This design comes from an exercise in tuning for small area and a short achievable clock period on the open sky130 flow, not from production work. At most, simulation tests tie the RTL to the original design; equivalence was not proved. Some runs may be left out. An edit can pass the tests and still lose a function that they never use. Only the layout flow was run in runs 2 to 5; the RTL was not checked for function there. Treat power and IR drop as tool artefacts here; the default activity estimate runs too high for this design.

**Run 1: the metal 4 layer**

Scale bar: 50 microns. Supply wires on this layer in gray.
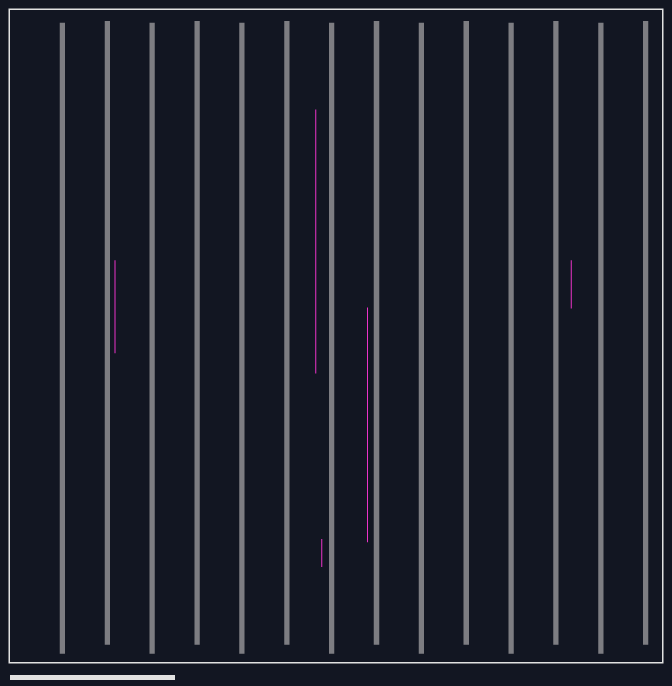
**Run 1: drive-strength map**

Scale bar: 50 microns.
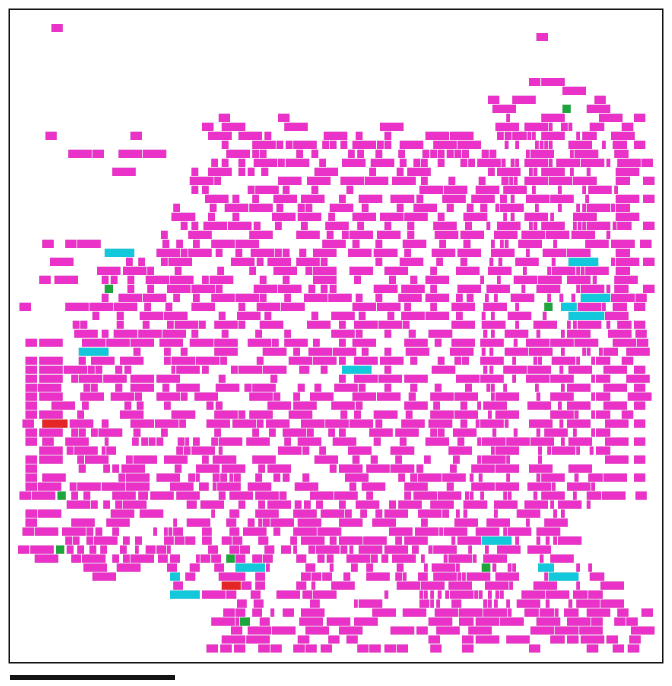
**Run 1: gate-type map**

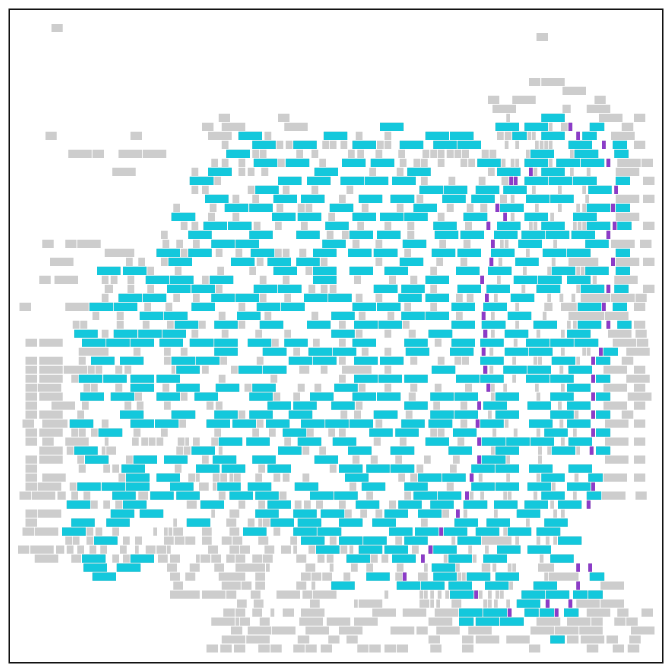
**design/flow/run.sh**
```bash
#!/bin/bash
# synth_recipe.tcl (not shown) runs the flow's synth.tcl, then flattens the netlist and writes it again
# the make line also repeats each setting of config.mk as NAME=value (left out here)
make -C /OpenROAD-flow-scripts/flow DESIGN_CONFIG=/design/flow/config.mk WORK_HOME=/design/flow/orfs CLKGATE_MAP_FILE= SYNTH_SCRIPT=/design/flow/synth_recipe.tcl finish
```
**design/flow/config.mk**
```make
export PLATFORM = sky130hd
export DESIGN_NAME = MultiTop
export DESIGN_NICKNAME = MultiTop
export VERILOG_FILES = /design/flow/design.v
export SDC_FILE = /design/flow/constraint.sdc
export NUM_CORES = 4
export LEC_CHECK = 0
export CAP_MARGIN = 20
export CORE_MARGIN = 2
export CORE_UTILIZATION = 40
export SLEW_MARGIN = 20
```
**design/flow/constraint.sdc**
```tcl
create_clock -name core_clock -period 17.0 [get_ports {clk}]
set_input_delay 3.4000 -clock core_clock [delete_from_list [all_inputs] [get_ports {clk}]]
set_output_delay 3.4000 -clock core_clock [all_outputs]
set_load 0.01 [all_outputs]
```
**design/flow/design.v**
```verilog
module MultiTop(
    input             clk,
    input      [31:0] a,
    input      [31:0] b,
    output reg [31:0] prod
);
    reg  [31:0] a_q;
    reg  [31:0] b_q;
    wire [31:0] p;
    Multi multi(
        .a(a_q),
        .b(b_q),
        .prod(p)
    );
    always @(posedge clk) begin
        a_q  <= a;
        b_q  <= b;
        prod <= p;
    end
endmodule

module FALayer(
    input  [31:0]               a,
    input  [31:0]               b,
    input  [31:0]              c,
    output  [31:0]              result,
    output  [31:0]              carry
);
    assign result = a ^ b ^ c;
    assign carry = (a & b) | (c & (a ^ b));
endmodule
module Multi(
    input  [31:0]               a,
    input  [31:0]               b,
    output  [31:0]          prod
);
    assign prod[0] = a[0] & b[0];
    wire [31:0] result [0:29];
    wire [31:0] carry [0:29];
    genvar i;
    generate
        for (i = 0; i < 30; i = i + 1) begin: FALayerLoop
            if (i == 0) begin
                FALayer fa0(
                        .a(b[0] ? {1'b0, a[31:1]} : 32'b0),
                        .b(b[1] ? a : 32'b0),
                        .c(b[2] ? {a[30:0], 1'b0} : 32'b0),
                        .result(result[0]),
                        .carry(carry[0])
                    );
            end else begin
                FALayer fa(
                        .a({b[i + 1] ? a[31] : 1'b0, result[i - 1][31:1]}),
                        .b(carry[i - 1]),
                        .c(b[i + 2] ? {a[30:0], 1'b0} : 32'b0),
                        .result(result[i]),
                        .carry(carry[i])
                    );
            end
            assign prod[i + 1] = result[i][0];
        end
    endgenerate
    assign prod[31] = result[29][1] ^ carry[29][0];
endmodule
```
==> impl_metrics.csv, run 1 <==
group,metric,value,unit
layout,most-common-layout-cells,"fa_1, and2_1, nand2_1",
global_routing,grt_max_degree,33,
clocking,cts_setup_buffers,0,
placed_design,io_buffers,96,
clocking,cts_buffers,9,
sta,max_freq,61.5,MHz
layout,fill_cells,3489,
run_status,outcome,"complete, no violations",
synth,yosysTopAreaCell,"fa_1",
floorplanning,die_h,197,microns
sta,finalSetupViolCount,0,
synth,ys_warn_count,2,
synth,netlist_area,14900,sq um
sta,worstMarginPinSlew,1.04,ns
worst_setup_path,worstPathRequired,17.25,ns
worst_setup_path,regToRegEndpoint,"prod[31]",
clocking,post_cts_resized,0,
placed_design,post-place-cells,1773,
drt,drcViolationCount,0,
worst_setup_path,arrival,16.52,ns
layout,diodes,0,
floorplanning,io_pins,97,
drt,viasPerCell,4.82,
synth,yosys_most_used_dff,"dfxtp_1",
placed_design,gp_congestion,0.752,
sta,period_needed,16.27,ns
layout,register_area,1920,sq um
synth,synth-seq-area-share,0.129,
worst_setup_path,crit_path_max_fanout,29,
min_path,min-delay-start,"a_q[0]",
worst_setup_path,slowest_delay,0.53,ns
sta,grt_setup_unrepaired,"false",
placed_design,post_dp_cell_area,16200,sq um
global_routing,grt_pass1_vias,10000,
global_routing,grtUsageTotal,0.155,
floorplanning,die_x,197,microns
min_path,hold_path_end,"prod[0]",
flow_run,maxCapViolations,0,
worst_setup_path,startpoint,"b_q[0]",
worst_setup_path,cp-end-kind,"flip-flop",
synth,yosys-top-cells-count,"fa_1, and2_1, nand2_1",
synth,synth.avg_cell_area,11.6,sq um
worst_setup_path,cp.depth,40,
floorplanning,start_util,0.407,
synth,yosys.area.top_type_share,0.583,
global_routing,antenna_found_initial,0,
layout,drive_above_1_share,0.0174,
min_path,holdCritPathClass,"flip-flop to flip-flop",
drt,wl_per_cell,14.9,microns
clocking,cts_sinks,96,
worst_setup_path,cp-start-kind,"flip-flop",
layout,fin_util,0.450,
synth,synthTopCellsByArea,"fa_1, and2_1, dfxtp_1",
synth,synth_cell_types,13,
sta,hold_violations,0,
min_path,min_path_cells,2,
clocking,cts_tree,"built",
placed_design,pre_cts_ws,0.449,ns
worst_setup_path,r2r_cells,40,
placed_design,dp_hpwl,23700,microns
sta,min_period_over_period,0.957,
clocking,cts_buffer_depth,2,
floorplanning,rows,70,
sta,skew,0.0106,ns
drt,ant_nets,0,
worst_setup_path,critPathTopFamily,"adder cells",
clocking,clk_pin_slew_worst_paths,0.07,ns
clocking,htreeDepth,3,
worst_setup_path,crit_path_end,"prod[31]",
clocking,root_buffer,"clkbuf_16",
sta,slew_viol_final,0,
layout,nets,1846,
floorplanning,core_area,36700,sq um
global_routing,grt_pass1_wl,48300,microns
worst_setup_path,reg2reg_slack,0.73,ns
drt,drt-initial-drc-count,210,
clocking,clock_latency,0.38,ns
synth,synthCells,1285,
synth,synth_most_common_cell,"fa_1",
sta,tns,0,ns
worst_setup_path,slowest_stage,"fa_1",
drt,first_pass_iters,4,
synth,syn-num-nets,1815,
global_routing,grt_overflow,0,
worst_setup_path,worst-path-buf-inv,3,
synth,synth_edf_count,0,
worst_setup_path,crit_type,"flip-flop to flip-flop",
floorplanning,die_area,38900,sq um
synth,asyncSetResetFlopFracSynth,0,
layout,multi_input_area,12500,sq um
sta,whs,0.741,ns
Back to the opening pictures, 'the metal 4 layer':
wire length on this layer: 201 microns
longest straight run: 79.6 microns
main direction: vertical
DR vias: 8619
total wire length: 26700 microns

Back to the opening pictures, 'drive-strength map':
| size | color | cells | share |
|---|---|---|---|
| _2 cells | red | 2 | 0.15% |
| _6 and larger | cyan | 13 | 0.98% |
| _3 and _4 cells | green | 8 | 0.61% |
| _0 and _1 cells | magenta | 1298 | 98% |
Layout area overhead: 10.7%
final instance area: 16500 sq um
Setup WS post-layout: 0.732 ns
Buffers, non-clock: 101

Back to the opening pictures, 'gate-type map':
| family | color | cells |
|---|---|---|
| inverters | purple | 55 |
| adder and majority cells | cyan | 465 |
Final Non-Filler Cells: 1789
most common cell after layout, fill and taps aside: fa_1
fraction of area in multi-input gates: 0.756

## run 1: area by class of cell
type / instances / area share
multi-input combinational: 1053 / 0.756
tap: 468 / 0.0354
timing repair buffer: 101 / 0.0604
inverter: 55 / 0.0125
clock buffer: 11 / 0.0153
clock inverter: 5 / 0.00379
sequential: 96 / 0.116
## run 1: kinds of logic after synthesis
| family | after synthesis | synth area share |
|---|---|---|
| fa+ha+maj | 465 | 0.608 |
| xor+xnor | 60 | 0.0366 |
| flops | 96 | 0.129 |
| simple gates | 528 | 0.192 |
| buf+inv | 136 | 0.0343 |
## run 1: routing by layer
metal  global-route usage  wire, microns  vias to the layer above  share of wire
met5                    0              0                        -              0
met2                0.272          13800                       89           0.52
met4               0.0276            200                        0         0.0075
met3               0.0275            806                       13          0.030
met1                0.205          11900                     4695           0.45
li1                     -              -                     3822              -
## run 1: registers in the layout, summed over array words and instances, names as in the netlist
register	flops
b_q	32
prod	32
a_q	32
## run 1: worst min-delay path, stage by stage, from the launching register on
cell and delay (ns):
dfxtp_1 0.30, buf_4 0.22, and2_1 0.17
**Run 1: IR drop over the die**

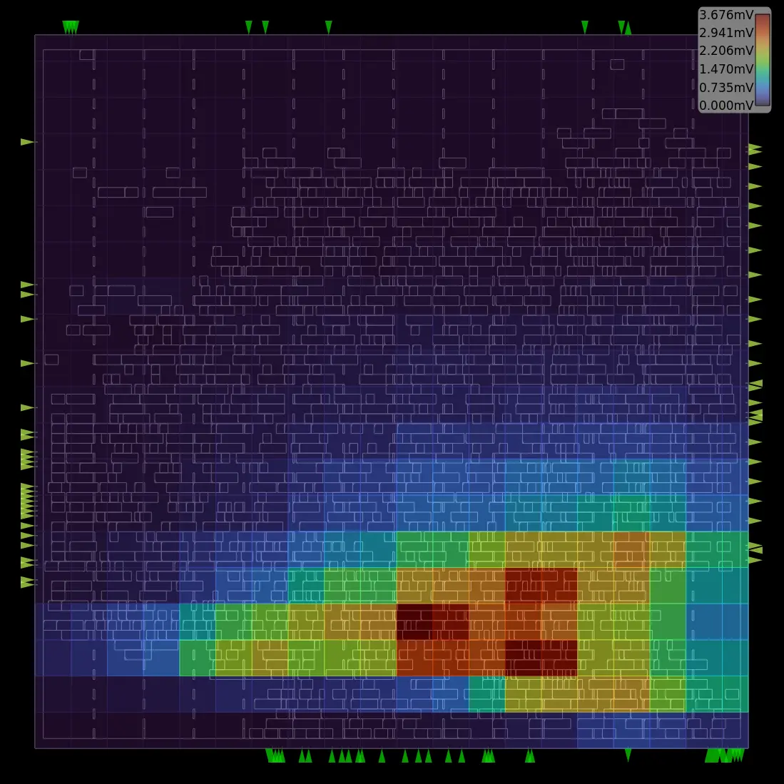

--- run 2 (changed files replaced; the others as in run 1) ---
==> design/flow/design.v <==
module MultiTop(
    input             clk,
    input      [31:0] a,
    input      [31:0] b,
    output reg [31:0] prod
);
    reg  [31:0] a_q;
    reg  [31:0] b_q;
    wire [31:0] p;
    Multi multi(
        .a(a_q),
        .b(b_q),
        .prod(p)
    );
    always @(posedge clk) begin
        a_q  <= a;
        b_q  <= b;
        prod <= p;
    end
endmodule

module FA(input a, input b, input c, output s, output co);
    assign s = a ^ b ^ c;
    assign co = (a & b) | (c & (a ^ b));
endmodule
module HA(input a, input b, output s, output co);
    assign s = a ^ b;
    assign co = a & b;
endmodule
module Multi(
    input  [31:0] a,
    input  [31:0] b,
    output [31:0] prod
);
    wire w1, w2, w3, w4, w5, w6, w7, w8, w9, w10, w11, w12, w13, w14, w15, w16;
    wire w17, w18, w19, w20, w21, w22, w23, w24, w25, w26, w27, w28, w29, w30, w31, w32;
    wire w33, w34, w35, w36, w37, w38, w39, w40, w41, w42, w43, w44, w45, w46, w47, w48;
    wire w49, w50, w51, w52, w53, w54, w55, w56, w57, w58, w59, w60, w61, w62, w63, w64;
    wire w65, w66, w67, w68, w69, w70, w71, w72, w73, w74, w75, w76, w77, w78, w79, w80;
    wire w81, w82, w83, w84, w85, w86, w87, w88, w89, w90, w91, w92, w93, w94, w95, w96;
    wire w97, w98, w99, w100, w101, w102, w103, w104, w105, w106, w107, w108, w109, w110, w111, w112;
    wire w113, w114, w115, w116, w117, w118, w119, w120, w121, w122, w123, w124, w125, w126, w127, w128;
    wire w129, w130, w131, w132, w133, w134, w135, w136, w137, w138, w139, w140, w141, w142, w143, w144;
    wire w145, w146, w147, w148, w149, w150, w151, w152, w153, w154, w155, w156, w157, w158, w159, w160;
    wire w161, w162, w163, w164, w165, w166, w167, w168, w169, w170, w171, w172, w173, w174, w175, w176;
    wire w177, w178, w179, w180, w181, w182, w183, w184, w185, w186, w187, w188, w189, w190, w191, w192;
    wire w193, w194, w195, w196, w197, w198, w199, w200, w201, w202, w203, w204, w205, w206, w207, w208;
    wire w209, w210, w211, w212, w213, w214, w215, w216, w217, w218, w219, w220, w221, w222, w223, w224;
    wire w225, w226, w227, w228, w229, w230, w231, w232, w233, w234, w235, w236, w237, w238, w239, w240;
    wire w241, w242, w243, w244, w245, w246, w247, w248, w249, w250, w251, w252, w253, w254, w255, w256;
    wire w257, w258, w259, w260, w261, w262, w263, w264, w265, w266, w267, w268, w269, w270, w271, w272;
    wire w273, w274, w275, w276, w277, w278, w279, w280, w281, w282, w283, w284, w285, w286, w287, w288;
    wire w289, w290, w291, w292, w293, w294, w295, w296, w297, w298, w299, w300, w301, w302, w303, w304;
    wire w305, w306, w307, w308, w309, w310, w311, w312, w313, w314, w315, w316, w317, w318, w319, w320;
    wire w321, w322, w323, w324, w325, w326, w327, w328, w329, w330, w331, w332, w333, w334, w335, w336;
    wire w337, w338, w339, w340, w341, w342, w343, w344, w345, w346, w347, w348, w349, w350, w351, w352;
    wire w353, w354, w355, w356, w357, w358, w359, w360, w361, w362, w363, w364, w365, w366, w367, w368;
    wire w369, w370, w371, w372, w373, w374, w375, w376, w377, w378, w379, w380, w381, w382, w383, w384;
    wire w385, w386, w387, w388, w389, w390, w391, w392, w393, w394, w395, w396, w397, w398, w399, w400;
    wire w401, w402, w403, w404, w405, w406, w407, w408, w409, w410, w411, w412, w413, w414, w415, w416;
    wire w417, w418, w419, w420, w421, w422, w423, w424, w425, w426, w427, w428, w429, w430, w431, w432;
    wire w433, w434, w435, w436, w437, w438, w439, w440, w441, w442, w443, w444, w445, w446, w447, w448;
    wire w449, w450, w451, w452, w453, w454, w455, w456, w457, w458, w459, w460, w461, w462, w463, w464;
    wire w465, w466, w467, w468, w469, w470, w471, w472, w473, w474, w475, w476, w477, w478, w479, w480;
    wire w481, w482, w483, w484, w485, w486, w487, w488, w489, w490, w491, w492, w493, w494, w495, w496;
    wire one0 = b[0] ^ 1'b0;
    wire two0 = (b[1] ^ b[0]) & ~(b[0] ^ 1'b0);
    wire neg0 = b[1] & ~(b[0] & 1'b0);
    wire [31:0] x0 = a[31:0] ^ {32{b[1]}};
    wire pp0_0 = (one0 & x0[0]) | (two0 & b[1]);
    wire pp0_1 = (one0 & x0[1]) | (two0 & x0[0]);
    wire pp0_2 = (one0 & x0[2]) | (two0 & x0[1]);
    wire pp0_3 = (one0 & x0[3]) | (two0 & x0[2]);
    wire pp0_4 = (one0 & x0[4]) | (two0 & x0[3]);
    wire pp0_5 = (one0 & x0[5]) | (two0 & x0[4]);
    wire pp0_6 = (one0 & x0[6]) | (two0 & x0[5]);
    wire pp0_7 = (one0 & x0[7]) | (two0 & x0[6]);
    wire pp0_8 = (one0 & x0[8]) | (two0 & x0[7]);
    wire pp0_9 = (one0 & x0[9]) | (two0 & x0[8]);
    wire pp0_10 = (one0 & x0[10]) | (two0 & x0[9]);
    wire pp0_11 = (one0 & x0[11]) | (two0 & x0[10]);
    wire pp0_12 = (one0 & x0[12]) | (two0 & x0[11]);
    wire pp0_13 = (one0 & x0[13]) | (two0 & x0[12]);
    wire pp0_14 = (one0 & x0[14]) | (two0 & x0[13]);
    wire pp0_15 = (one0 & x0[15]) | (two0 & x0[14]);
    wire pp0_16 = (one0 & x0[16]) | (two0 & x0[15]);
    wire pp0_17 = (one0 & x0[17]) | (two0 & x0[16]);
    wire pp0_18 = (one0 & x0[18]) | (two0 & x0[17]);
    wire pp0_19 = (one0 & x0[19]) | (two0 & x0[18]);
    wire pp0_20 = (one0 & x0[20]) | (two0 & x0[19]);
    wire pp0_21 = (one0 & x0[21]) | (two0 & x0[20]);
    wire pp0_22 = (one0 & x0[22]) | (two0 & x0[21]);
    wire pp0_23 = (one0 & x0[23]) | (two0 & x0[22]);
    wire pp0_24 = (one0 & x0[24]) | (two0 & x0[23]);
    wire pp0_25 = (one0 & x0[25]) | (two0 & x0[24]);
    wire pp0_26 = (one0 & x0[26]) | (two0 & x0[25]);
    wire pp0_27 = (one0 & x0[27]) | (two0 & x0[26]);
    wire pp0_28 = (one0 & x0[28]) | (two0 & x0[27]);
    wire pp0_29 = (one0 & x0[29]) | (two0 & x0[28]);
    wire pp0_30 = (one0 & x0[30]) | (two0 & x0[29]);
    wire pp0_31 = (one0 & x0[31]) | (two0 & x0[30]);
    wire one1 = b[2] ^ b[1];
    wire two1 = (b[3] ^ b[2]) & ~(b[2] ^ b[1]);
    wire neg1 = b[3] & ~(b[2] & b[1]);
    wire [29:0] x1 = a[29:0] ^ {30{b[3]}};
    wire pp1_0 = (one1 & x1[0]) | (two1 & b[3]);
    wire pp1_1 = (one1 & x1[1]) | (two1 & x1[0]);
    wire pp1_2 = (one1 & x1[2]) | (two1 & x1[1]);
    wire pp1_3 = (one1 & x1[3]) | (two1 & x1[2]);
    wire pp1_4 = (one1 & x1[4]) | (two1 & x1[3]);
    wire pp1_5 = (one1 & x1[5]) | (two1 & x1[4]);
    wire pp1_6 = (one1 & x1[6]) | (two1 & x1[5]);
    wire pp1_7 = (one1 & x1[7]) | (two1 & x1[6]);
    wire pp1_8 = (one1 & x1[8]) | (two1 & x1[7]);
    wire pp1_9 = (one1 & x1[9]) | (two1 & x1[8]);
    wire pp1_10 = (one1 & x1[10]) | (two1 & x1[9]);
    wire pp1_11 = (one1 & x1[11]) | (two1 & x1[10]);
    wire pp1_12 = (one1 & x1[12]) | (two1 & x1[11]);
    wire pp1_13 = (one1 & x1[13]) | (two1 & x1[12]);
    wire pp1_14 = (one1 & x1[14]) | (two1 & x1[13]);
    wire pp1_15 = (one1 & x1[15]) | (two1 & x1[14]);
    wire pp1_16 = (one1 & x1[16]) | (two1 & x1[15]);
    wire pp1_17 = (one1 & x1[17]) | (two1 & x1[16]);
    wire pp1_18 = (one1 & x1[18]) | (two1 & x1[17]);
    wire pp1_19 = (one1 & x1[19]) | (two1 & x1[18]);
    wire pp1_20 = (one1 & x1[20]) | (two1 & x1[19]);
    wire pp1_21 = (one1 & x1[21]) | (two1 & x1[20]);
    wire pp1_22 = (one1 & x1[22]) | (two1 & x1[21]);
    wire pp1_23 = (one1 & x1[23]) | (two1 & x1[22]);
    wire pp1_24 = (one1 & x1[24]) | (two1 & x1[23]);
    wire pp1_25 = (one1 & x1[25]) | (two1 & x1[24]);
    wire pp1_26 = (one1 & x1[26]) | (two1 & x1[25]);
    wire pp1_27 = (one1 & x1[27]) | (two1 & x1[26]);
    wire pp1_28 = (one1 & x1[28]) | (two1 & x1[27]);
    wire pp1_29 = (one1 & x1[29]) | (two1 & x1[28]);
    wire one2 = b[4] ^ b[3];
    wire two2 = (b[5] ^ b[4]) & ~(b[4] ^ b[3]);
    wire neg2 = b[5] & ~(b[4] & b[3]);
    wire [27:0] x2 = a[27:0] ^ {28{b[5]}};
    wire pp2_0 = (one2 & x2[0]) | (two2 & b[5]);
    wire pp2_1 = (one2 & x2[1]) | (two2 & x2[0]);
    wire pp2_2 = (one2 & x2[2]) | (two2 & x2[1]);
    wire pp2_3 = (one2 & x2[3]) | (two2 & x2[2]);
    wire pp2_4 = (one2 & x2[4]) | (two2 & x2[3]);
    wire pp2_5 = (one2 & x2[5]) | (two2 & x2[4]);
    wire pp2_6 = (one2 & x2[6]) | (two2 & x2[5]);
    wire pp2_7 = (one2 & x2[7]) | (two2 & x2[6]);
    wire pp2_8 = (one2 & x2[8]) | (two2 & x2[7]);
    wire pp2_9 = (one2 & x2[9]) | (two2 & x2[8]);
    wire pp2_10 = (one2 & x2[10]) | (two2 & x2[9]);
    wire pp2_11 = (one2 & x2[11]) | (two2 & x2[10]);
    wire pp2_12 = (one2 & x2[12]) | (two2 & x2[11]);
    wire pp2_13 = (one2 & x2[13]) | (two2 & x2[12]);
    wire pp2_14 = (one2 & x2[14]) | (two2 & x2[13]);
    wire pp2_15 = (one2 & x2[15]) | (two2 & x2[14]);
    wire pp2_16 = (one2 & x2[16]) | (two2 & x2[15]);
    wire pp2_17 = (one2 & x2[17]) | (two2 & x2[16]);
    wire pp2_18 = (one2 & x2[18]) | (two2 & x2[17]);
    wire pp2_19 = (one2 & x2[19]) | (two2 & x2[18]);
    wire pp2_20 = (one2 & x2[20]) | (two2 & x2[19]);
    wire pp2_21 = (one2 & x2[21]) | (two2 & x2[20]);
    wire pp2_22 = (one2 & x2[22]) | (two2 & x2[21]);
    wire pp2_23 = (one2 & x2[23]) | (two2 & x2[22]);
    wire pp2_24 = (one2 & x2[24]) | (two2 & x2[23]);
    wire pp2_25 = (one2 & x2[25]) | (two2 & x2[24]);
    wire pp2_26 = (one2 & x2[26]) | (two2 & x2[25]);
    wire pp2_27 = (one2 & x2[27]) | (two2 & x2[26]);
    wire one3 = b[6] ^ b[5];
    wire two3 = (b[7] ^ b[6]) & ~(b[6] ^ b[5]);
    wire neg3 = b[7] & ~(b[6] & b[5]);
    wire [25:0] x3 = a[25:0] ^ {26{b[7]}};
    wire pp3_0 = (one3 & x3[0]) | (two3 & b[7]);
    wire pp3_1 = (one3 & x3[1]) | (two3 & x3[0]);
    wire pp3_2 = (one3 & x3[2]) | (two3 & x3[1]);
    wire pp3_3 = (one3 & x3[3]) | (two3 & x3[2]);
    wire pp3_4 = (one3 & x3[4]) | (two3 & x3[3]);
    wire pp3_5 = (one3 & x3[5]) | (two3 & x3[4]);
    wire pp3_6 = (one3 & x3[6]) | (two3 & x3[5]);
    wire pp3_7 = (one3 & x3[7]) | (two3 & x3[6]);
    wire pp3_8 = (one3 & x3[8]) | (two3 & x3[7]);
    wire pp3_9 = (one3 & x3[9]) | (two3 & x3[8]);
    wire pp3_10 = (one3 & x3[10]) | (two3 & x3[9]);
    wire pp3_11 = (one3 & x3[11]) | (two3 & x3[10]);
    wire pp3_12 = (one3 & x3[12]) | (two3 & x3[11]);
    wire pp3_13 = (one3 & x3[13]) | (two3 & x3[12]);
    wire pp3_14 = (one3 & x3[14]) | (two3 & x3[13]);
    wire pp3_15 = (one3 & x3[15]) | (two3 & x3[14]);
    wire pp3_16 = (one3 & x3[16]) | (two3 & x3[15]);
    wire pp3_17 = (one3 & x3[17]) | (two3 & x3[16]);
    wire pp3_18 = (one3 & x3[18]) | (two3 & x3[17]);
    wire pp3_19 = (one3 & x3[19]) | (two3 & x3[18]);
    wire pp3_20 = (one3 & x3[20]) | (two3 & x3[19]);
    wire pp3_21 = (one3 & x3[21]) | (two3 & x3[20]);
    wire pp3_22 = (one3 & x3[22]) | (two3 & x3[21]);
    wire pp3_23 = (one3 & x3[23]) | (two3 & x3[22]);
    wire pp3_24 = (one3 & x3[24]) | (two3 & x3[23]);
    wire pp3_25 = (one3 & x3[25]) | (two3 & x3[24]);
    wire one4 = b[8] ^ b[7];
    wire two4 = (b[9] ^ b[8]) & ~(b[8] ^ b[7]);
    wire neg4 = b[9] & ~(b[8] & b[7]);
    wire [23:0] x4 = a[23:0] ^ {24{b[9]}};
    wire pp4_0 = (one4 & x4[0]) | (two4 & b[9]);
    wire pp4_1 = (one4 & x4[1]) | (two4 & x4[0]);
    wire pp4_2 = (one4 & x4[2]) | (two4 & x4[1]);
    wire pp4_3 = (one4 & x4[3]) | (two4 & x4[2]);
    wire pp4_4 = (one4 & x4[4]) | (two4 & x4[3]);
    wire pp4_5 = (one4 & x4[5]) | (two4 & x4[4]);
    wire pp4_6 = (one4 & x4[6]) | (two4 & x4[5]);
    wire pp4_7 = (one4 & x4[7]) | (two4 & x4[6]);
    wire pp4_8 = (one4 & x4[8]) | (two4 & x4[7]);
    wire pp4_9 = (one4 & x4[9]) | (two4 & x4[8]);
    wire pp4_10 = (one4 & x4[10]) | (two4 & x4[9]);
    wire pp4_11 = (one4 & x4[11]) | (two4 & x4[10]);
    wire pp4_12 = (one4 & x4[12]) | (two4 & x4[11]);
    wire pp4_13 = (one4 & x4[13]) | (two4 & x4[12]);
    wire pp4_14 = (one4 & x4[14]) | (two4 & x4[13]);
    wire pp4_15 = (one4 & x4[15]) | (two4 & x4[14]);
    wire pp4_16 = (one4 & x4[16]) | (two4 & x4[15]);
    wire pp4_17 = (one4 & x4[17]) | (two4 & x4[16]);
    wire pp4_18 = (one4 & x4[18]) | (two4 & x4[17]);
    wire pp4_19 = (one4 & x4[19]) | (two4 & x4[18]);
    wire pp4_20 = (one4 & x4[20]) | (two4 & x4[19]);
    wire pp4_21 = (one4 & x4[21]) | (two4 & x4[20]);
    wire pp4_22 = (one4 & x4[22]) | (two4 & x4[21]);
    wire pp4_23 = (one4 & x4[23]) | (two4 & x4[22]);
    wire one5 = b[10] ^ b[9];
    wire two5 = (b[11] ^ b[10]) & ~(b[10] ^ b[9]);
    wire neg5 = b[11] & ~(b[10] & b[9]);
    wire [21:0] x5 = a[21:0] ^ {22{b[11]}};
    wire pp5_0 = (one5 & x5[0]) | (two5 & b[11]);
    wire pp5_1 = (one5 & x5[1]) | (two5 & x5[0]);
    wire pp5_2 = (one5 & x5[2]) | (two5 & x5[1]);
    wire pp5_3 = (one5 & x5[3]) | (two5 & x5[2]);
    wire pp5_4 = (one5 & x5[4]) | (two5 & x5[3]);
    wire pp5_5 = (one5 & x5[5]) | (two5 & x5[4]);
    wire pp5_6 = (one5 & x5[6]) | (two5 & x5[5]);
    wire pp5_7 = (one5 & x5[7]) | (two5 & x5[6]);
    wire pp5_8 = (one5 & x5[8]) | (two5 & x5[7]);
    wire pp5_9 = (one5 & x5[9]) | (two5 & x5[8]);
    wire pp5_10 = (one5 & x5[10]) | (two5 & x5[9]);
    wire pp5_11 = (one5 & x5[11]) | (two5 & x5[10]);
    wire pp5_12 = (one5 & x5[12]) | (two5 & x5[11]);
    wire pp5_13 = (one5 & x5[13]) | (two5 & x5[12]);
    wire pp5_14 = (one5 & x5[14]) | (two5 & x5[13]);
    wire pp5_15 = (one5 & x5[15]) | (two5 & x5[14]);
    wire pp5_16 = (one5 & x5[16]) | (two5 & x5[15]);
    wire pp5_17 = (one5 & x5[17]) | (two5 & x5[16]);
    wire pp5_18 = (one5 & x5[18]) | (two5 & x5[17]);
    wire pp5_19 = (one5 & x5[19]) | (two5 & x5[18]);
    wire pp5_20 = (one5 & x5[20]) | (two5 & x5[19]);
    wire pp5_21 = (one5 & x5[21]) | (two5 & x5[20]);
    wire one6 = b[12] ^ b[11];
    wire two6 = (b[13] ^ b[12]) & ~(b[12] ^ b[11]);
    wire neg6 = b[13] & ~(b[12] & b[11]);
    wire [19:0] x6 = a[19:0] ^ {20{b[13]}};
    wire pp6_0 = (one6 & x6[0]) | (two6 & b[13]);
    wire pp6_1 = (one6 & x6[1]) | (two6 & x6[0]);
    wire pp6_2 = (one6 & x6[2]) | (two6 & x6[1]);
    wire pp6_3 = (one6 & x6[3]) | (two6 & x6[2]);
    wire pp6_4 = (one6 & x6[4]) | (two6 & x6[3]);
    wire pp6_5 = (one6 & x6[5]) | (two6 & x6[4]);
    wire pp6_6 = (one6 & x6[6]) | (two6 & x6[5]);
    wire pp6_7 = (one6 & x6[7]) | (two6 & x6[6]);
    wire pp6_8 = (one6 & x6[8]) | (two6 & x6[7]);
    wire pp6_9 = (one6 & x6[9]) | (two6 & x6[8]);
    wire pp6_10 = (one6 & x6[10]) | (two6 & x6[9]);
    wire pp6_11 = (one6 & x6[11]) | (two6 & x6[10]);
    wire pp6_12 = (one6 & x6[12]) | (two6 & x6[11]);
    wire pp6_13 = (one6 & x6[13]) | (two6 & x6[12]);
    wire pp6_14 = (one6 & x6[14]) | (two6 & x6[13]);
    wire pp6_15 = (one6 & x6[15]) | (two6 & x6[14]);
    wire pp6_16 = (one6 & x6[16]) | (two6 & x6[15]);
    wire pp6_17 = (one6 & x6[17]) | (two6 & x6[16]);
    wire pp6_18 = (one6 & x6[18]) | (two6 & x6[17]);
    wire pp6_19 = (one6 & x6[19]) | (two6 & x6[18]);
    wire one7 = b[14] ^ b[13];
    wire two7 = (b[15] ^ b[14]) & ~(b[14] ^ b[13]);
    wire neg7 = b[15] & ~(b[14] & b[13]);
    wire [17:0] x7 = a[17:0] ^ {18{b[15]}};
    wire pp7_0 = (one7 & x7[0]) | (two7 & b[15]);
    wire pp7_1 = (one7 & x7[1]) | (two7 & x7[0]);
    wire pp7_2 = (one7 & x7[2]) | (two7 & x7[1]);
    wire pp7_3 = (one7 & x7[3]) | (two7 & x7[2]);
    wire pp7_4 = (one7 & x7[4]) | (two7 & x7[3]);
    wire pp7_5 = (one7 & x7[5]) | (two7 & x7[4]);
    wire pp7_6 = (one7 & x7[6]) | (two7 & x7[5]);
    wire pp7_7 = (one7 & x7[7]) | (two7 & x7[6]);
    wire pp7_8 = (one7 & x7[8]) | (two7 & x7[7]);
    wire pp7_9 = (one7 & x7[9]) | (two7 & x7[8]);
    wire pp7_10 = (one7 & x7[10]) | (two7 & x7[9]);
    wire pp7_11 = (one7 & x7[11]) | (two7 & x7[10]);
    wire pp7_12 = (one7 & x7[12]) | (two7 & x7[11]);
    wire pp7_13 = (one7 & x7[13]) | (two7 & x7[12]);
    wire pp7_14 = (one7 & x7[14]) | (two7 & x7[13]);
    wire pp7_15 = (one7 & x7[15]) | (two7 & x7[14]);
    wire pp7_16 = (one7 & x7[16]) | (two7 & x7[15]);
    wire pp7_17 = (one7 & x7[17]) | (two7 & x7[16]);
    wire one8 = b[16] ^ b[15];
    wire two8 = (b[17] ^ b[16]) & ~(b[16] ^ b[15]);
    wire neg8 = b[17] & ~(b[16] & b[15]);
    wire [15:0] x8 = a[15:0] ^ {16{b[17]}};
    wire pp8_0 = (one8 & x8[0]) | (two8 & b[17]);
    wire pp8_1 = (one8 & x8[1]) | (two8 & x8[0]);
    wire pp8_2 = (one8 & x8[2]) | (two8 & x8[1]);
    wire pp8_3 = (one8 & x8[3]) | (two8 & x8[2]);
    wire pp8_4 = (one8 & x8[4]) | (two8 & x8[3]);
    wire pp8_5 = (one8 & x8[5]) | (two8 & x8[4]);
    wire pp8_6 = (one8 & x8[6]) | (two8 & x8[5]);
    wire pp8_7 = (one8 & x8[7]) | (two8 & x8[6]);
    wire pp8_8 = (one8 & x8[8]) | (two8 & x8[7]);
    wire pp8_9 = (one8 & x8[9]) | (two8 & x8[8]);
    wire pp8_10 = (one8 & x8[10]) | (two8 & x8[9]);
    wire pp8_11 = (one8 & x8[11]) | (two8 & x8[10]);
    wire pp8_12 = (one8 & x8[12]) | (two8 & x8[11]);
    wire pp8_13 = (one8 & x8[13]) | (two8 & x8[12]);
    wire pp8_14 = (one8 & x8[14]) | (two8 & x8[13]);
    wire pp8_15 = (one8 & x8[15]) | (two8 & x8[14]);
    wire one9 = b[18] ^ b[17];
    wire two9 = (b[19] ^ b[18]) & ~(b[18] ^ b[17]);
    wire neg9 = b[19] & ~(b[18] & b[17]);
    wire [13:0] x9 = a[13:0] ^ {14{b[19]}};
    wire pp9_0 = (one9 & x9[0]) | (two9 & b[19]);
    wire pp9_1 = (one9 & x9[1]) | (two9 & x9[0]);
    wire pp9_2 = (one9 & x9[2]) | (two9 & x9[1]);
    wire pp9_3 = (one9 & x9[3]) | (two9 & x9[2]);
    wire pp9_4 = (one9 & x9[4]) | (two9 & x9[3]);
    wire pp9_5 = (one9 & x9[5]) | (two9 & x9[4]);
    wire pp9_6 = (one9 & x9[6]) | (two9 & x9[5]);
    wire pp9_7 = (one9 & x9[7]) | (two9 & x9[6]);
    wire pp9_8 = (one9 & x9[8]) | (two9 & x9[7]);
    wire pp9_9 = (one9 & x9[9]) | (two9 & x9[8]);
    wire pp9_10 = (one9 & x9[10]) | (two9 & x9[9]);
    wire pp9_11 = (one9 & x9[11]) | (two9 & x9[10]);
    wire pp9_12 = (one9 & x9[12]) | (two9 & x9[11]);
    wire pp9_13 = (one9 & x9[13]) | (two9 & x9[12]);
    wire one10 = b[20] ^ b[19];
    wire two10 = (b[21] ^ b[20]) & ~(b[20] ^ b[19]);
    wire neg10 = b[21] & ~(b[20] & b[19]);
    wire [11:0] x10 = a[11:0] ^ {12{b[21]}};
    wire pp10_0 = (one10 & x10[0]) | (two10 & b[21]);
    wire pp10_1 = (one10 & x10[1]) | (two10 & x10[0]);
    wire pp10_2 = (one10 & x10[2]) | (two10 & x10[1]);
    wire pp10_3 = (one10 & x10[3]) | (two10 & x10[2]);
    wire pp10_4 = (one10 & x10[4]) | (two10 & x10[3]);
    wire pp10_5 = (one10 & x10[5]) | (two10 & x10[4]);
    wire pp10_6 = (one10 & x10[6]) | (two10 & x10[5]);
    wire pp10_7 = (one10 & x10[7]) | (two10 & x10[6]);
    wire pp10_8 = (one10 & x10[8]) | (two10 & x10[7]);
    wire pp10_9 = (one10 & x10[9]) | (two10 & x10[8]);
    wire pp10_10 = (one10 & x10[10]) | (two10 & x10[9]);
    wire pp10_11 = (one10 & x10[11]) | (two10 & x10[10]);
    wire one11 = b[22] ^ b[21];
    wire two11 = (b[23] ^ b[22]) & ~(b[22] ^ b[21]);
    wire neg11 = b[23] & ~(b[22] & b[21]);
    wire [9:0] x11 = a[9:0] ^ {10{b[23]}};
    wire pp11_0 = (one11 & x11[0]) | (two11 & b[23]);
    wire pp11_1 = (one11 & x11[1]) | (two11 & x11[0]);
    wire pp11_2 = (one11 & x11[2]) | (two11 & x11[1]);
    wire pp11_3 = (one11 & x11[3]) | (two11 & x11[2]);
    wire pp11_4 = (one11 & x11[4]) | (two11 & x11[3]);
    wire pp11_5 = (one11 & x11[5]) | (two11 & x11[4]);
    wire pp11_6 = (one11 & x11[6]) | (two11 & x11[5]);
    wire pp11_7 = (one11 & x11[7]) | (two11 & x11[6]);
    wire pp11_8 = (one11 & x11[8]) | (two11 & x11[7]);
    wire pp11_9 = (one11 & x11[9]) | (two11 & x11[8]);
    wire one12 = b[24] ^ b[23];
    wire two12 = (b[25] ^ b[24]) & ~(b[24] ^ b[23]);
    wire neg12 = b[25] & ~(b[24] & b[23]);
    wire [7:0] x12 = a[7:0] ^ {8{b[25]}};
    wire pp12_0 = (one12 & x12[0]) | (two12 & b[25]);
    wire pp12_1 = (one12 & x12[1]) | (two12 & x12[0]);
    wire pp12_2 = (one12 & x12[2]) | (two12 & x12[1]);
    wire pp12_3 = (one12 & x12[3]) | (two12 & x12[2]);
    wire pp12_4 = (one12 & x12[4]) | (two12 & x12[3]);
    wire pp12_5 = (one12 & x12[5]) | (two12 & x12[4]);
    wire pp12_6 = (one12 & x12[6]) | (two12 & x12[5]);
    wire pp12_7 = (one12 & x12[7]) | (two12 & x12[6]);
    wire one13 = b[26] ^ b[25];
    wire two13 = (b[27] ^ b[26]) & ~(b[26] ^ b[25]);
    wire neg13 = b[27] & ~(b[26] & b[25]);
    wire [5:0] x13 = a[5:0] ^ {6{b[27]}};
    wire pp13_0 = (one13 & x13[0]) | (two13 & b[27]);
    wire pp13_1 = (one13 & x13[1]) | (two13 & x13[0]);
    wire pp13_2 = (one13 & x13[2]) | (two13 & x13[1]);
    wire pp13_3 = (one13 & x13[3]) | (two13 & x13[2]);
    wire pp13_4 = (one13 & x13[4]) | (two13 & x13[3]);
    wire pp13_5 = (one13 & x13[5]) | (two13 & x13[4]);
    wire one14 = b[28] ^ b[27];
    wire two14 = (b[29] ^ b[28]) & ~(b[28] ^ b[27]);
    wire neg14 = b[29] & ~(b[28] & b[27]);
    wire [3:0] x14 = a[3:0] ^ {4{b[29]}};
    wire pp14_0 = (one14 & x14[0]) | (two14 & b[29]);
    wire pp14_1 = (one14 & x14[1]) | (two14 & x14[0]);
    wire pp14_2 = (one14 & x14[2]) | (two14 & x14[1]);
    wire pp14_3 = (one14 & x14[3]) | (two14 & x14[2]);
    wire one15 = b[30] ^ b[29];
    wire two15 = (b[31] ^ b[30]) & ~(b[30] ^ b[29]);
    wire neg15 = b[31] & ~(b[30] & b[29]);
    wire [1:0] x15 = a[1:0] ^ {2{b[31]}};
    wire pp15_0 = (one15 & x15[0]) | (two15 & b[31]);
    wire pp15_1 = (one15 & x15[1]) | (two15 & x15[0]);
    HA ha1(.a(neg0), .b(pp0_0), .s(w1), .co(w2));
    HA ha2(.a(pp0_1), .b(w2), .s(w3), .co(w4));
    FA fa1(.a(neg1), .b(pp0_2), .c(pp1_0), .s(w5), .co(w6));
    HA ha3(.a(w4), .b(w5), .s(w7), .co(w8));
    FA fa2(.a(pp0_3), .b(pp1_1), .c(w6), .s(w9), .co(w10));
    HA ha4(.a(w8), .b(w9), .s(w11), .co(w12));
    FA fa3(.a(neg2), .b(pp0_4), .c(pp1_2), .s(w13), .co(w14));
    FA fa4(.a(pp2_0), .b(w13), .c(w10), .s(w15), .co(w16));
    HA ha5(.a(w12), .b(w15), .s(w17), .co(w18));
    FA fa5(.a(pp0_5), .b(pp1_3), .c(pp2_1), .s(w19), .co(w20));
    FA fa6(.a(w14), .b(w19), .c(w16), .s(w21), .co(w22));
    HA ha6(.a(w18), .b(w21), .s(w23), .co(w24));
    FA fa7(.a(neg3), .b(pp0_6), .c(pp1_4), .s(w25), .co(w26));
    FA fa8(.a(pp2_2), .b(pp3_0), .c(w20), .s(w27), .co(w28));
    FA fa9(.a(w25), .b(w27), .c(w22), .s(w29), .co(w30));
    HA ha7(.a(w24), .b(w29), .s(w31), .co(w32));
    FA fa10(.a(pp0_7), .b(pp1_5), .c(pp2_3), .s(w33), .co(w34));
    FA fa11(.a(pp3_1), .b(w26), .c(w33), .s(w35), .co(w36));
    FA fa12(.a(w28), .b(w35), .c(w30), .s(w37), .co(w38));
    HA ha8(.a(w32), .b(w37), .s(w39), .co(w40));
    FA fa13(.a(neg4), .b(pp0_8), .c(pp1_6), .s(w41), .co(w42));
    FA fa14(.a(pp2_4), .b(pp3_2), .c(pp4_0), .s(w43), .co(w44));
    FA fa15(.a(w34), .b(w41), .c(w43), .s(w45), .co(w46));
    FA fa16(.a(w36), .b(w45), .c(w38), .s(w47), .co(w48));
    FA fa17(.a(pp0_9), .b(pp1_7), .c(pp2_5), .s(w49), .co(w50));
    FA fa18(.a(pp3_3), .b(pp4_1), .c(w42), .s(w51), .co(w52));
    FA fa19(.a(w44), .b(w49), .c(w51), .s(w53), .co(w54));
    FA fa20(.a(w46), .b(w53), .c(w48), .s(w55), .co(w56));
    FA fa21(.a(neg5), .b(pp0_10), .c(pp1_8), .s(w57), .co(w58));
    FA fa22(.a(pp2_6), .b(pp3_4), .c(pp4_2), .s(w59), .co(w60));
    FA fa23(.a(pp5_0), .b(w50), .c(w57), .s(w61), .co(w62));
    FA fa24(.a(w59), .b(w52), .c(w61), .s(w63), .co(w64));
    FA fa25(.a(w54), .b(w63), .c(w56), .s(w65), .co(w66));
    FA fa26(.a(pp0_11), .b(pp1_9), .c(pp2_7), .s(w67), .co(w68));
    FA fa27(.a(pp3_5), .b(pp4_3), .c(pp5_1), .s(w69), .co(w70));
    FA fa28(.a(w58), .b(w60), .c(w67), .s(w71), .co(w72));
    FA fa29(.a(w69), .b(w62), .c(w71), .s(w73), .co(w74));
    FA fa30(.a(w64), .b(w73), .c(w66), .s(w75), .co(w76));
    FA fa31(.a(neg6), .b(pp0_12), .c(pp1_10), .s(w77), .co(w78));
    FA fa32(.a(pp2_8), .b(pp3_6), .c(pp4_4), .s(w79), .co(w80));
    FA fa33(.a(pp5_2), .b(pp6_0), .c(w68), .s(w81), .co(w82));
    FA fa34(.a(w70), .b(w77), .c(w79), .s(w83), .co(w84));
    FA fa35(.a(w81), .b(w72), .c(w83), .s(w85), .co(w86));
    FA fa36(.a(w74), .b(w85), .c(w76), .s(w87), .co(w88));
    FA fa37(.a(pp0_13), .b(pp1_11), .c(pp2_9), .s(w89), .co(w90));
    FA fa38(.a(pp3_7), .b(pp4_5), .c(pp5_3), .s(w91), .co(w92));
    FA fa39(.a(pp6_1), .b(w78), .c(w80), .s(w93), .co(w94));
    FA fa40(.a(w89), .b(w91), .c(w82), .s(w95), .co(w96));
    FA fa41(.a(w84), .b(w93), .c(w95), .s(w97), .co(w98));
    FA fa42(.a(w86), .b(w97), .c(w88), .s(w99), .co(w100));
    FA fa43(.a(neg7), .b(pp0_14), .c(pp1_12), .s(w101), .co(w102));
    FA fa44(.a(pp2_10), .b(pp3_8), .c(pp4_6), .s(w103), .co(w104));
    FA fa45(.a(pp5_4), .b(pp6_2), .c(pp7_0), .s(w105), .co(w106));
    FA fa46(.a(w90), .b(w92), .c(w101), .s(w107), .co(w108));
    FA fa47(.a(w103), .b(w105), .c(w94), .s(w109), .co(w110));
    FA fa48(.a(w107), .b(w96), .c(w109), .s(w111), .co(w112));
    FA fa49(.a(w98), .b(w111), .c(w100), .s(w113), .co(w114));
    FA fa50(.a(pp0_15), .b(pp1_13), .c(pp2_11), .s(w115), .co(w116));
    FA fa51(.a(pp3_9), .b(pp4_7), .c(pp5_5), .s(w117), .co(w118));
    FA fa52(.a(pp6_3), .b(pp7_1), .c(w102), .s(w119), .co(w120));
    FA fa53(.a(w104), .b(w106), .c(w115), .s(w121), .co(w122));
    FA fa54(.a(w117), .b(w119), .c(w108), .s(w123), .co(w124));
    FA fa55(.a(w121), .b(w110), .c(w123), .s(w125), .co(w126));
    FA fa56(.a(w112), .b(w125), .c(w114), .s(w127), .co(w128));
    FA fa57(.a(neg8), .b(pp0_16), .c(pp1_14), .s(w129), .co(w130));
    FA fa58(.a(pp2_12), .b(pp3_10), .c(pp4_8), .s(w131), .co(w132));
    FA fa59(.a(pp5_6), .b(pp6_4), .c(pp7_2), .s(w133), .co(w134));
    FA fa60(.a(pp8_0), .b(w116), .c(w118), .s(w135), .co(w136));
    FA fa61(.a(w129), .b(w131), .c(w133), .s(w137), .co(w138));
    FA fa62(.a(w120), .b(w122), .c(w135), .s(w139), .co(w140));
    FA fa63(.a(w137), .b(w124), .c(w139), .s(w141), .co(w142));
    FA fa64(.a(w126), .b(w141), .c(w128), .s(w143), .co(w144));
    FA fa65(.a(pp0_17), .b(pp1_15), .c(pp2_13), .s(w145), .co(w146));
    FA fa66(.a(pp3_11), .b(pp4_9), .c(pp5_7), .s(w147), .co(w148));
    FA fa67(.a(pp6_5), .b(pp7_3), .c(pp8_1), .s(w149), .co(w150));
    FA fa68(.a(w130), .b(w132), .c(w134), .s(w151), .co(w152));
    FA fa69(.a(w145), .b(w147), .c(w149), .s(w153), .co(w154));
    FA fa70(.a(w136), .b(w138), .c(w151), .s(w155), .co(w156));
    FA fa71(.a(w153), .b(w140), .c(w155), .s(w157), .co(w158));
    FA fa72(.a(w142), .b(w157), .c(w144), .s(w159), .co(w160));
    FA fa73(.a(neg9), .b(pp0_18), .c(pp1_16), .s(w161), .co(w162));
    FA fa74(.a(pp2_14), .b(pp3_12), .c(pp4_10), .s(w163), .co(w164));
    FA fa75(.a(pp5_8), .b(pp6_6), .c(pp7_4), .s(w165), .co(w166));
    FA fa76(.a(pp8_2), .b(pp9_0), .c(w146), .s(w167), .co(w168));
    FA fa77(.a(w148), .b(w150), .c(w161), .s(w169), .co(w170));
    FA fa78(.a(w163), .b(w165), .c(w152), .s(w171), .co(w172));
    FA fa79(.a(w167), .b(w154), .c(w169), .s(w173), .co(w174));
    FA fa80(.a(w171), .b(w156), .c(w173), .s(w175), .co(w176));
    FA fa81(.a(w158), .b(w175), .c(w160), .s(w177), .co(w178));
    FA fa82(.a(pp0_19), .b(pp1_17), .c(pp2_15), .s(w179), .co(w180));
    FA fa83(.a(pp3_13), .b(pp4_11), .c(pp5_9), .s(w181), .co(w182));
    FA fa84(.a(pp6_7), .b(pp7_5), .c(pp8_3), .s(w183), .co(w184));
    FA fa85(.a(pp9_1), .b(w162), .c(w164), .s(w185), .co(w186));
    FA fa86(.a(w166), .b(w179), .c(w181), .s(w187), .co(w188));
    FA fa87(.a(w183), .b(w168), .c(w170), .s(w189), .co(w190));
    FA fa88(.a(w185), .b(w187), .c(w172), .s(w191), .co(w192));
    FA fa89(.a(w189), .b(w174), .c(w191), .s(w193), .co(w194));
    FA fa90(.a(w176), .b(w193), .c(w178), .s(w195), .co(w196));
    FA fa91(.a(neg10), .b(pp0_20), .c(pp1_18), .s(w197), .co(w198));
    FA fa92(.a(pp2_16), .b(pp3_14), .c(pp4_12), .s(w199), .co(w200));
    FA fa93(.a(pp5_10), .b(pp6_8), .c(pp7_6), .s(w201), .co(w202));
    FA fa94(.a(pp8_4), .b(pp9_2), .c(pp10_0), .s(w203), .co(w204));
    FA fa95(.a(w180), .b(w182), .c(w184), .s(w205), .co(w206));
    FA fa96(.a(w197), .b(w199), .c(w201), .s(w207), .co(w208));
    FA fa97(.a(w203), .b(w186), .c(w188), .s(w209), .co(w210));
    FA fa98(.a(w205), .b(w207), .c(w190), .s(w211), .co(w212));
    FA fa99(.a(w209), .b(w192), .c(w211), .s(w213), .co(w214));
    FA fa100(.a(w194), .b(w213), .c(w196), .s(w215), .co(w216));
    FA fa101(.a(pp0_21), .b(pp1_19), .c(pp2_17), .s(w217), .co(w218));
    FA fa102(.a(pp3_15), .b(pp4_13), .c(pp5_11), .s(w219), .co(w220));
    FA fa103(.a(pp6_9), .b(pp7_7), .c(pp8_5), .s(w221), .co(w222));
    FA fa104(.a(pp9_3), .b(pp10_1), .c(w198), .s(w223), .co(w224));
    FA fa105(.a(w200), .b(w202), .c(w204), .s(w225), .co(w226));
    FA fa106(.a(w217), .b(w219), .c(w221), .s(w227), .co(w228));
    FA fa107(.a(w206), .b(w223), .c(w208), .s(w229), .co(w230));
    FA fa108(.a(w225), .b(w227), .c(w210), .s(w231), .co(w232));
    FA fa109(.a(w229), .b(w212), .c(w231), .s(w233), .co(w234));
    FA fa110(.a(w214), .b(w233), .c(w216), .s(w235), .co(w236));
    FA fa111(.a(neg11), .b(pp0_22), .c(pp1_20), .s(w237), .co(w238));
    FA fa112(.a(pp2_18), .b(pp3_16), .c(pp4_14), .s(w239), .co(w240));
    FA fa113(.a(pp5_12), .b(pp6_10), .c(pp7_8), .s(w241), .co(w242));
    FA fa114(.a(pp8_6), .b(pp9_4), .c(pp10_2), .s(w243), .co(w244));
    FA fa115(.a(pp11_0), .b(w218), .c(w220), .s(w245), .co(w246));
    FA fa116(.a(w222), .b(w237), .c(w239), .s(w247), .co(w248));
    FA fa117(.a(w241), .b(w243), .c(w224), .s(w249), .co(w250));
    FA fa118(.a(w226), .b(w228), .c(w245), .s(w251), .co(w252));
    FA fa119(.a(w247), .b(w249), .c(w230), .s(w253), .co(w254));
    FA fa120(.a(w251), .b(w232), .c(w253), .s(w255), .co(w256));
    FA fa121(.a(w234), .b(w255), .c(w236), .s(w257), .co(w258));
    FA fa122(.a(pp0_23), .b(pp1_21), .c(pp2_19), .s(w259), .co(w260));
    FA fa123(.a(pp3_17), .b(pp4_15), .c(pp5_13), .s(w261), .co(w262));
    FA fa124(.a(pp6_11), .b(pp7_9), .c(pp8_7), .s(w263), .co(w264));
    FA fa125(.a(pp9_5), .b(pp10_3), .c(pp11_1), .s(w265), .co(w266));
    FA fa126(.a(w238), .b(w240), .c(w242), .s(w267), .co(w268));
    FA fa127(.a(w244), .b(w259), .c(w261), .s(w269), .co(w270));
    FA fa128(.a(w263), .b(w265), .c(w246), .s(w271), .co(w272));
    FA fa129(.a(w248), .b(w267), .c(w269), .s(w273), .co(w274));
    FA fa130(.a(w250), .b(w271), .c(w252), .s(w275), .co(w276));
    FA fa131(.a(w273), .b(w254), .c(w275), .s(w277), .co(w278));
    FA fa132(.a(w256), .b(w277), .c(w258), .s(w279), .co(w280));
    FA fa133(.a(neg12), .b(pp0_24), .c(pp1_22), .s(w281), .co(w282));
    FA fa134(.a(pp2_20), .b(pp3_18), .c(pp4_16), .s(w283), .co(w284));
    FA fa135(.a(pp5_14), .b(pp6_12), .c(pp7_10), .s(w285), .co(w286));
    FA fa136(.a(pp8_8), .b(pp9_6), .c(pp10_4), .s(w287), .co(w288));
    FA fa137(.a(pp11_2), .b(pp12_0), .c(w260), .s(w289), .co(w290));
    FA fa138(.a(w262), .b(w264), .c(w266), .s(w291), .co(w292));
    FA fa139(.a(w281), .b(w283), .c(w285), .s(w293), .co(w294));
    FA fa140(.a(w287), .b(w268), .c(w289), .s(w295), .co(w296));
    FA fa141(.a(w270), .b(w291), .c(w293), .s(w297), .co(w298));
    FA fa142(.a(w272), .b(w295), .c(w274), .s(w299), .co(w300));
    FA fa143(.a(w297), .b(w276), .c(w299), .s(w301), .co(w302));
    FA fa144(.a(w278), .b(w301), .c(w280), .s(w303), .co(w304));
    FA fa145(.a(pp0_25), .b(pp1_23), .c(pp2_21), .s(w305), .co(w306));
    FA fa146(.a(pp3_19), .b(pp4_17), .c(pp5_15), .s(w307), .co(w308));
    FA fa147(.a(pp6_13), .b(pp7_11), .c(pp8_9), .s(w309), .co(w310));
    FA fa148(.a(pp9_7), .b(pp10_5), .c(pp11_3), .s(w311), .co(w312));
    FA fa149(.a(pp12_1), .b(w282), .c(w284), .s(w313), .co(w314));
    FA fa150(.a(w286), .b(w288), .c(w305), .s(w315), .co(w316));
    FA fa151(.a(w307), .b(w309), .c(w311), .s(w317), .co(w318));
    FA fa152(.a(w290), .b(w292), .c(w294), .s(w319), .co(w320));
    FA fa153(.a(w313), .b(w315), .c(w317), .s(w321), .co(w322));
    FA fa154(.a(w296), .b(w319), .c(w298), .s(w323), .co(w324));
    FA fa155(.a(w321), .b(w300), .c(w323), .s(w325), .co(w326));
    FA fa156(.a(w302), .b(w325), .c(w304), .s(w327), .co(w328));
    FA fa157(.a(neg13), .b(pp0_26), .c(pp1_24), .s(w329), .co(w330));
    FA fa158(.a(pp2_22), .b(pp3_20), .c(pp4_18), .s(w331), .co(w332));
    FA fa159(.a(pp5_16), .b(pp6_14), .c(pp7_12), .s(w333), .co(w334));
    FA fa160(.a(pp8_10), .b(pp9_8), .c(pp10_6), .s(w335), .co(w336));
    FA fa161(.a(pp11_4), .b(pp12_2), .c(pp13_0), .s(w337), .co(w338));
    FA fa162(.a(w306), .b(w308), .c(w310), .s(w339), .co(w340));
    FA fa163(.a(w312), .b(w329), .c(w331), .s(w341), .co(w342));
    FA fa164(.a(w333), .b(w335), .c(w337), .s(w343), .co(w344));
    FA fa165(.a(w314), .b(w316), .c(w318), .s(w345), .co(w346));
    FA fa166(.a(w339), .b(w341), .c(w343), .s(w347), .co(w348));
    FA fa167(.a(w320), .b(w322), .c(w345), .s(w349), .co(w350));
    FA fa168(.a(w347), .b(w324), .c(w349), .s(w351), .co(w352));
    FA fa169(.a(w326), .b(w351), .c(w328), .s(w353), .co(w354));
    FA fa170(.a(pp0_27), .b(pp1_25), .c(pp2_23), .s(w355), .co(w356));
    FA fa171(.a(pp3_21), .b(pp4_19), .c(pp5_17), .s(w357), .co(w358));
    FA fa172(.a(pp6_15), .b(pp7_13), .c(pp8_11), .s(w359), .co(w360));
    FA fa173(.a(pp9_9), .b(pp10_7), .c(pp11_5), .s(w361), .co(w362));
    FA fa174(.a(pp12_3), .b(pp13_1), .c(w330), .s(w363), .co(w364));
    FA fa175(.a(w332), .b(w334), .c(w336), .s(w365), .co(w366));
    FA fa176(.a(w338), .b(w355), .c(w357), .s(w367), .co(w368));
    FA fa177(.a(w359), .b(w361), .c(w340), .s(w369), .co(w370));
    FA fa178(.a(w363), .b(w342), .c(w344), .s(w371), .co(w372));
    FA fa179(.a(w365), .b(w367), .c(w369), .s(w373), .co(w374));
    FA fa180(.a(w346), .b(w348), .c(w371), .s(w375), .co(w376));
    FA fa181(.a(w373), .b(w350), .c(w375), .s(w377), .co(w378));
    FA fa182(.a(w352), .b(w377), .c(w354), .s(w379), .co(w380));
    FA fa183(.a(neg14), .b(pp0_28), .c(pp1_26), .s(w381), .co(w382));
    FA fa184(.a(pp2_24), .b(pp3_22), .c(pp4_20), .s(w383), .co(w384));
    FA fa185(.a(pp5_18), .b(pp6_16), .c(pp7_14), .s(w385), .co(w386));
    FA fa186(.a(pp8_12), .b(pp9_10), .c(pp10_8), .s(w387), .co(w388));
    FA fa187(.a(pp11_6), .b(pp12_4), .c(pp13_2), .s(w389), .co(w390));
    FA fa188(.a(pp14_0), .b(w356), .c(w358), .s(w391), .co(w392));
    FA fa189(.a(w360), .b(w362), .c(w381), .s(w393), .co(w394));
    FA fa190(.a(w383), .b(w385), .c(w387), .s(w395), .co(w396));
    FA fa191(.a(w389), .b(w364), .c(w366), .s(w397), .co(w398));
    FA fa192(.a(w368), .b(w391), .c(w393), .s(w399), .co(w400));
    FA fa193(.a(w395), .b(w370), .c(w397), .s(w401), .co(w402));
    FA fa194(.a(w372), .b(w399), .c(w374), .s(w403), .co(w404));
    FA fa195(.a(w401), .b(w376), .c(w403), .s(w405), .co(w406));
    FA fa196(.a(w378), .b(w405), .c(w380), .s(w407), .co(w408));
    FA fa197(.a(pp0_29), .b(pp1_27), .c(pp2_25), .s(w409), .co(w410));
    FA fa198(.a(pp3_23), .b(pp4_21), .c(pp5_19), .s(w411), .co(w412));
    FA fa199(.a(pp6_17), .b(pp7_15), .c(pp8_13), .s(w413), .co(w414));
    FA fa200(.a(pp9_11), .b(pp10_9), .c(pp11_7), .s(w415), .co(w416));
    FA fa201(.a(pp12_5), .b(pp13_3), .c(pp14_1), .s(w417), .co(w418));
    FA fa202(.a(w382), .b(w384), .c(w386), .s(w419), .co(w420));
    FA fa203(.a(w388), .b(w390), .c(w409), .s(w421), .co(w422));
    FA fa204(.a(w411), .b(w413), .c(w415), .s(w423), .co(w424));
    FA fa205(.a(w417), .b(w392), .c(w394), .s(w425), .co(w426));
    FA fa206(.a(w396), .b(w419), .c(w421), .s(w427), .co(w428));
    FA fa207(.a(w423), .b(w398), .c(w400), .s(w429), .co(w430));
    FA fa208(.a(w425), .b(w427), .c(w402), .s(w431), .co(w432));
    FA fa209(.a(w429), .b(w404), .c(w431), .s(w433), .co(w434));
    FA fa210(.a(w406), .b(w433), .c(w408), .s(w435), .co(w436));
    FA fa211(.a(neg15), .b(pp0_30), .c(pp1_28), .s(w437), .co(w438));
    FA fa212(.a(pp2_26), .b(pp3_24), .c(pp4_22), .s(w439), .co(w440));
    FA fa213(.a(pp5_20), .b(pp6_18), .c(pp7_16), .s(w441), .co(w442));
    FA fa214(.a(pp8_14), .b(pp9_12), .c(pp10_10), .s(w443), .co(w444));
    FA fa215(.a(pp11_8), .b(pp12_6), .c(pp13_4), .s(w445), .co(w446));
    FA fa216(.a(pp14_2), .b(pp15_0), .c(w410), .s(w447), .co(w448));
    FA fa217(.a(w412), .b(w414), .c(w416), .s(w449), .co(w450));
    FA fa218(.a(w418), .b(w437), .c(w439), .s(w451), .co(w452));
    FA fa219(.a(w441), .b(w443), .c(w445), .s(w453), .co(w454));
    FA fa220(.a(w420), .b(w447), .c(w422), .s(w455), .co(w456));
    FA fa221(.a(w424), .b(w449), .c(w451), .s(w457), .co(w458));
    FA fa222(.a(w453), .b(w426), .c(w428), .s(w459), .co(w460));
    FA fa223(.a(w455), .b(w457), .c(w430), .s(w461), .co(w462));
    FA fa224(.a(w459), .b(w432), .c(w461), .s(w463), .co(w464));
    FA fa225(.a(w434), .b(w463), .c(w436), .s(w465), .co(w466));
    assign prod[0] = w1;
    assign prod[1] = w3;
    assign prod[2] = w7;
    assign prod[3] = w11;
    assign prod[4] = w17;
    assign prod[5] = w23;
    assign prod[6] = w31;
    assign prod[7] = w39;
    wire g8 = w40 & w47;
    wire p8 = w40 ^ w47;
    wire g9 = 1'b0;
    wire p9 = w55;
    wire g10 = 1'b0;
    wire p10 = w65;
    wire g11 = 1'b0;
    wire p11 = w75;
    wire g12 = 1'b0;
    wire p12 = w87;
    wire g13 = 1'b0;
    wire p13 = w99;
    wire g14 = 1'b0;
    wire p14 = w113;
    wire g15 = 1'b0;
    wire p15 = w127;
    wire g16 = 1'b0;
    wire p16 = w143;
    wire g17 = 1'b0;
    wire p17 = w159;
    wire g18 = 1'b0;
    wire p18 = w177;
    wire g19 = 1'b0;
    wire p19 = w195;
    wire g20 = 1'b0;
    wire p20 = w215;
    wire g21 = 1'b0;
    wire p21 = w235;
    wire g22 = 1'b0;
    wire p22 = w257;
    wire g23 = 1'b0;
    wire p23 = w279;
    wire g24 = 1'b0;
    wire p24 = w303;
    wire g25 = 1'b0;
    wire p25 = w327;
    wire g26 = 1'b0;
    wire p26 = w353;
    wire g27 = 1'b0;
    wire p27 = w379;
    wire g28 = 1'b0;
    wire p28 = w407;
    wire g29 = 1'b0;
    wire p29 = w435;
    wire g30 = 1'b0;
    wire p30 = w465;
    wire G9_8 = g9 | (p9 & g8);
    wire G11_10 = g11 | (p11 & g10);
    wire P11_10 = p11 & p10;
    wire G13_12 = g13 | (p13 & g12);
    wire P13_12 = p13 & p12;
    wire G15_14 = g15 | (p15 & g14);
    wire P15_14 = p15 & p14;
    wire G17_16 = g17 | (p17 & g16);
    wire P17_16 = p17 & p16;
    wire G19_18 = g19 | (p19 & g18);
    wire P19_18 = p19 & p18;
    wire G21_20 = g21 | (p21 & g20);
    wire P21_20 = p21 & p20;
    wire G23_22 = g23 | (p23 & g22);
    wire P23_22 = p23 & p22;
    wire G25_24 = g25 | (p25 & g24);
    wire P25_24 = p25 & p24;
    wire G27_26 = g27 | (p27 & g26);
    wire P27_26 = p27 & p26;
    wire G29_28 = g29 | (p29 & g28);
    wire P29_28 = p29 & p28;
    wire G11_8 = G11_10 | (P11_10 & G9_8);
    wire G15_12 = G15_14 | (P15_14 & G13_12);
    wire P15_12 = P15_14 & P13_12;
    wire G19_16 = G19_18 | (P19_18 & G17_16);
    wire P19_16 = P19_18 & P17_16;
    wire G23_20 = G23_22 | (P23_22 & G21_20);
    wire P23_20 = P23_22 & P21_20;
    wire G27_24 = G27_26 | (P27_26 & G25_24);
    wire P27_24 = P27_26 & P25_24;
    wire G15_8 = G15_12 | (P15_12 & G11_8);
    wire G23_16 = G23_20 | (P23_20 & G19_16);
    wire P23_16 = P23_20 & P19_16;
    wire G23_8 = G23_16 | (P23_16 & G15_8);
    wire G19_8 = G19_16 | (P19_16 & G15_8);
    wire G27_8 = G27_24 | (P27_24 & G23_8);
    wire G13_8 = G13_12 | (P13_12 & G11_8);
    wire G17_8 = G17_16 | (P17_16 & G15_8);
    wire G21_8 = G21_20 | (P21_20 & G19_8);
    wire G25_8 = G25_24 | (P25_24 & G23_8);
    wire G29_8 = G29_28 | (P29_28 & G27_8);
    wire G10_8 = g10 | (p10 & G9_8);
    wire G12_8 = g12 | (p12 & G11_8);
    wire G14_8 = g14 | (p14 & G13_8);
    wire G16_8 = g16 | (p16 & G15_8);
    wire G18_8 = g18 | (p18 & G17_8);
    wire G20_8 = g20 | (p20 & G19_8);
    wire G22_8 = g22 | (p22 & G21_8);
    wire G24_8 = g24 | (p24 & G23_8);
    wire G26_8 = g26 | (p26 & G25_8);
    wire G28_8 = g28 | (p28 & G27_8);
    wire G30_8 = g30 | (p30 & G29_8);
    assign prod[8] = p8;
    assign prod[9] = p9 ^ g8;
    assign prod[10] = p10 ^ G9_8;
    assign prod[11] = p11 ^ G10_8;
    assign prod[12] = p12 ^ G11_8;
    assign prod[13] = p13 ^ G12_8;
    assign prod[14] = p14 ^ G13_8;
    assign prod[15] = p15 ^ G14_8;
    assign prod[16] = p16 ^ G15_8;
    assign prod[17] = p17 ^ G16_8;
    assign prod[18] = p18 ^ G17_8;
    assign prod[19] = p19 ^ G18_8;
    assign prod[20] = p20 ^ G19_8;
    assign prod[21] = p21 ^ G20_8;
    assign prod[22] = p22 ^ G21_8;
    assign prod[23] = p23 ^ G22_8;
    assign prod[24] = p24 ^ G23_8;
    assign prod[25] = p25 ^ G24_8;
    assign prod[26] = p26 ^ G25_8;
    assign prod[27] = p27 ^ G26_8;
    assign prod[28] = p28 ^ G27_8;
    assign prod[29] = p29 ^ G28_8;
    assign prod[30] = p30 ^ G29_8;
    assign w467 = pp0_31 ^ pp1_29;
    assign w468 = pp2_27 ^ pp3_25;
    assign w469 = pp4_23 ^ pp5_21;
    assign w470 = pp6_19 ^ pp7_17;
    assign w471 = pp8_15 ^ pp9_13;
    assign w472 = pp10_11 ^ pp11_9;
    assign w473 = pp12_7 ^ pp13_5;
    assign w474 = pp14_3 ^ pp15_1;
    assign w475 = w467 ^ w468;
    assign w476 = w469 ^ w470;
    assign w477 = w471 ^ w472;
    assign w478 = w473 ^ w474;
    assign w479 = w438 ^ w440;
    assign w480 = w442 ^ w444;
    assign w481 = w446 ^ w475;
    assign w482 = w476 ^ w477;
    assign w483 = w478 ^ w479;
    assign w484 = w480 ^ w481;
    assign w485 = w482 ^ w448;
    assign w486 = w450 ^ w452;
    assign w487 = w454 ^ w483;
    assign w488 = w484 ^ w485;
    assign w489 = w486 ^ w487;
    assign w490 = w456 ^ w488;
    assign w491 = w458 ^ w489;
    assign w492 = w490 ^ w491;
    assign w493 = w460 ^ w492;
    assign w494 = w462 ^ w493;
    assign w495 = w494 ^ w464;
    assign w496 = w495 ^ w466;
    assign prod[31] = w496 ^ G30_8;
endmodule
**Run 2: IR drop over the die**

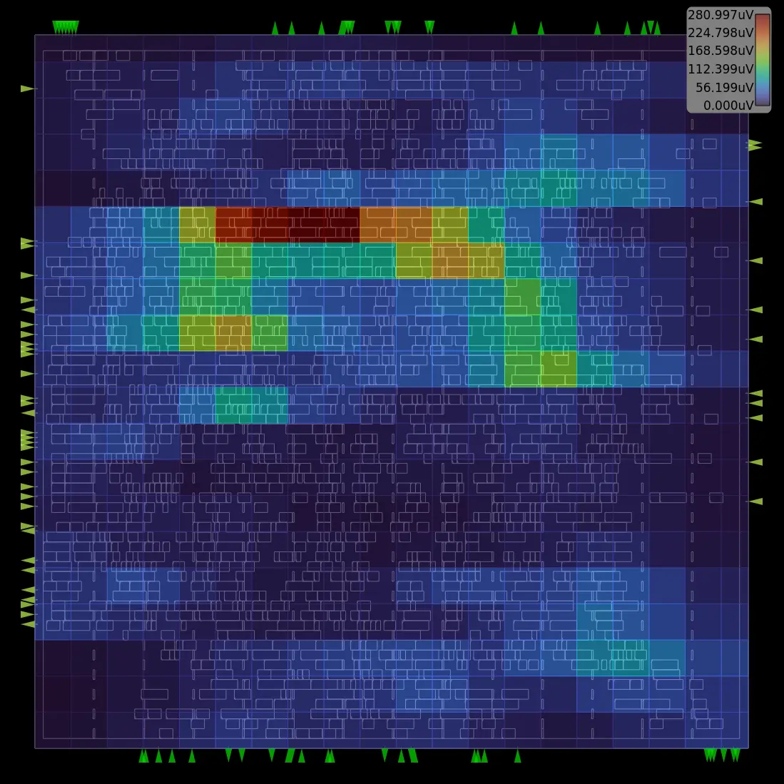

**Run 2: drive-strength map**

Scale bar: 50 microns.
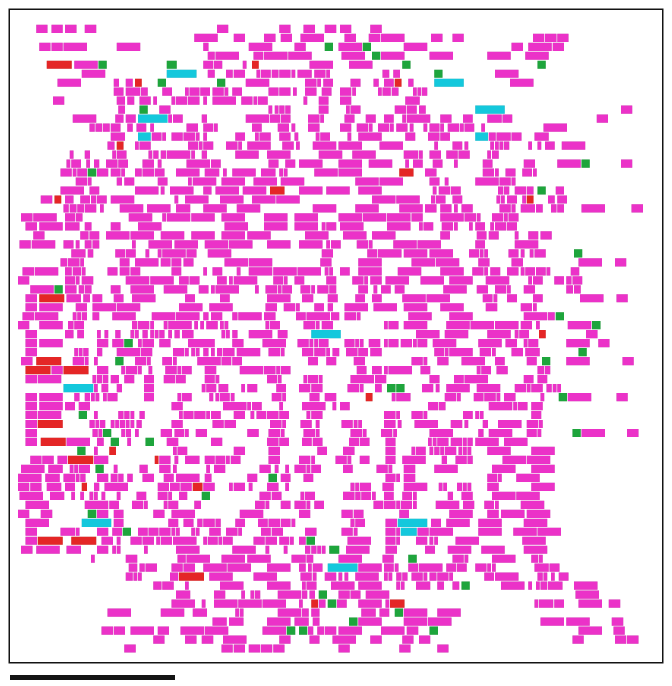
| size | color | cells | share |
|---|---|---|---|
| _3 and _4 cells | green | 47 | 3.0% |
| _0 and _1 cells | magenta | 1458 | 94% |
| _2 cells | red | 27 | 1.7% |
| _6 and larger | cyan | 12 | 0.78% |
final instance area: 16200 sq um
Buffers, non-clock: 140

==> run 2 against run 1 <==
Compared with the run above:
- still clean
- clock-buffer cell count down 1
- via count up 57%
- register-to-register slack improved by 0.75 ns
- first-iteration DRC count grew to 8.8 times the previous value
- largest cell class unchanged
- highest routed layer unchanged
==> impl_metrics.csv, run 2 <==
group,metric,value,unit
layout,largest_class,"multi-input combinational cells",
synth,synthCells,1653,
layout,nets,1865,
drt,ant_nets,0,
clocking,root_buffer,"clkbuf_16",
layout,seq_cell_count,96,
placed_design,gp_congestion,0.914,
sta,setup_ws,1.48,ns
worst_setup_path,slowest_stage,"dfxtp_2",
floorplanning,die_h,197,microns
global_routing,grt_max_degree,63,
synth,synth_cell_types,42,
synth,netlist_area,15000,sq um
drt,viasPerCell,6.71,
layout,diodes,0,
drt,drt-initial-drc-count,1850,
global_routing,met2_usage,0.397,
floorplanning,die_area,39000,sq um
layout,fill_cells,3502,
sta,grt_setup_unrepaired,"false",
global_routing,antenna_found_initial,0,
global_routing,grt.met3_usage,0.0396,
floorplanning,taps,468,
global_routing,grt_busiest_layer,"met2",
global_routing,grt_pass1_vias,12200,
layout,instances_no_fill,2012,
global_routing,grtUsageTotal,0.255,
synth,yosysTopAreaCell,"fa_1",
layout,inverters,45,
flow_run,maxCapViolations,0,
floorplanning,core_area,36700,sq um
clocking,cts_sinks,96,
worst_setup_path,crit_type,"flip-flop to flip-flop",
worst_setup_path,slowest_delay,0.98,ns
drt,wl_met1,21000,microns
clocking,clk_pin_slew_worst_paths,0.07,ns
placed_design,post_dp_cell_area,15900,sq um
floorplanning,rows,70,
global_routing,grt_pass1_wl,75400,microns
layout,area_delta_synth_final,7.91,%
worst_setup_path,cp-start-kind,"flip-flop",
layout,multi_input_area,11900,sq um
drt,wl_per_cell,24.6,microns
layout,clk_share,0.0180,
synth,synth_most_common_cell,"nand2_1",
synth,synth_edf_count,0,
layout,drive_above_1_share,0.0557,
sta,tns,0,ns
layout,layout.cells.most_common,"nand2_1",
layout,multi_input_area_share,0.736,
drt,wl_met3,4360,microns
layout,clockBufferCount,10,
layout,layout.nonclk_buf_frac,0.0799,
synth,yosys_most_used_dff,"dfxtp_1",
clocking,cts_tree,"built",
clocking,cts_setup_buffers,0,
clocking,cts_buffers,9,
clocking,htreeDepth,3,
sta,slew_viol_final,0,
worst_setup_path,crit_path_max_fanout,62,
drt,first_pass_iters,8,
sta,min_period_over_period,0.913,
placed_design,post-place-cells,1996,
placed_design,io_buffers,96,
run_status,outcome,"complete, no violations",
worst_setup_path,worst-path-buf-inv,1,
placed_design,pre_cts_ws,1.54,ns
layout,most-common-layout-cells,"nand2_1, fa_1, a221o_1",
**Run 2: signal routing as the flow saved it**

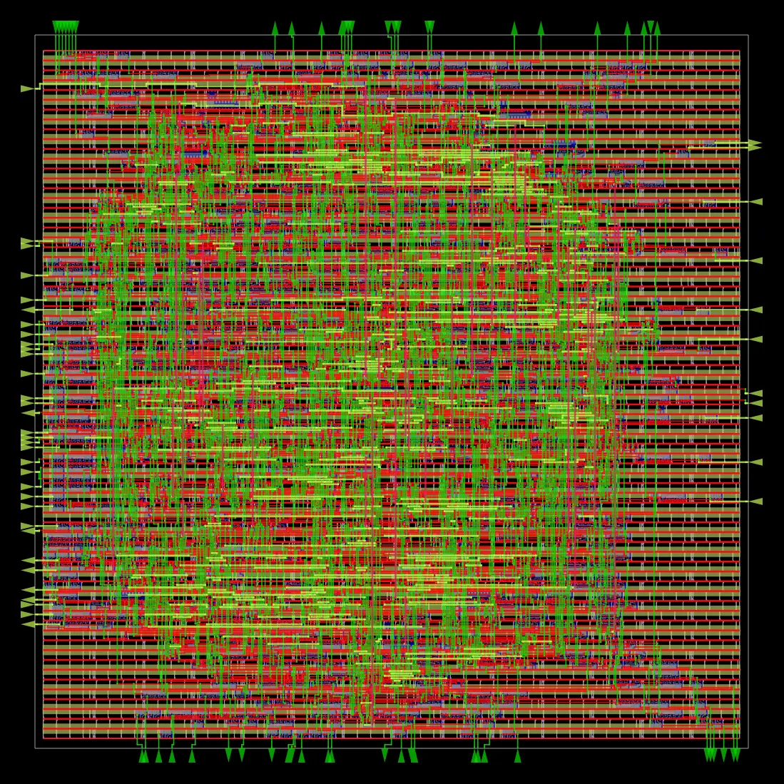
total wire length: 49500 microns
highest routed layer: met4

**Run 2: the metal 4 layer**

Scale bar: 50 microns. Supply wires on this layer in gray.
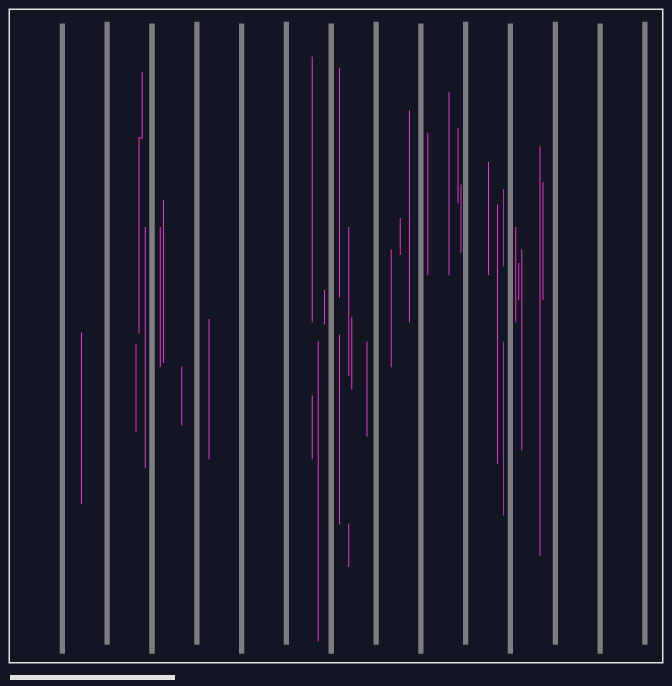
share of all routed wire: 3.1%
wire length on this layer: 1510 microns
longest straight run: 124 microns
nets with wire on the layer: 30
DR vias: 13500

-- run 2: cell count changes after synthesis, sizes merged, moves of 47 or more --
| cell | before | now |
|---|---|---|
| and2 | 354 | 3 |
| fa | 435 | 225 |
| a221o | 0 | 206 |
| o221ai | 0 | 204 |
| clkbuf | 78 | 229 |
| nand2 | 174 | 258 |
| a21oi | 0 | 54 |
| nor2 | 0 | 47 |
-- run 2: logic make-up after synthesis --
group | after synthesis | share of synthesized area
buffers and inverters | 310 | 0.0781
AOI/OAI and AO/OA | 517 | 0.299
and+or+nand+nor | 395 | 0.116
muxes | 33 | 0.0221
xor gates and xnor gates | 41 | 0.0249
DFF | 96 | 0.128
adders and majority gates | 261 | 0.331
-- run 2: path summary, 6_finish.rpt --
| kind | startpoint | to | slack (ns) | cells after the start |
|---|---|---|---|---|
| min | b_q[1] | prod[0] | 1.03 | 2 |
| max reg2reg | b_q[3] | prod[31] | 1.48 | 39 |
| max | b_q[3] | prod[31] | 1.48 | 39 |
| min reg2reg | b_q[1] | prod[0] | 1.03 | 2 |
**Run 2: signal metal coverage by tile**

The die is cut into 39 by 39 equal tiles; black is low, pale yellow is high, scaled to the fullest tile. Values are wire area over tile area, all layers added.
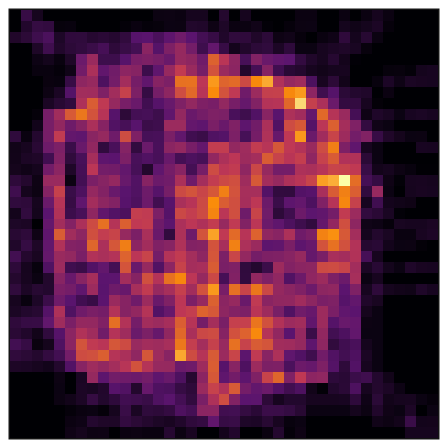

==> run 3: changes to the inputs <==
--- a/design/flow/design.v
+++ b/design/flow/design.v
@@ -687,57 +687,99 @@
     wire g30 = 1'b0;
     wire p30 = w465;
     wire G9_8 = g9 | (p9 & g8);
+    wire G12_11 = g12 | (p12 & g11);
+    wire P12_11 = p12 & p11;
     wire G11_10 = g11 | (p11 & g10);
     wire P11_10 = p11 & p10;
-    wire G13_12 = g13 | (p13 & g12);
-    wire P13_12 = p13 & p12;
+    wire G12_10 = G12_11 | (P12_11 & g10);
+    wire P12_10 = P12_11 & p10;
+    wire G10_8 = g10 | (p10 & G9_8);
+    wire G11_8 = G11_10 | (P11_10 & G9_8);
+    wire G12_8 = G12_10 | (P12_10 & G9_8);
     wire G15_14 = g15 | (p15 & g14);
     wire P15_14 = p15 & p14;
+    wire G14_13 = g14 | (p14 & g13);
+    wire P14_13 = p14 & p13;
+    wire G15_13 = G15_14 | (P15_14 & g13);
+    wire P15_13 = P15_14 & p13;
+    wire G18_17 = g18 | (p18 & g17);
+    wire P18_17 = p18 & p17;
     wire G17_16 = g17 | (p17 & g16);
     wire P17_16 = p17 & p16;
-    wire G19_18 = g19 | (p19 & g18);
-    wire P19_18 = p19 & p18;
+    wire G18_16 = G18_17 | (P18_17 & g16);
+    wire P18_16 = P18_17 & p16;
+    wire G16_13 = g16 | (p16 & G15_13);
+    wire P16_13 = p16 & P15_13;
+    wire G17_13 = G17_16 | (P17_16 & G15_13);
+    wire P17_13 = P17_16 & P15_13;
+    wire G18_13 = G18_16 | (P18_16 & G15_13);
+    wire P18_13 = P18_16 & P15_13;
+    wire G13_8 = g13 | (p13 & G12_8);
+    wire G14_8 = G14_13 | (P14_13 & G12_8);
+    wire G15_8 = G15_13 | (P15_13 & G12_8);
+    wire G16_8 = G16_13 | (P16_13 & G12_8);
+    wire G17_8 = G17_13 | (P17_13 & G12_8);
+    wire G18_8 = G18_13 | (P18_13 & G12_8);
     wire G21_20 = g21 | (p21 & g20);
     wire P21_20 = p21 & p20;
+    wire G20_19 = g20 | (p20 & g19);
+    wire P20_19 = p20 & p19;
+    wire G21_19 = G21_20 | (P21_20 & g19);
+    wire P21_19 = P21_20 & p19;
+    wire G24_23 = g24 | (p24 & g23);
+    wire P24_23 = p24 & p23;
     wire G23_22 = g23 | (p23 & g22);
     wire P23_22 = p23 & p22;
-    wire G25_24 = g25 | (p25 & g24);
-    wire P25_24 = p25 & p24;
+    wire G24_22 = G24_23 | (P24_23 & g22);
+    wire P24_22 = P24_23 & p22;
+    wire G22_19 = g22 | (p22 & G21_19);
+    wire P22_19 = p22 & P21_19;
+    wire G23_19 = G23_22 | (P23_22 & G21_19);
+    wire P23_19 = P23_22 & P21_19;
+    wire G24_19 = G24_22 | (P24_22 & G21_19);
+    wire P24_19 = P24_22 & P21_19;
     wire G27_26 = g27 | (p27 & g26);
     wire P27_26 = p27 & p26;
+    wire G26_25 = g26 | (p26 & g25);
+    wire P26_25 = p26 & p25;
+    wire G27_25 = G27_26 | (P27_26 & g25);
+    wire P27_25 = P27_26 & p25;
+    wire G30_29 = g30 | (p30 & g29);
+    wire P30_29 = p30 & p29;
     wire G29_28 = g29 | (p29 & g28);
     wire P29_28 = p29 & p28;
-    wire G11_8 = G11_10 | (P11_10 & G9_8);
-    wire G15_12 = G15_14 | (P15_14 & G13_12);
-    wire P15_12 = P15_14 & P13_12;
-    wire G19_16 = G19_18 | (P19_18 & G17_16);
-    wire P19_16 = P19_18 & P17_16;
-    wire G23_20 = G23_22 | (P23_22 & G21_20);
-    wire P23_20 = P23_22 & P21_20;
-    wire G27_24 = G27_26 | (P27_26 & G25_24);
-    wire P27_24 = P27_26 & P25_24;
-    wire G15_8 = G15_12 | (P15_12 & G11_8);
-    wire G23_16 = G23_20 | (P23_20 & G19_16);
-    wire P23_16 = P23_20 & P19_16;
-    wire G23_8 = G23_16 | (P23_16 & G15_8);
-    wire G19_8 = G19_16 | (P19_16 & G15_8);
-    wire G27_8 = G27_24 | (P27_24 & G23_8);
-    wire G13_8 = G13_12 | (P13_12 & G11_8);
-    wire G17_8 = G17_16 | (P17_16 & G15_8);
-    wire G21_8 = G21_20 | (P21_20 & G19_8);
-    wire G25_8 = G25_24 | (P25_24 & G23_8);
-    wire G29_8 = G29_28 | (P29_28 & G27_8);
-    wire G10_8 = g10 | (p10 & G9_8);
-    wire G12_8 = g12 | (p12 & G11_8);
-    wire G14_8 = g14 | (p14 & G13_8);
-    wire G16_8 = g16 | (p16 & G15_8);
-    wire G18_8 = g18 | (p18 & G17_8);
-    wire G20_8 = g20 | (p20 & G19_8);
-    wire G22_8 = g22 | (p22 & G21_8);
-    wire G24_8 = g24 | (p24 & G23_8);
-    wire G26_8 = g26 | (p26 & G25_8);
-    wire G28_8 = g28 | (p28 & G27_8);
-    wire G30_8 = g30 | (p30 & G29_8);
+    wire G30_28 = G30_29 | (P30_29 & g28);
+    wire P30_28 = P30_29 & p28;
+    wire G28_25 = g28 | (p28 & G27_25);
+    wire P28_25 = p28 & P27_25;
+    wire G29_25 = G29_28 | (P29_28 & G27_25);
+    wire P29_25 = P29_28 & P27_25;
+    wire G30_25 = G30_28 | (P30_28 & G27_25);
+    wire P30_25 = P30_28 & P27_25;
+    wire G25_19 = g25 | (p25 & G24_19);
+    wire P25_19 = p25 & P24_19;
+    wire G26_19 = G26_25 | (P26_25 & G24_19);
+    wire P26_19 = P26_25 & P24_19;
+    wire G27_19 = G27_25 | (P27_25 & G24_19);
+    wire P27_19 = P27_25 & P24_19;
+    wire G28_19 = G28_25 | (P28_25 & G24_19);
+    wire P28_19 = P28_25 & P24_19;
+    wire G29_19 = G29_25 | (P29_25 & G24_19);
+    wire P29_19 = P29_25 & P24_19;
+    wire G30_19 = G30_25 | (P30_25 & G24_19);
+    wire P30_19 = P30_25 & P24_19;
+    wire G19_8 = g19 | (p19 & G18_8);
+    wire G20_8 = G20_19 | (P20_19 & G18_8);
+    wire G21_8 = G21_19 | (P21_19 & G18_8);
+    wire G22_8 = G22_19 | (P22_19 & G18_8);
+    wire G23_8 = G23_19 | (P23_19 & G18_8);
+    wire G24_8 = G24_19 | (P24_19 & G18_8);
+    wire G25_8 = G25_19 | (P25_19 & G18_8);
+    wire G26_8 = G26_19 | (P26_19 & G18_8);
+    wire G27_8 = G27_19 | (P27_19 & G18_8);
+    wire G28_8 = G28_19 | (P28_19 & G18_8);
+    wire G29_8 = G29_19 | (P29_19 & G18_8);
+    wire G30_8 = G30_19 | (P30_19 & G18_8);
     assign prod[8] = p8;
     assign prod[9] = p9 ^ g8;
     assign prod[10] = p10 ^ G9_8;
**Run 3: signal metal coverage by tile**

The die is cut into 39 by 39 equal tiles; black is low, pale yellow is high, scaled to the fullest tile. Values are wire area over tile area, all layers added.
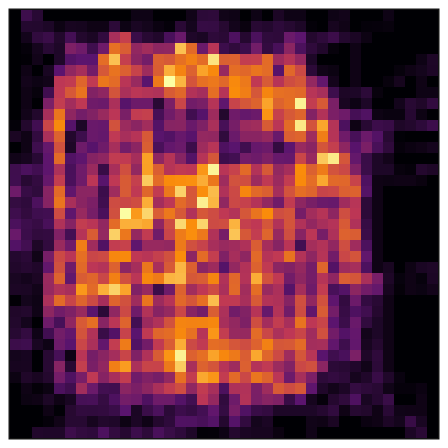
fullest tile: 0.68
tiles over half the peak: 27%
densest ninth of the die: center
nearly empty tiles: 14%
wire length per cell: 24.9 microns
total wire length: 50000 microns
DR vias: 13600

**Run 3: the metal 4 layer**

Scale bar: 50 microns. Supply wires on this layer in gray.
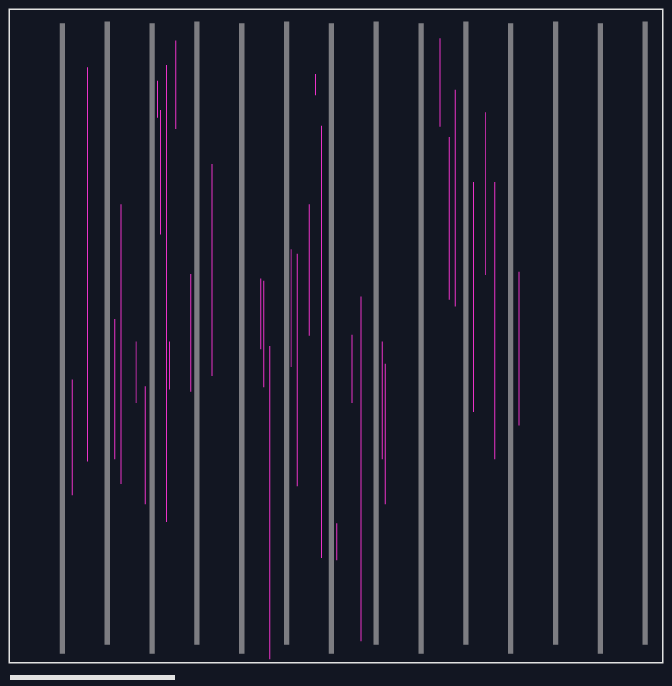
wire length on this layer: 1690 microns
longest straight run: 138 microns

**Run 3: signal routing as the flow saved it**

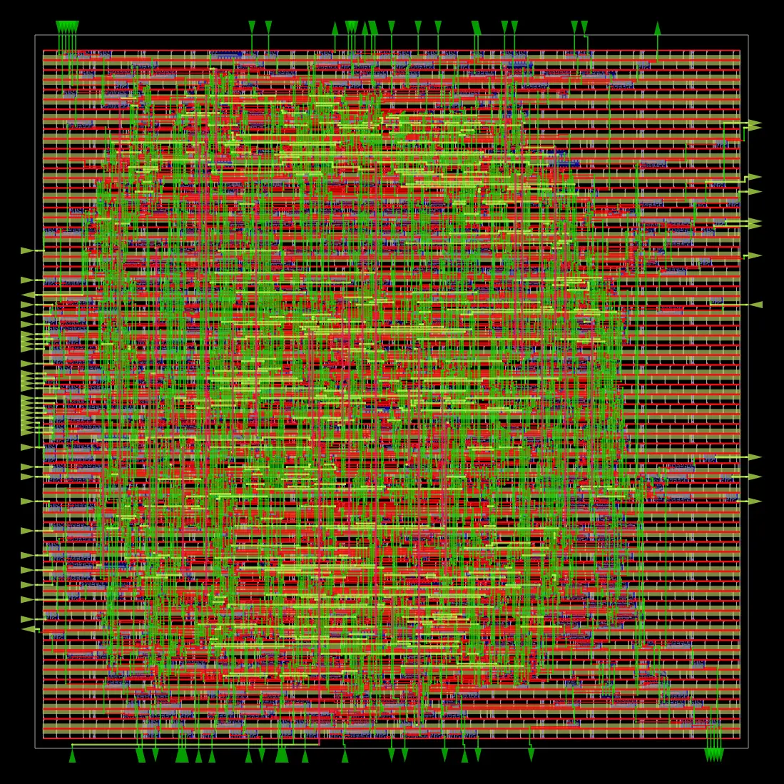
met1 WL: 21000 microns
met2 wire len: 23500 microns
GRT Overall Usage: 0.262

**Run 3: drive-strength map**

Scale bar: 50 microns.
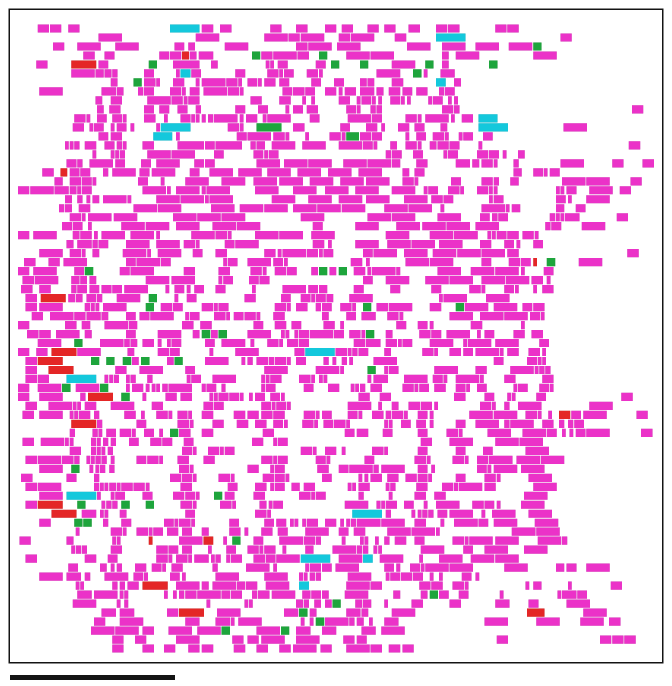
Setup WS post-layout: 1.48 ns
Buffers, non-clock: 141
Layout area overhead: 8.04%

==> run 3 against run 2 <==
Compared with the run above:
- hold slack got worse by 0.0037 ns
- core utilization barely moved
- critical path depth fell by 2
- via count rose by 0.44%
- final cell count did not move
- sequential cell count did not move
- synthesized area fell by 0.10%
- first-iteration DRC count fell by 2.4%
- clock skew rose by 0.0014 ns
- non-clock buffer count rose by 1
- register-to-register slack barely moved
==> impl_metrics.csv, run 3 <==
group,metric,value,unit
worst_setup_path,worst-path-buf-inv,0,
clocking,clk_pin_slew_worst_paths,0.08,ns
layout,multi_input_area,11900,sq um
sta,grt_setup_unrepaired,"false",
clocking,cts_setup_buffers,0,
worst_setup_path,slowest_delay,0.98,ns
synth,synth_most_common_cell,"nand2_1",
worst_setup_path,cp-start-kind,"flip-flop",
global_routing,grt_pass1_wl,77500,microns
drt,highest_layer,"met4",
floorplanning,core_area,36700,sq um
worst_setup_path,crit_path_max_fanout,62,
clocking,cts_buffers,9,
sta,slew_viol_final,0,
clocking,cts_tree,"built",
run_status,outcome,"complete, no violations",
flow_run,maxCapViolations,0,
floorplanning,rows,70,
worst_setup_path,slowest_stage,"dfxtp_2",
drt,viasPerCell,6.74,
synth,yosys_most_used_dff,"dfxtp_1",
layout,post-route-cell-area,16200,sq um
clocking,cts_sinks,96,
sta,min_period_over_period,0.913,
placed_design,io_buffers,96,
clocking,htreeDepth,3,
synth,synth_cell_types,43,
drt,first_pass_iters,7,
drt,ant_nets,0,
global_routing,grt_pass1_vias,12700,
worst_setup_path,crit_type,"flip-flop to flip-flop",
layout,drive_above_1_share,0.0525,
global_routing,grt_max_degree,63,
layout,diodes,0,
drt,drt-initial-drc-count,1805,
placed_design,pre_cts_ws,1.56,ns
sta,tns,0,ns
layout,nets,1857,
layout,instances_no_fill,2012,
placed_design,post-place-cells,1996,
worst_setup_path,reg2reg_slack,1.48,ns
synth,synth_edf_count,0,
placed_design,gp_congestion,0.922,
clocking,root_buffer,"clkbuf_16",
## run 3: cell types whose count changed in the layout (fill, tap and decap cells not counted), moves of 6 or more
| cell | previous run | this run |
|---|---|---|
| inv_1 | 39 | 30 |
| or2_1 | 3 | 12 |
| or2_2 | 10 | 1 |
| ha_1 | 36 | 28 |
| nand2_1 | 258 | 264 |
| xor2_1 | 4 | 10 |
## run 3: cell families after synthesis
kind of cell    after synthesis  synth area share
simple gates                408             0.121
mux                          32            0.0214
xor+xnor                     44            0.0285
fa+ha+maj                   253             0.325
flops                        96             0.128
buf+inv                     300            0.0753
compound gates              520             0.301
## run 3: final cells by class
| class | count | share of cell area |
|---|---|---|
| inverters | 34 | 0.00790 |
| flip-flops and latches | 96 | 0.120 |
| clock buffers | 9 | 0.0139 |
| clock inverters | 7 | 0.00465 |
| well taps | 468 | 0.0362 |
| multi-input cells | 1257 | 0.737 |
| repair buffers | 141 | 0.0804 |
## run 3: final timing paths
kind | from | endpoint | cells past startpoint
max | b_q[3] | prod[31] | 37
min | b_q[1] | prod[0] | 3
max reg2reg | b_q[3] | prod[31] | 37
min reg2reg | b_q[1] | prod[0] | 3
**Run 3: gate-type map**

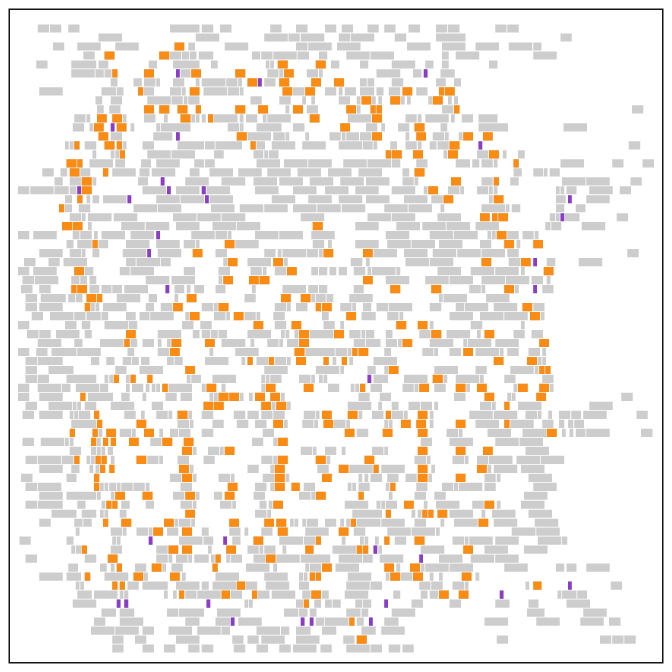

--- run 4: outline of the changes from run 3 ---
design/flow/design.v: 837 -> 1095 lines; modules unchanged: 3
  BENC: new, 5 lines
  XNOR: new, 3 lines
  PPSEL: new, 3 lines
  Multi: edited, 808 -> 1055 lines
==> module PPSEL as of run 4 <==
module PPSEL(input onen, input xn0, input twon, input xn1, output pp);
    assign pp = ~((onen | xn0) & (twon | xn1));
endmodule
==> module BENC as of run 4 <==
module BENC(input b2, input b1, input b0, output onen, output twon, output neg);
    assign onen = ~(b1 ^ b0);
    assign twon = ~((b2 ^ b1) & (b1 ^ b0 ^ 1'b1));
    assign neg = b2 & ~(b1 & b0);
endmodule
==> module XNOR as of run 4 <==
module XNOR(input a, input b, output y);
    assign y = ~(a ^ b);
endmodule
--- a/design/flow/config.mk
+++ b/design/flow/config.mk
@@ -10,2 +10,4 @@
 export CORE_UTILIZATION = 40
 export SLEW_MARGIN = 20
+export SYNTH_HIERARCHICAL = 1
+export SYNTH_MINIMUM_KEEP_SIZE = 0
**Run 4: gate-type map**

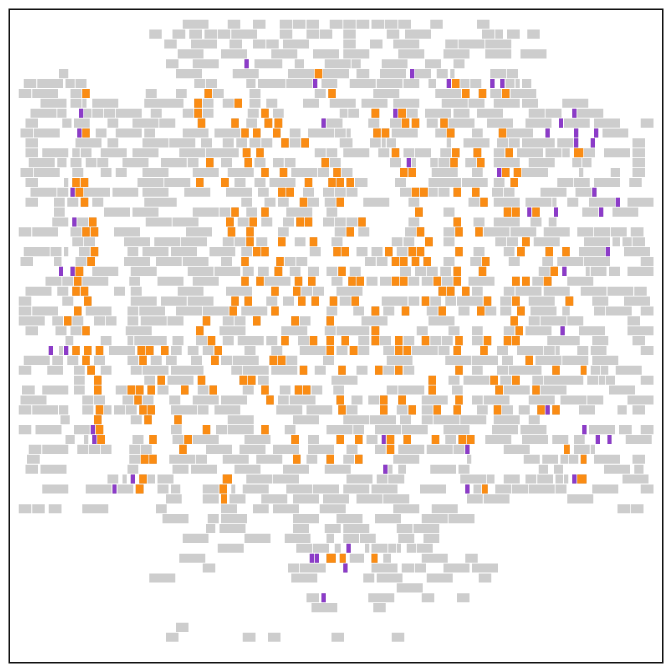
fraction of area in multi-input gates: 0.714
Final Non-Filler Cells: 1629
most common cell after layout, fill and taps aside: xnor2_1

**Run 4: signal metal coverage by tile**

The die is cut into 36 by 36 equal tiles; black is low, pale yellow is high, scaled to the fullest tile. Values are wire area over tile area, all layers added.
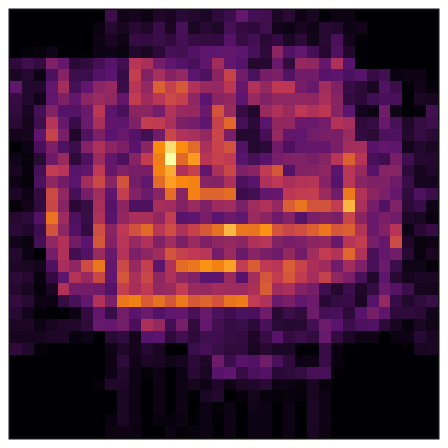
fullest tile: 0.76
nearly empty tiles: 19%
densest ninth of the die: center
wire length per cell: 20.6 microns
GRT Overall Usage: 0.220

**Run 4: IR drop over the die**

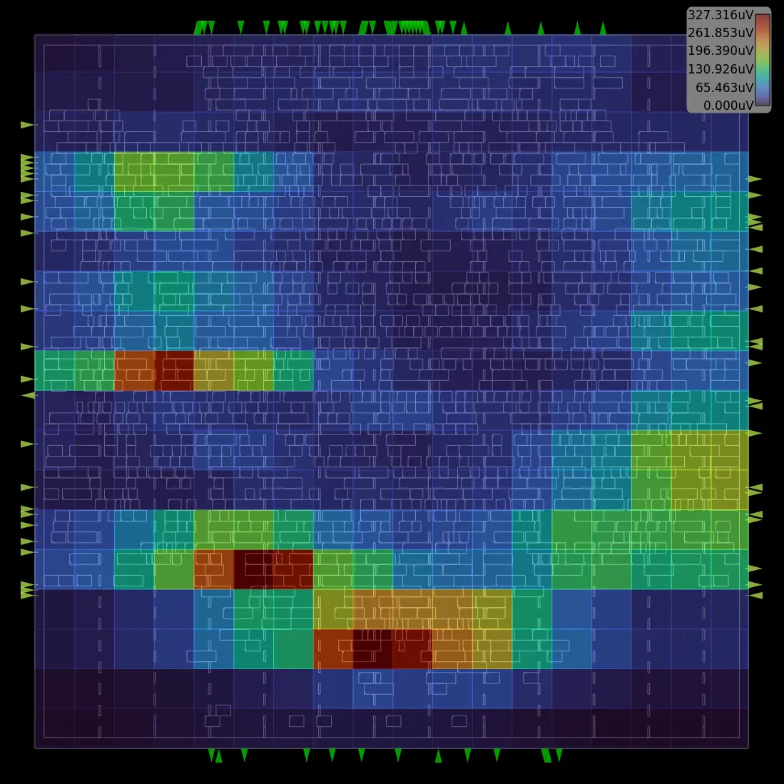

**Run 4: drive-strength map**

Scale bar: 50 microns.
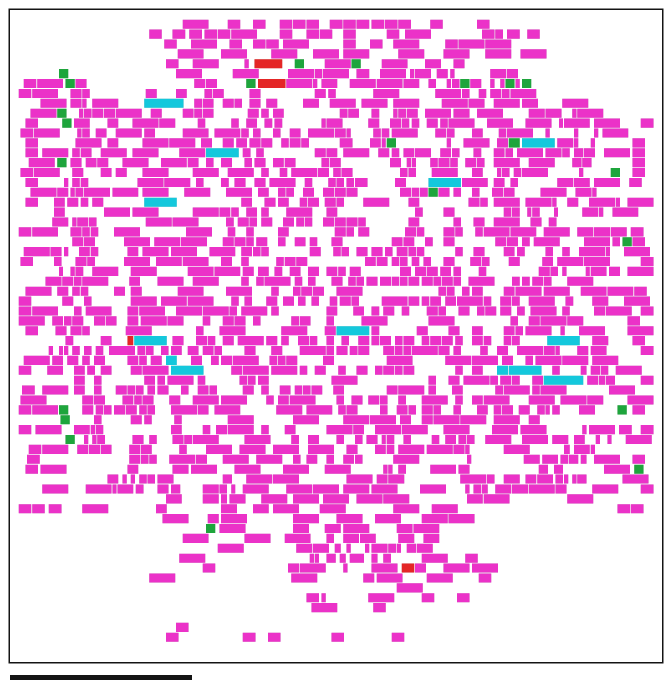
| size | color | cells | share |
|---|---|---|---|
| _2 cells | red | 4 | 0.32% |
| _3 and _4 cells | green | 22 | 1.8% |
| _0 and _1 cells | magenta | 1194 | 97% |
| _6 and larger | cyan | 13 | 1.1% |
final instance area: 14200 sq um
Buffers, non-clock: 117
Setup WS post-layout: 7.45 ns

==> run 4 against run 3 <==
Compared with the run above:
- highest routed layer unchanged
- largest cell class unchanged
- global-route usage down 4.2 points
- non-clock buffer count down 24
- sequential share of layout area up 1.6 points
==> impl_metrics.csv, run 4 <==
group,metric,value,unit
run_status,outcome,"complete, no violations",
worst_setup_path,crit_path_max_fanout,36,
worst_setup_path,slowest_delay,0.98,ns
drt,num_vias,9244,
layout,seq_cell_count,96,
global_routing,grt_pass1_wl,53500,microns
synth,yosys_most_used_dff,"dfxtp_1",
synth,synth-simple-area-share,0.0200,
layout,drive_above_1_share,0.0316,
worst_setup_path,cp-start-kind,"flip-flop",
placed_design,post-place-cells,1613,
drt,dr_wl_met2,16500,microns
global_routing,grt_max_degree,37,
drt,wl_met1,14000,microns
floorplanning,taps,396,
sta,slew_viol_final,0,
drt,ant_nets,0,
clocking,cts_setup_buffers,0,
synth,synth-compound-area-share,0.152,
sta,min_period_over_period,0.562,
floorplanning,rows,64,
min_path,hold_path_end,"prod[1]",
worst_setup_path,r2r_cells,25,
worst_setup_path,r2r_start,"b_q[1]",
drt,highest_layer,"met4",
synth,synth_top_family_by_area,"adder cells",
synth,synthXorXnorAreaFrac,0.234,
drt,drt-initial-drc-count,649,
clocking,cts_tree,"built",
min_path,min-delay-start,"b_q[0]",
layout,diodes,0,
drt,first_pass_iters,5,
global_routing,grt_pass1_vias,9610,
synth,synthMuxAreaShare,0,
layout,nets,1574,
clocking,root_buffer,"clkbuf_16",
worst_setup_path,cp.depth,25,
worst_setup_path,reg2reg_slack,7.45,ns
sta,grt_setup_unrepaired,"false",
layout,multi_input_comb_cells,953,
worst_setup_path,regToRegEndpoint,"prod[31]",
placed_design,io_buffers,96,
drt,viasPerCell,5.67,
layout,area_delta_synth_final,15.2,%
layout,inverters,51,
clocking,cts_sinks,96,
clocking,clk_pin_slew_worst_paths,0.08,ns
sta,tns,0,ns
synth,synth_edf_count,0,
layout,clockBufferCount,10,
-- run 4: cell types whose count changed after synthesis, moves of 52 or more --
| cell | change |
|---|---|
| clkbuf_1 | -240 |
| a221o_1 | -208 |
| o221ai_1 | -206 |
| xnor2_1 | +273 |
| o22ai_1 | +272 |
| nand2_1 | -246 |
| a21oi_1 | -52 |
-- run 4: worst max-delay path by stage --
| stage | slack, ns | startpoint | end |
|---|---|---|---|
| 3_3_place_gp | 7.85 | b_q[1] | prod[31] |
| 4_1_cts | 7.54 | b_q[1] | prod[31] |
| 2_1_floorplan | 8.87 | b_q[1] | prod[31] |
| 3_5_place_dp | 7.56 | b_q[1] | prod[31] |
| 5_1_grt | 6.83 | b_q[1] | prod[31] |
| 6_report | 7.45 | b_q[1] | prod[31] |
**Run 4: signal routing as the flow saved it**

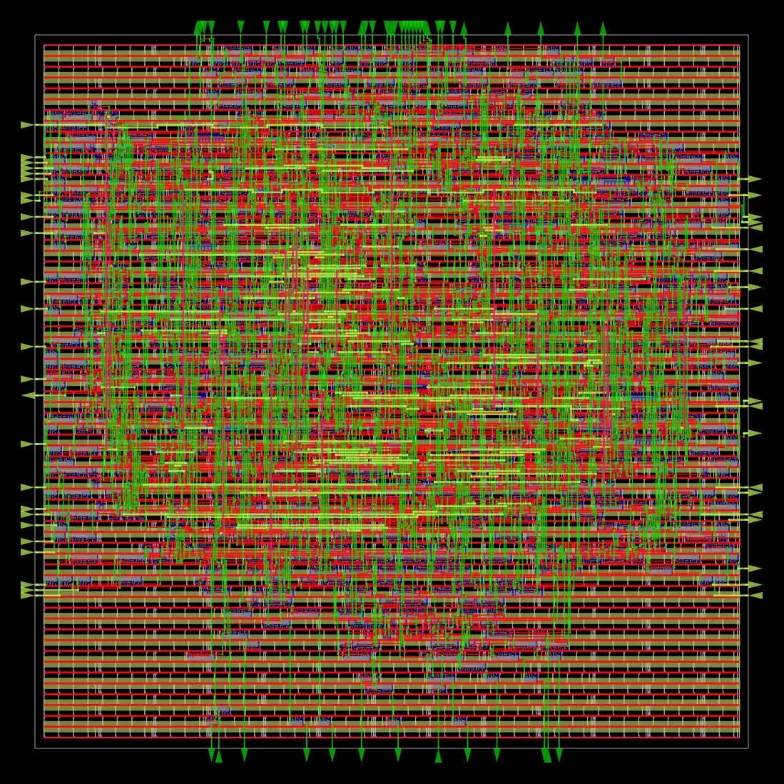

==> run 5: changes to the inputs <==
--- a/design/flow/design.v
+++ b/design/flow/design.v
@@ -32,6 +32,15 @@
     assign twon = ~((b2 ^ b1) & (b1 ^ b0 ^ 1'b1));
     assign neg = b2 & ~(b1 & b0);
 endmodule
+module XOR2(input a, input b, output y);
+    assign y = a ^ b;
+endmodule
+module AND2(input a, input b, output y);
+    assign y = a & b;
+endmodule
+module AO21(input a1, input a2, input b1, output x);
+    assign x = (a1 & a2) | b1;
+endmodule
 module XNOR(input a, input b, output y);
     assign y = ~(a ^ b);
 endmodule
@@ -940,156 +949,208 @@
     assign prod[5] = w23;
     assign prod[6] = w31;
     assign prod[7] = w39;
-    wire g8 = w40 & w47;
-    wire p8 = w40 ^ w47;
-    wire g9 = w48 & w55;
-    wire p9 = w48 ^ w55;
-    wire g10 = w56 & w65;
-    wire p10 = w56 ^ w65;
-    wire g11 = w66 & w75;
-    wire p11 = w66 ^ w75;
-    wire g12 = w76 & w87;
-    wire p12 = w76 ^ w87;
-    wire g13 = w97 & w99;
-    wire p13 = w97 ^ w99;
-    wire g14 = w100 & w113;
-    wire p14 = w100 ^ w113;
-    wire g15 = w114 & w127;
-    wire p15 = w114 ^ w127;
-    wire g16 = w128 & w143;
-    wire p16 = w128 ^ w143;
-    wire g17 = w144 & w159;
-    wire p17 = w144 ^ w159;
-    wire g18 = w160 & w177;
-    wire p18 = w160 ^ w177;
-    wire g19 = w193 & w195;
-    wire p19 = w193 ^ w195;
-    wire g20 = w196 & w215;
-    wire p20 = w196 ^ w215;
-    wire g21 = w216 & w235;
-    wire p21 = w216 ^ w235;
-    wire g22 = w236 & w257;
-    wire p22 = w236 ^ w257;
-    wire g23 = w258 & w279;
-    wire p23 = w258 ^ w279;
-    wire g24 = w280 & w303;
-    wire p24 = w280 ^ w303;
-    wire g25 = w304 & w327;
-    wire p25 = w304 ^ w327;
-    wire g26 = w328 & w353;
-    wire p26 = w328 ^ w353;
-    wire g27 = w354 & w379;
-    wire p27 = w354 ^ w379;
-    wire g28 = w380 & w407;
-    wire p28 = w380 ^ w407;
-    wire g29 = w408 & w435;
-    wire p29 = w408 ^ w435;
-    wire g30 = w436 & w465;
-    wire p30 = w436 ^ w465;
-    wire G9_8 = g9 | (p9 & g8);
-    wire G11_10 = g11 | (p11 & g10);
-    wire P11_10 = p11 & p10;
-    wire G13_12 = g13 | (p13 & g12);
-    wire P13_12 = p13 & p12;
-    wire G15_14 = g15 | (p15 & g14);
-    wire P15_14 = p15 & p14;
-    wire G17_16 = g17 | (p17 & g16);
-    wire P17_16 = p17 & p16;
-    wire G19_18 = g19 | (p19 & g18);
-    wire P19_18 = p19 & p18;
-    wire G21_20 = g21 | (p21 & g20);
-    wire P21_20 = p21 & p20;
-    wire G23_22 = g23 | (p23 & g22);
-    wire P23_22 = p23 & p22;
-    wire G25_24 = g25 | (p25 & g24);
-    wire P25_24 = p25 & p24;
-    wire G27_26 = g27 | (p27 & g26);
-    wire P27_26 = p27 & p26;
-    wire G29_28 = g29 | (p29 & g28);
-    wire P29_28 = p29 & p28;
-    wire G11_8 = G11_10 | (P11_10 & G9_8);
-    wire G15_12 = G15_14 | (P15_14 & G13_12);
-    wire P15_12 = P15_14 & P13_12;
-    wire G19_16 = G19_18 | (P19_18 & G17_16);
-    wire P19_16 = P19_18 & P17_16;
-    wire G23_20 = G23_22 | (P23_22 & G21_20);
-    wire P23_20 = P23_22 & P21_20;
-    wire G27_24 = G27_26 | (P27_26 & G25_24);
-    wire P27_24 = P27_26 & P25_24;
-    wire G15_8 = G15_12 | (P15_12 & G11_8);
-    wire G23_16 = G23_20 | (P23_20 & G19_16);
-    wire P23_16 = P23_20 & P19_16;
-    wire G23_8 = G23_16 | (P23_16 & G15_8);
-    wire G19_8 = G19_16 | (P19_16 & G15_8);
-    wire G27_8 = G27_24 | (P27_24 & G23_8);
-    wire G13_8 = G13_12 | (P13_12 & G11_8);
-    wire G17_8 = G17_16 | (P17_16 & G15_8);
-    wire G21_8 = G21_20 | (P21_20 & G19_8);
-    wire G25_8 = G25_24 | (P25_24 & G23_8);
-    wire G29_8 = G29_28 | (P29_28 & G27_8);
-    wire G10_8 = g10 | (p10 & G9_8);
-    wire G12_8 = g12 | (p12 & G11_8);
-    wire G14_8 = g14 | (p14 & G13_8);
-    wire G16_8 = g16 | (p16 & G15_8);
-    wire G18_8 = g18 | (p18 & G17_8);
-    wire G20_8 = g20 | (p20 & G19_8);
-    wire G22_8 = g22 | (p22 & G21_8);
-    wire G24_8 = g24 | (p24 & G23_8);
-    wire G26_8 = g26 | (p26 & G25_8);
-    wire G28_8 = g28 | (p28 & G27_8);
-    wire G30_8 = g30 | (p30 & G29_8);
+    wire g8, p8;
+    HA hgp8(.a(w40), .b(w47), .s(p8), .co(g8));
+    wire g9, p9;
+    HA hgp9(.a(w48), .b(w55), .s(p9), .co(g9));
+    wire g10, p10;
+    HA hgp10(.a(w56), .b(w65), .s(p10), .co(g10));
+    wire g11, p11;
+    HA hgp11(.a(w66), .b(w75), .s(p11), .co(g11));
+    wire g12, p12;
+    HA hgp12(.a(w76), .b(w87), .s(p12), .co(g12));
+    wire g13, p13;
+    HA hgp13(.a(w97), .b(w99), .s(p13), .co(g13));
+    wire g14, p14;
+    HA hgp14(.a(w100), .b(w113), .s(p14), .co(g14));
+    wire g15, p15;
+    HA hgp15(.a(w114), .b(w127), .s(p15), .co(g15));
+    wire g16, p16;
+    HA hgp16(.a(w128), .b(w143), .s(p16), .co(g16));
+    wire g17, p17;
+    HA hgp17(.a(w144), .b(w159), .s(p17), .co(g17));
+    wire g18, p18;
+    HA hgp18(.a(w160), .b(w177), .s(p18), .co(g18));
+    wire g19, p19;
+    HA hgp19(.a(w193), .b(w195), .s(p19), .co(g19));
+    wire g20, p20;
+    HA hgp20(.a(w196), .b(w215), .s(p20), .co(g20));
+    wire g21, p21;
+    HA hgp21(.a(w216), .b(w235), .s(p21), .co(g21));
+    wire g22, p22;
+    HA hgp22(.a(w236), .b(w257), .s(p22), .co(g22));
+    wire g23, p23;
+    HA hgp23(.a(w258), .b(w279), .s(p23), .co(g23));
+    wire g24, p24;
+    HA hgp24(.a(w280), .b(w303), .s(p24), .co(g24));
+    wire g25, p25;
+    HA hgp25(.a(w304), .b(w327), .s(p25), .co(g25));
+    wire g26, p26;
+    HA hgp26(.a(w328), .b(w353), .s(p26), .co(g26));
+    wire g27, p27;
+    HA hgp27(.a(w354), .b(w379), .s(p27), .co(g27));
+    wire g28, p28;
+    HA hgp28(.a(w380), .b(w407), .s(p28), .co(g28));
+    wire g29, p29;
+    HA hgp29(.a(w408), .b(w435), .s(p29), .co(g29));
+    wire g30, p30;
+    HA hgp30(.a(w436), .b(w465), .s(p30), .co(g30));
+    wire G9_8;
+    AO21 gao9_8(.a1(p9), .a2(g8), .b1(g9), .x(G9_8));
+    wire G11_10;
+    AO21 gao11_10(.a1(p11), .a2(g10), .b1(g11), .x(G11_10));
+    wire P11_10;
+    AND2 pand11_10(.a(p11), .b(p10), .y(P11_10));
+    wire G13_12;
+    AO21 gao13_12(.a1(p13), .a2(g12), .b1(g13), .x(G13_12));
+    wire P13_12;
+    AND2 pand13_12(.a(p13), .b(p12), .y(P13_12));
+    wire G15_14;
+    AO21 gao15_14(.a1(p15), .a2(g14), .b1(g15), .x(G15_14));
+    wire P15_14;
+    AND2 pand15_14(.a(p15), .b(p14), .y(P15_14));
+    wire G17_16;
+    AO21 gao17_16(.a1(p17), .a2(g16), .b1(g17), .x(G17_16));
+    wire P17_16;
+    AND2 pand17_16(.a(p17), .b(p16), .y(P17_16));
+    wire G19_18;
+    AO21 gao19_18(.a1(p19), .a2(g18), .b1(g19), .x(G19_18));
+    wire P19_18;
+    AND2 pand19_18(.a(p19), .b(p18), .y(P19_18));
+    wire G21_20;
+    AO21 gao21_20(.a1(p21), .a2(g20), .b1(g21), .x(G21_20));
+    wire P21_20;
+    AND2 pand21_20(.a(p21), .b(p20), .y(P21_20));
+    wire G23_22;
+    AO21 gao23_22(.a1(p23), .a2(g22), .b1(g23), .x(G23_22));
+    wire P23_22;
+    AND2 pand23_22(.a(p23), .b(p22), .y(P23_22));
+    wire G25_24;
+    AO21 gao25_24(.a1(p25), .a2(g24), .b1(g25), .x(G25_24));
+    wire P25_24;
+    AND2 pand25_24(.a(p25), .b(p24), .y(P25_24));
+    wire G27_26;
+    AO21 gao27_26(.a1(p27), .a2(g26), .b1(g27), .x(G27_26));
+    wire P27_26;
+    AND2 pand27_26(.a(p27), .b(p26), .y(P27_26));
+    wire G29_28;
+    AO21 gao29_28(.a1(p29), .a2(g28), .b1(g29), .x(G29_28));
+    wire P29_28;
+    AND2 pand29_28(.a(p29), .b(p28), .y(P29_28));
+    wire G11_8;
+    AO21 gao11_8(.a1(P11_10), .a2(G9_8), .b1(G11_10), .x(G11_8));
+    wire G15_12;
+    AO21 gao15_12(.a1(P15_14), .a2(G13_12), .b1(G15_14), .x(G15_12));
+    wire P15_12;
+    AND2 pand15_12(.a(P15_14), .b(P13_12), .y(P15_12));
+    wire G19_16;
+    AO21 gao19_16(.a1(P19_18), .a2(G17_16), .b1(G19_18), .x(G19_16));
+    wire P19_16;
+    AND2 pand19_16(.a(P19_18), .b(P17_16), .y(P19_16));
+    wire G23_20;
+    AO21 gao23_20(.a1(P23_22), .a2(G21_20), .b1(G23_22), .x(G23_20));
+    wire P23_20;
+    AND2 pand23_20(.a(P23_22), .b(P21_20), .y(P23_20));
+    wire G27_24;
+    AO21 gao27_24(.a1(P27_26), .a2(G25_24), .b1(G27_26), .x(G27_24));
+    wire P27_24;
+    AND2 pand27_24(.a(P27_26), .b(P25_24), .y(P27_24));
+    wire G15_8;
+    AO21 gao15_8(.a1(P15_12), .a2(G11_8), .b1(G15_12), .x(G15_8));
+    wire G23_16;
+    AO21 gao23_16(.a1(P23_20), .a2(G19_16), .b1(G23_20), .x(G23_16));
+    wire P23_16;
+    AND2 pand23_16(.a(P23_20), .b(P19_16), .y(P23_16));
+    wire G23_8;
+    AO21 gao23_8(.a1(P23_16), .a2(G15_8), .b1(G23_16), .x(G23_8));
+    wire G19_8;
+    AO21 gao19_8(.a1(P19_16), .a2(G15_8), .b1(G19_16), .x(G19_8));
+    wire G27_8;
+    AO21 gao27_8(.a1(P27_24), .a2(G23_8), .b1(G27_24), .x(G27_8));
+    wire G13_8;
+    AO21 gao13_8(.a1(P13_12), .a2(G11_8), .b1(G13_12), .x(G13_8));
+    wire G17_8;
+    AO21 gao17_8(.a1(P17_16), .a2(G15_8), .b1(G17_16), .x(G17_8));
+    wire G21_8;
+    AO21 gao21_8(.a1(P21_20), .a2(G19_8), .b1(G21_20), .x(G21_8));
+    wire G25_8;
+    AO21 gao25_8(.a1(P25_24), .a2(G23_8), .b1(G25_24), .x(G25_8));
+    wire G29_8;
+    AO21 gao29_8(.a1(P29_28), .a2(G27_8), .b1(G29_28), .x(G29_8));
+    wire G10_8;
+    AO21 gao10_8(.a1(p10), .a2(G9_8), .b1(g10), .x(G10_8));
+    wire G12_8;
+    AO21 gao12_8(.a1(p12), .a2(G11_8), .b1(g12), .x(G12_8));
+    wire G14_8;
+    AO21 gao14_8(.a1(p14), .a2(G13_8), .b1(g14), .x(G14_8));
+    wire G16_8;
+    AO21 gao16_8(.a1(p16), .a2(G15_8), .b1(g16), .x(G16_8));
+    wire G18_8;
+    AO21 gao18_8(.a1(p18), .a2(G17_8), .b1(g18), .x(G18_8));
+    wire G20_8;
+    AO21 gao20_8(.a1(p20), .a2(G19_8), .b1(g20), .x(G20_8));
+    wire G22_8;
+    AO21 gao22_8(.a1(p22), .a2(G21_8), .b1(g22), .x(G22_8));
+    wire G24_8;
+    AO21 gao24_8(.a1(p24), .a2(G23_8), .b1(g24), .x(G24_8));
+    wire G26_8;
+    AO21 gao26_8(.a1(p26), .a2(G25_8), .b1(g26), .x(G26_8));
+    wire G28_8;
+    AO21 gao28_8(.a1(p28), .a2(G27_8), .b1(g28), .x(G28_8));
+    wire G30_8;
+    AO21 gao30_8(.a1(p30), .a2(G29_8), .b1(g30), .x(G30_8));
     assign prod[8] = p8;
-    assign prod[9] = p9 ^ g8;
-    assign prod[10] = p10 ^ G9_8;
-    assign prod[11] = p11 ^ G10_8;
-    assign prod[12] = p12 ^ G11_8;
-    assign prod[13] = p13 ^ G12_8;
-    assign prod[14] = p14 ^ G13_8;
-    assign prod[15] = p15 ^ G14_8;
-    assign prod[16] = p16 ^ G15_8;
-    assign prod[17] = p17 ^ G16_8;
-    assign prod[18] = p18 ^ G17_8;
-    assign prod[19] = p19 ^ G18_8;
-    assign prod[20] = p20 ^ G19_8;
-    assign prod[21] = p21 ^ G20_8;
-    assign prod[22] = p22 ^ G21_8;
-    assign prod[23] = p23 ^ G22_8;
-    assign prod[24] = p24 ^ G23_8;
-    assign prod[25] = p25 ^ G24_8;
-    assign prod[26] = p26 ^ G25_8;
-    assign prod[27] = p27 ^ G26_8;
-    assign prod[28] = p28 ^ G27_8;
-    assign prod[29] = p29 ^ G28_8;
-    assign prod[30] = p30 ^ G29_8;
-    assign w467 = pp0[31] ^ pp1[29];
-    assign w468 = pp2[27] ^ pp3[25];
-    assign w469 = pp4[23] ^ pp5[21];
-    assign w470 = pp6[19] ^ pp7[17];
-    assign w471 = pp8[15] ^ pp9[13];
-    assign w472 = pp10[11] ^ pp11[9];
-    assign w473 = pp12[7] ^ pp13[5];
-    assign w474 = pp14[3] ^ pp15[1];
-    assign w475 = w467 ^ w468;
-    assign w476 = w469 ^ w470;
-    assign w477 = w471 ^ w472;
-    assign w478 = w473 ^ w474;
-    assign w479 = w438 ^ w440;
-    assign w480 = w442 ^ w444;
-    assign w481 = w446 ^ w475;
-    assign w482 = w476 ^ w477;
-    assign w483 = w478 ^ w479;
-    assign w484 = w480 ^ w481;
-    assign w485 = w482 ^ w448;
-    assign w486 = w450 ^ w452;
-    assign w487 = w454 ^ w483;
-    assign w488 = w484 ^ w485;
-    assign w489 = w486 ^ w487;
-    assign w490 = w456 ^ w488;
-    assign w491 = w458 ^ w489;
-    assign w492 = w490 ^ w491;
-    assign w493 = w460 ^ w492;
-    assign w494 = w462 ^ w493;
-    assign w495 = w494 ^ w464;
-    assign w496 = w495 ^ w466;
-    assign prod[31] = w496 ^ G30_8;
+    XOR2 sx9(.a(p9), .b(g8), .y(prod[9]));
+    XOR2 sx10(.a(p10), .b(G9_8), .y(prod[10]));
+    XOR2 sx11(.a(p11), .b(G10_8), .y(prod[11]));
+    XOR2 sx12(.a(p12), .b(G11_8), .y(prod[12]));
+    XOR2 sx13(.a(p13), .b(G12_8), .y(prod[13]));
+    XOR2 sx14(.a(p14), .b(G13_8), .y(prod[14]));
+    XOR2 sx15(.a(p15), .b(G14_8), .y(prod[15]));
+    XOR2 sx16(.a(p16), .b(G15_8), .y(prod[16]));
+    XOR2 sx17(.a(p17), .b(G16_8), .y(prod[17]));
+    XOR2 sx18(.a(p18), .b(G17_8), .y(prod[18]));
+    XOR2 sx19(.a(p19), .b(G18_8), .y(prod[19]));
+    XOR2 sx20(.a(p20), .b(G19_8), .y(prod[20]));
+    XOR2 sx21(.a(p21), .b(G20_8), .y(prod[21]));
+    XOR2 sx22(.a(p22), .b(G21_8), .y(prod[22]));
+    XOR2 sx23(.a(p23), .b(G22_8), .y(prod[23]));
+    XOR2 sx24(.a(p24), .b(G23_8), .y(prod[24]));
+    XOR2 sx25(.a(p25), .b(G24_8), .y(prod[25]));
+    XOR2 sx26(.a(p26), .b(G25_8), .y(prod[26]));
+    XOR2 sx27(.a(p27), .b(G26_8), .y(prod[27]));
+    XOR2 sx28(.a(p28), .b(G27_8), .y(prod[28]));
+    XOR2 sx29(.a(p29), .b(G28_8), .y(prod[29]));
+    XOR2 sx30(.a(p30), .b(G29_8), .y(prod[30]));
+    XOR2 txw467(.a(pp0[31]), .b(pp1[29]), .y(w467));
+    XOR2 txw468(.a(pp2[27]), .b(pp3[25]), .y(w468));
+    XOR2 txw469(.a(pp4[23]), .b(pp5[21]), .y(w469));
+    XOR2 txw470(.a(pp6[19]), .b(pp7[17]), .y(w470));
+    XOR2 txw471(.a(pp8[15]), .b(pp9[13]), .y(w471));
+    XOR2 txw472(.a(pp10[11]), .b(pp11[9]), .y(w472));
+    XOR2 txw473(.a(pp12[7]), .b(pp13[5]), .y(w473));
+    XOR2 txw474(.a(pp14[3]), .b(pp15[1]), .y(w474));
+    XOR2 txw475(.a(w467), .b(w468), .y(w475));
+    XOR2 txw476(.a(w469), .b(w470), .y(w476));
+    XOR2 txw477(.a(w471), .b(w472), .y(w477));
+    XOR2 txw478(.a(w473), .b(w474), .y(w478));
+    XOR2 txw479(.a(w438), .b(w440), .y(w479));
+    XOR2 txw480(.a(w442), .b(w444), .y(w480));
+    XOR2 txw481(.a(w446), .b(w475), .y(w481));
+    XOR2 txw482(.a(w476), .b(w477), .y(w482));
+    XOR2 txw483(.a(w478), .b(w479), .y(w483));
+    XOR2 txw484(.a(w480), .b(w481), .y(w484));
+    XOR2 txw485(.a(w482), .b(w448), .y(w485));
+    XOR2 txw486(.a(w450), .b(w452), .y(w486));
+    XOR2 txw487(.a(w454), .b(w483), .y(w487));
+    XOR2 txw488(.a(w484), .b(w485), .y(w488));
+    XOR2 txw489(.a(w486), .b(w487), .y(w489));
+    XOR2 txw490(.a(w456), .b(w488), .y(w490));
+    XOR2 txw491(.a(w458), .b(w489), .y(w491));
+    XOR2 txw492(.a(w490), .b(w491), .y(w492));
+    XOR2 txw493(.a(w460), .b(w492), .y(w493));
+    XOR2 txw494(.a(w462), .b(w493), .y(w494));
+    XOR2 txw495(.a(w494), .b(w464), .y(w495));
+    XOR2 txw496(.a(w495), .b(w466), .y(w496));
+    XOR2 sx31(.a(w496), .b(G30_8), .y(prod[31]));
 endmodule
**Run 5: signal routing as the flow saved it**

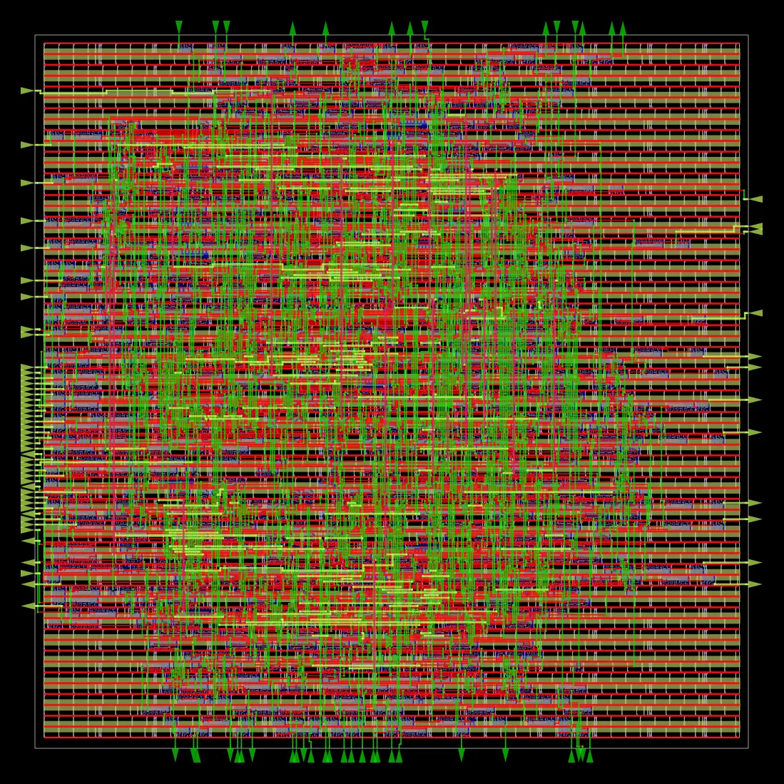
GRT Overall Usage: 0.217
total wire length: 33000 microns
met1 WL: 14500 microns

**Run 5: the metal 4 layer**

Scale bar: 50 microns. Supply wires on this layer in gray.
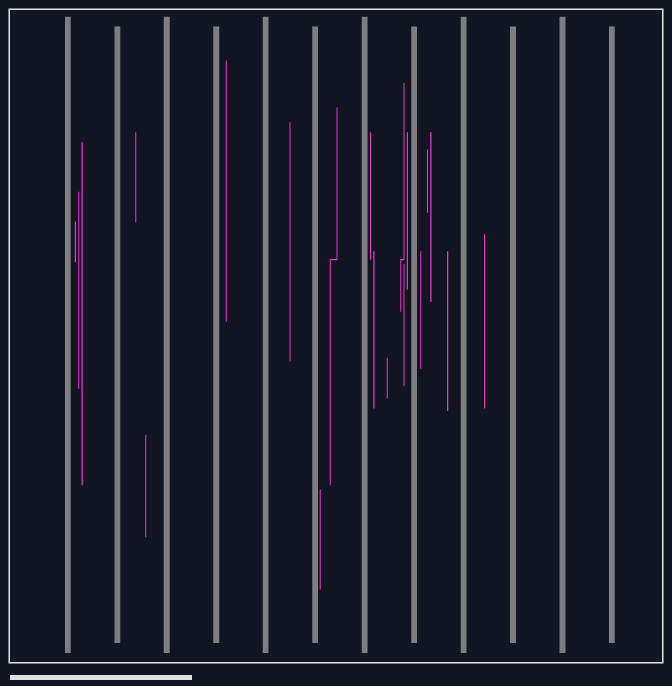
nets with wire on the layer: 16
share of all routed wire: 2.7%
longest straight run: 93.8 microns
DR vias: 9102

**Run 5: IR drop over the die**

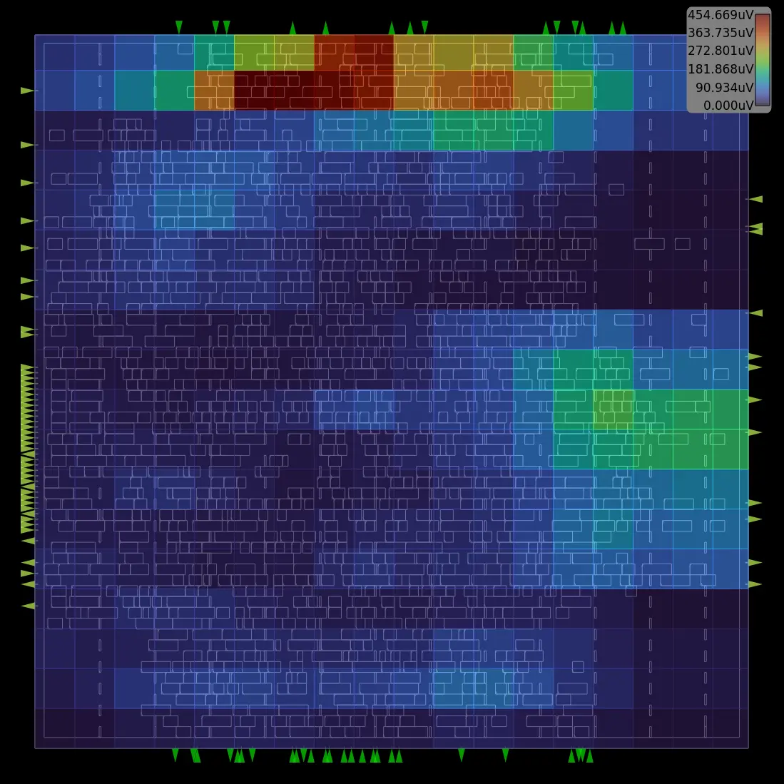

**Run 5: drive-strength map**

Scale bar: 50 microns.
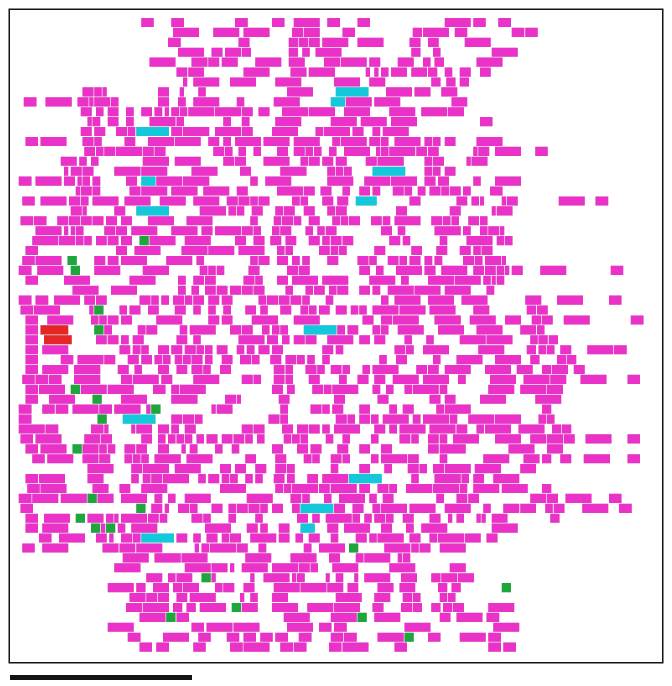
Layout area overhead: 15.0%
final instance area: 14100 sq um
Setup WS post-layout: 9.06 ns

==> run 5 against run 4 <==
Compared with the run above:
- hold slack gained 0.050 ns
- still clean on timing, DRC and antenna
- first-iteration DRC count down 0.15%
- worst setup slack gained 1.6 ns
- highest routed layer unchanged
- largest cell class unchanged
- via count shrank 1.5%
==> impl_metrics.csv, run 5 <==
group,metric,value,unit
drt,dr_wl_met2,15500,microns
worst_setup_path,crit_path_end,"prod[31]",
sta,min_period_over_period,0.467,
worst_setup_path,r2r_cells,19,
global_routing,grt_max_degree,37,
worst_setup_path,slowest_delay,0.99,ns
worst_setup_path,cp-start-kind,"flip-flop",
clocking,cts_tree,"built",
drt,viasPerCell,5.62,
run_status,outcome,"complete, no violations",
synth,synth_edf_count,0,
worst_setup_path,reg2reg_slack,9.06,ns
worst_setup_path,regToRegEndpoint,"prod[31]",
layout,nets,1556,
layout,diodes,0,
sta,slew_viol_final,0,
layout,drive_above_1_share,0.0302,
clocking,cts_setup_buffers,0,
synth,yosys_most_used_dff,"dfxtp_1",
worst_setup_path,crit_path_max_fanout,36,
global_routing,grt_pass1_vias,9385,
clocking,cts_sinks,96,
placed_design,io_buffers,96,
drt,ant_nets,0,
clocking,clk_pin_slew_worst_paths,0.08,ns
placed_design,post-place-cells,1605,
drt,highest_layer,"met4",
drt,first_pass_iters,7,
drt,wl_per_cell,20.3,microns
run 5: cells by family (layout without fill, tap and decap cells):
group,after synthesis,after routing,share of synthesized area
fa+ha+maj,271,271,0.402
simple gates,46,46,0.0205
xor+xnor,340,340,0.243
flops,96,96,0.157
compound gates,309,309,0.162
buf+inv,41,163,0.0153
run 5: cell type report:
| class | instances | area share |
|---|---|---|
| Inverter | 32 | 0.00854 |
| Timing Repair Buffer | 115 | 0.0785 |
| Multi-Input combinational cell | 966 | 0.720 |
| Clock inverter | 7 | 0.00516 |
| Tap cell | 396 | 0.0352 |
| Sequential cell | 96 | 0.137 |
| Clock buffer | 9 | 0.0160 |
run 5: per-stage QoR:
stage	area [sq um]	hold WS (ns)	util	setup WS (ns)
3_5_place_dp	13800	0.942	0.454	9.06
4_1_cts	14100	0.965	0.463	9.05
5_1_grt	14100	1.04	0.463	8.68
3_3_place_gp	13800	0.926	0.454	9.22
2_1_floorplan	12200	1.04	-	9.62
6_report	14100	0.981	0.463	9.06
run 5: layer usage:
layer	track usage	up-vias
met5	0	-
met4	0.0722	0
met3	0.0358	47
met2	0.357	350
met1	0.291	4496
li1	-	4209

-- static timing again, ports no longer ideal --
In the flow no input, the clock included, has a driving cell. The finished layouts below were timed again as built, in two steps.
Step 1, drivers: a clkbuf_16 drives clk and a buf_2 each remaining input, both assumed.
Step 2, shift: input delay + t, output delay - t, t = (earliest + latest rising clock arrival at the registers) / 2. This alone moves slack from input paths to output paths.
Three values: no drivers, after step 1, after step 2; two values: the first two.
run | t (ns) | setup slack, ns | hold slack, ns
run 1 | 0.421 | 0.732 / 0.732 / 0.732 | 0.741 / 0.741 / 0.741
run 2 | 0.447 | 1.485 / 1.485 / 1.485 | 1.027 / 1.027 / 1.027
run 3 | 0.436 | 1.478 / 1.478 / 1.478 | 1.024 / 1.024 / 1.024
run 4 | 0.419 | 7.450 / 7.450 / 7.450 | 0.930 / 0.930 / 0.930
run 5 | 0.424 | 9.058 / 9.058 / 9.058 | 0.981 / 0.981 / 0.981
After both steps every run listed still meets setup and hold.
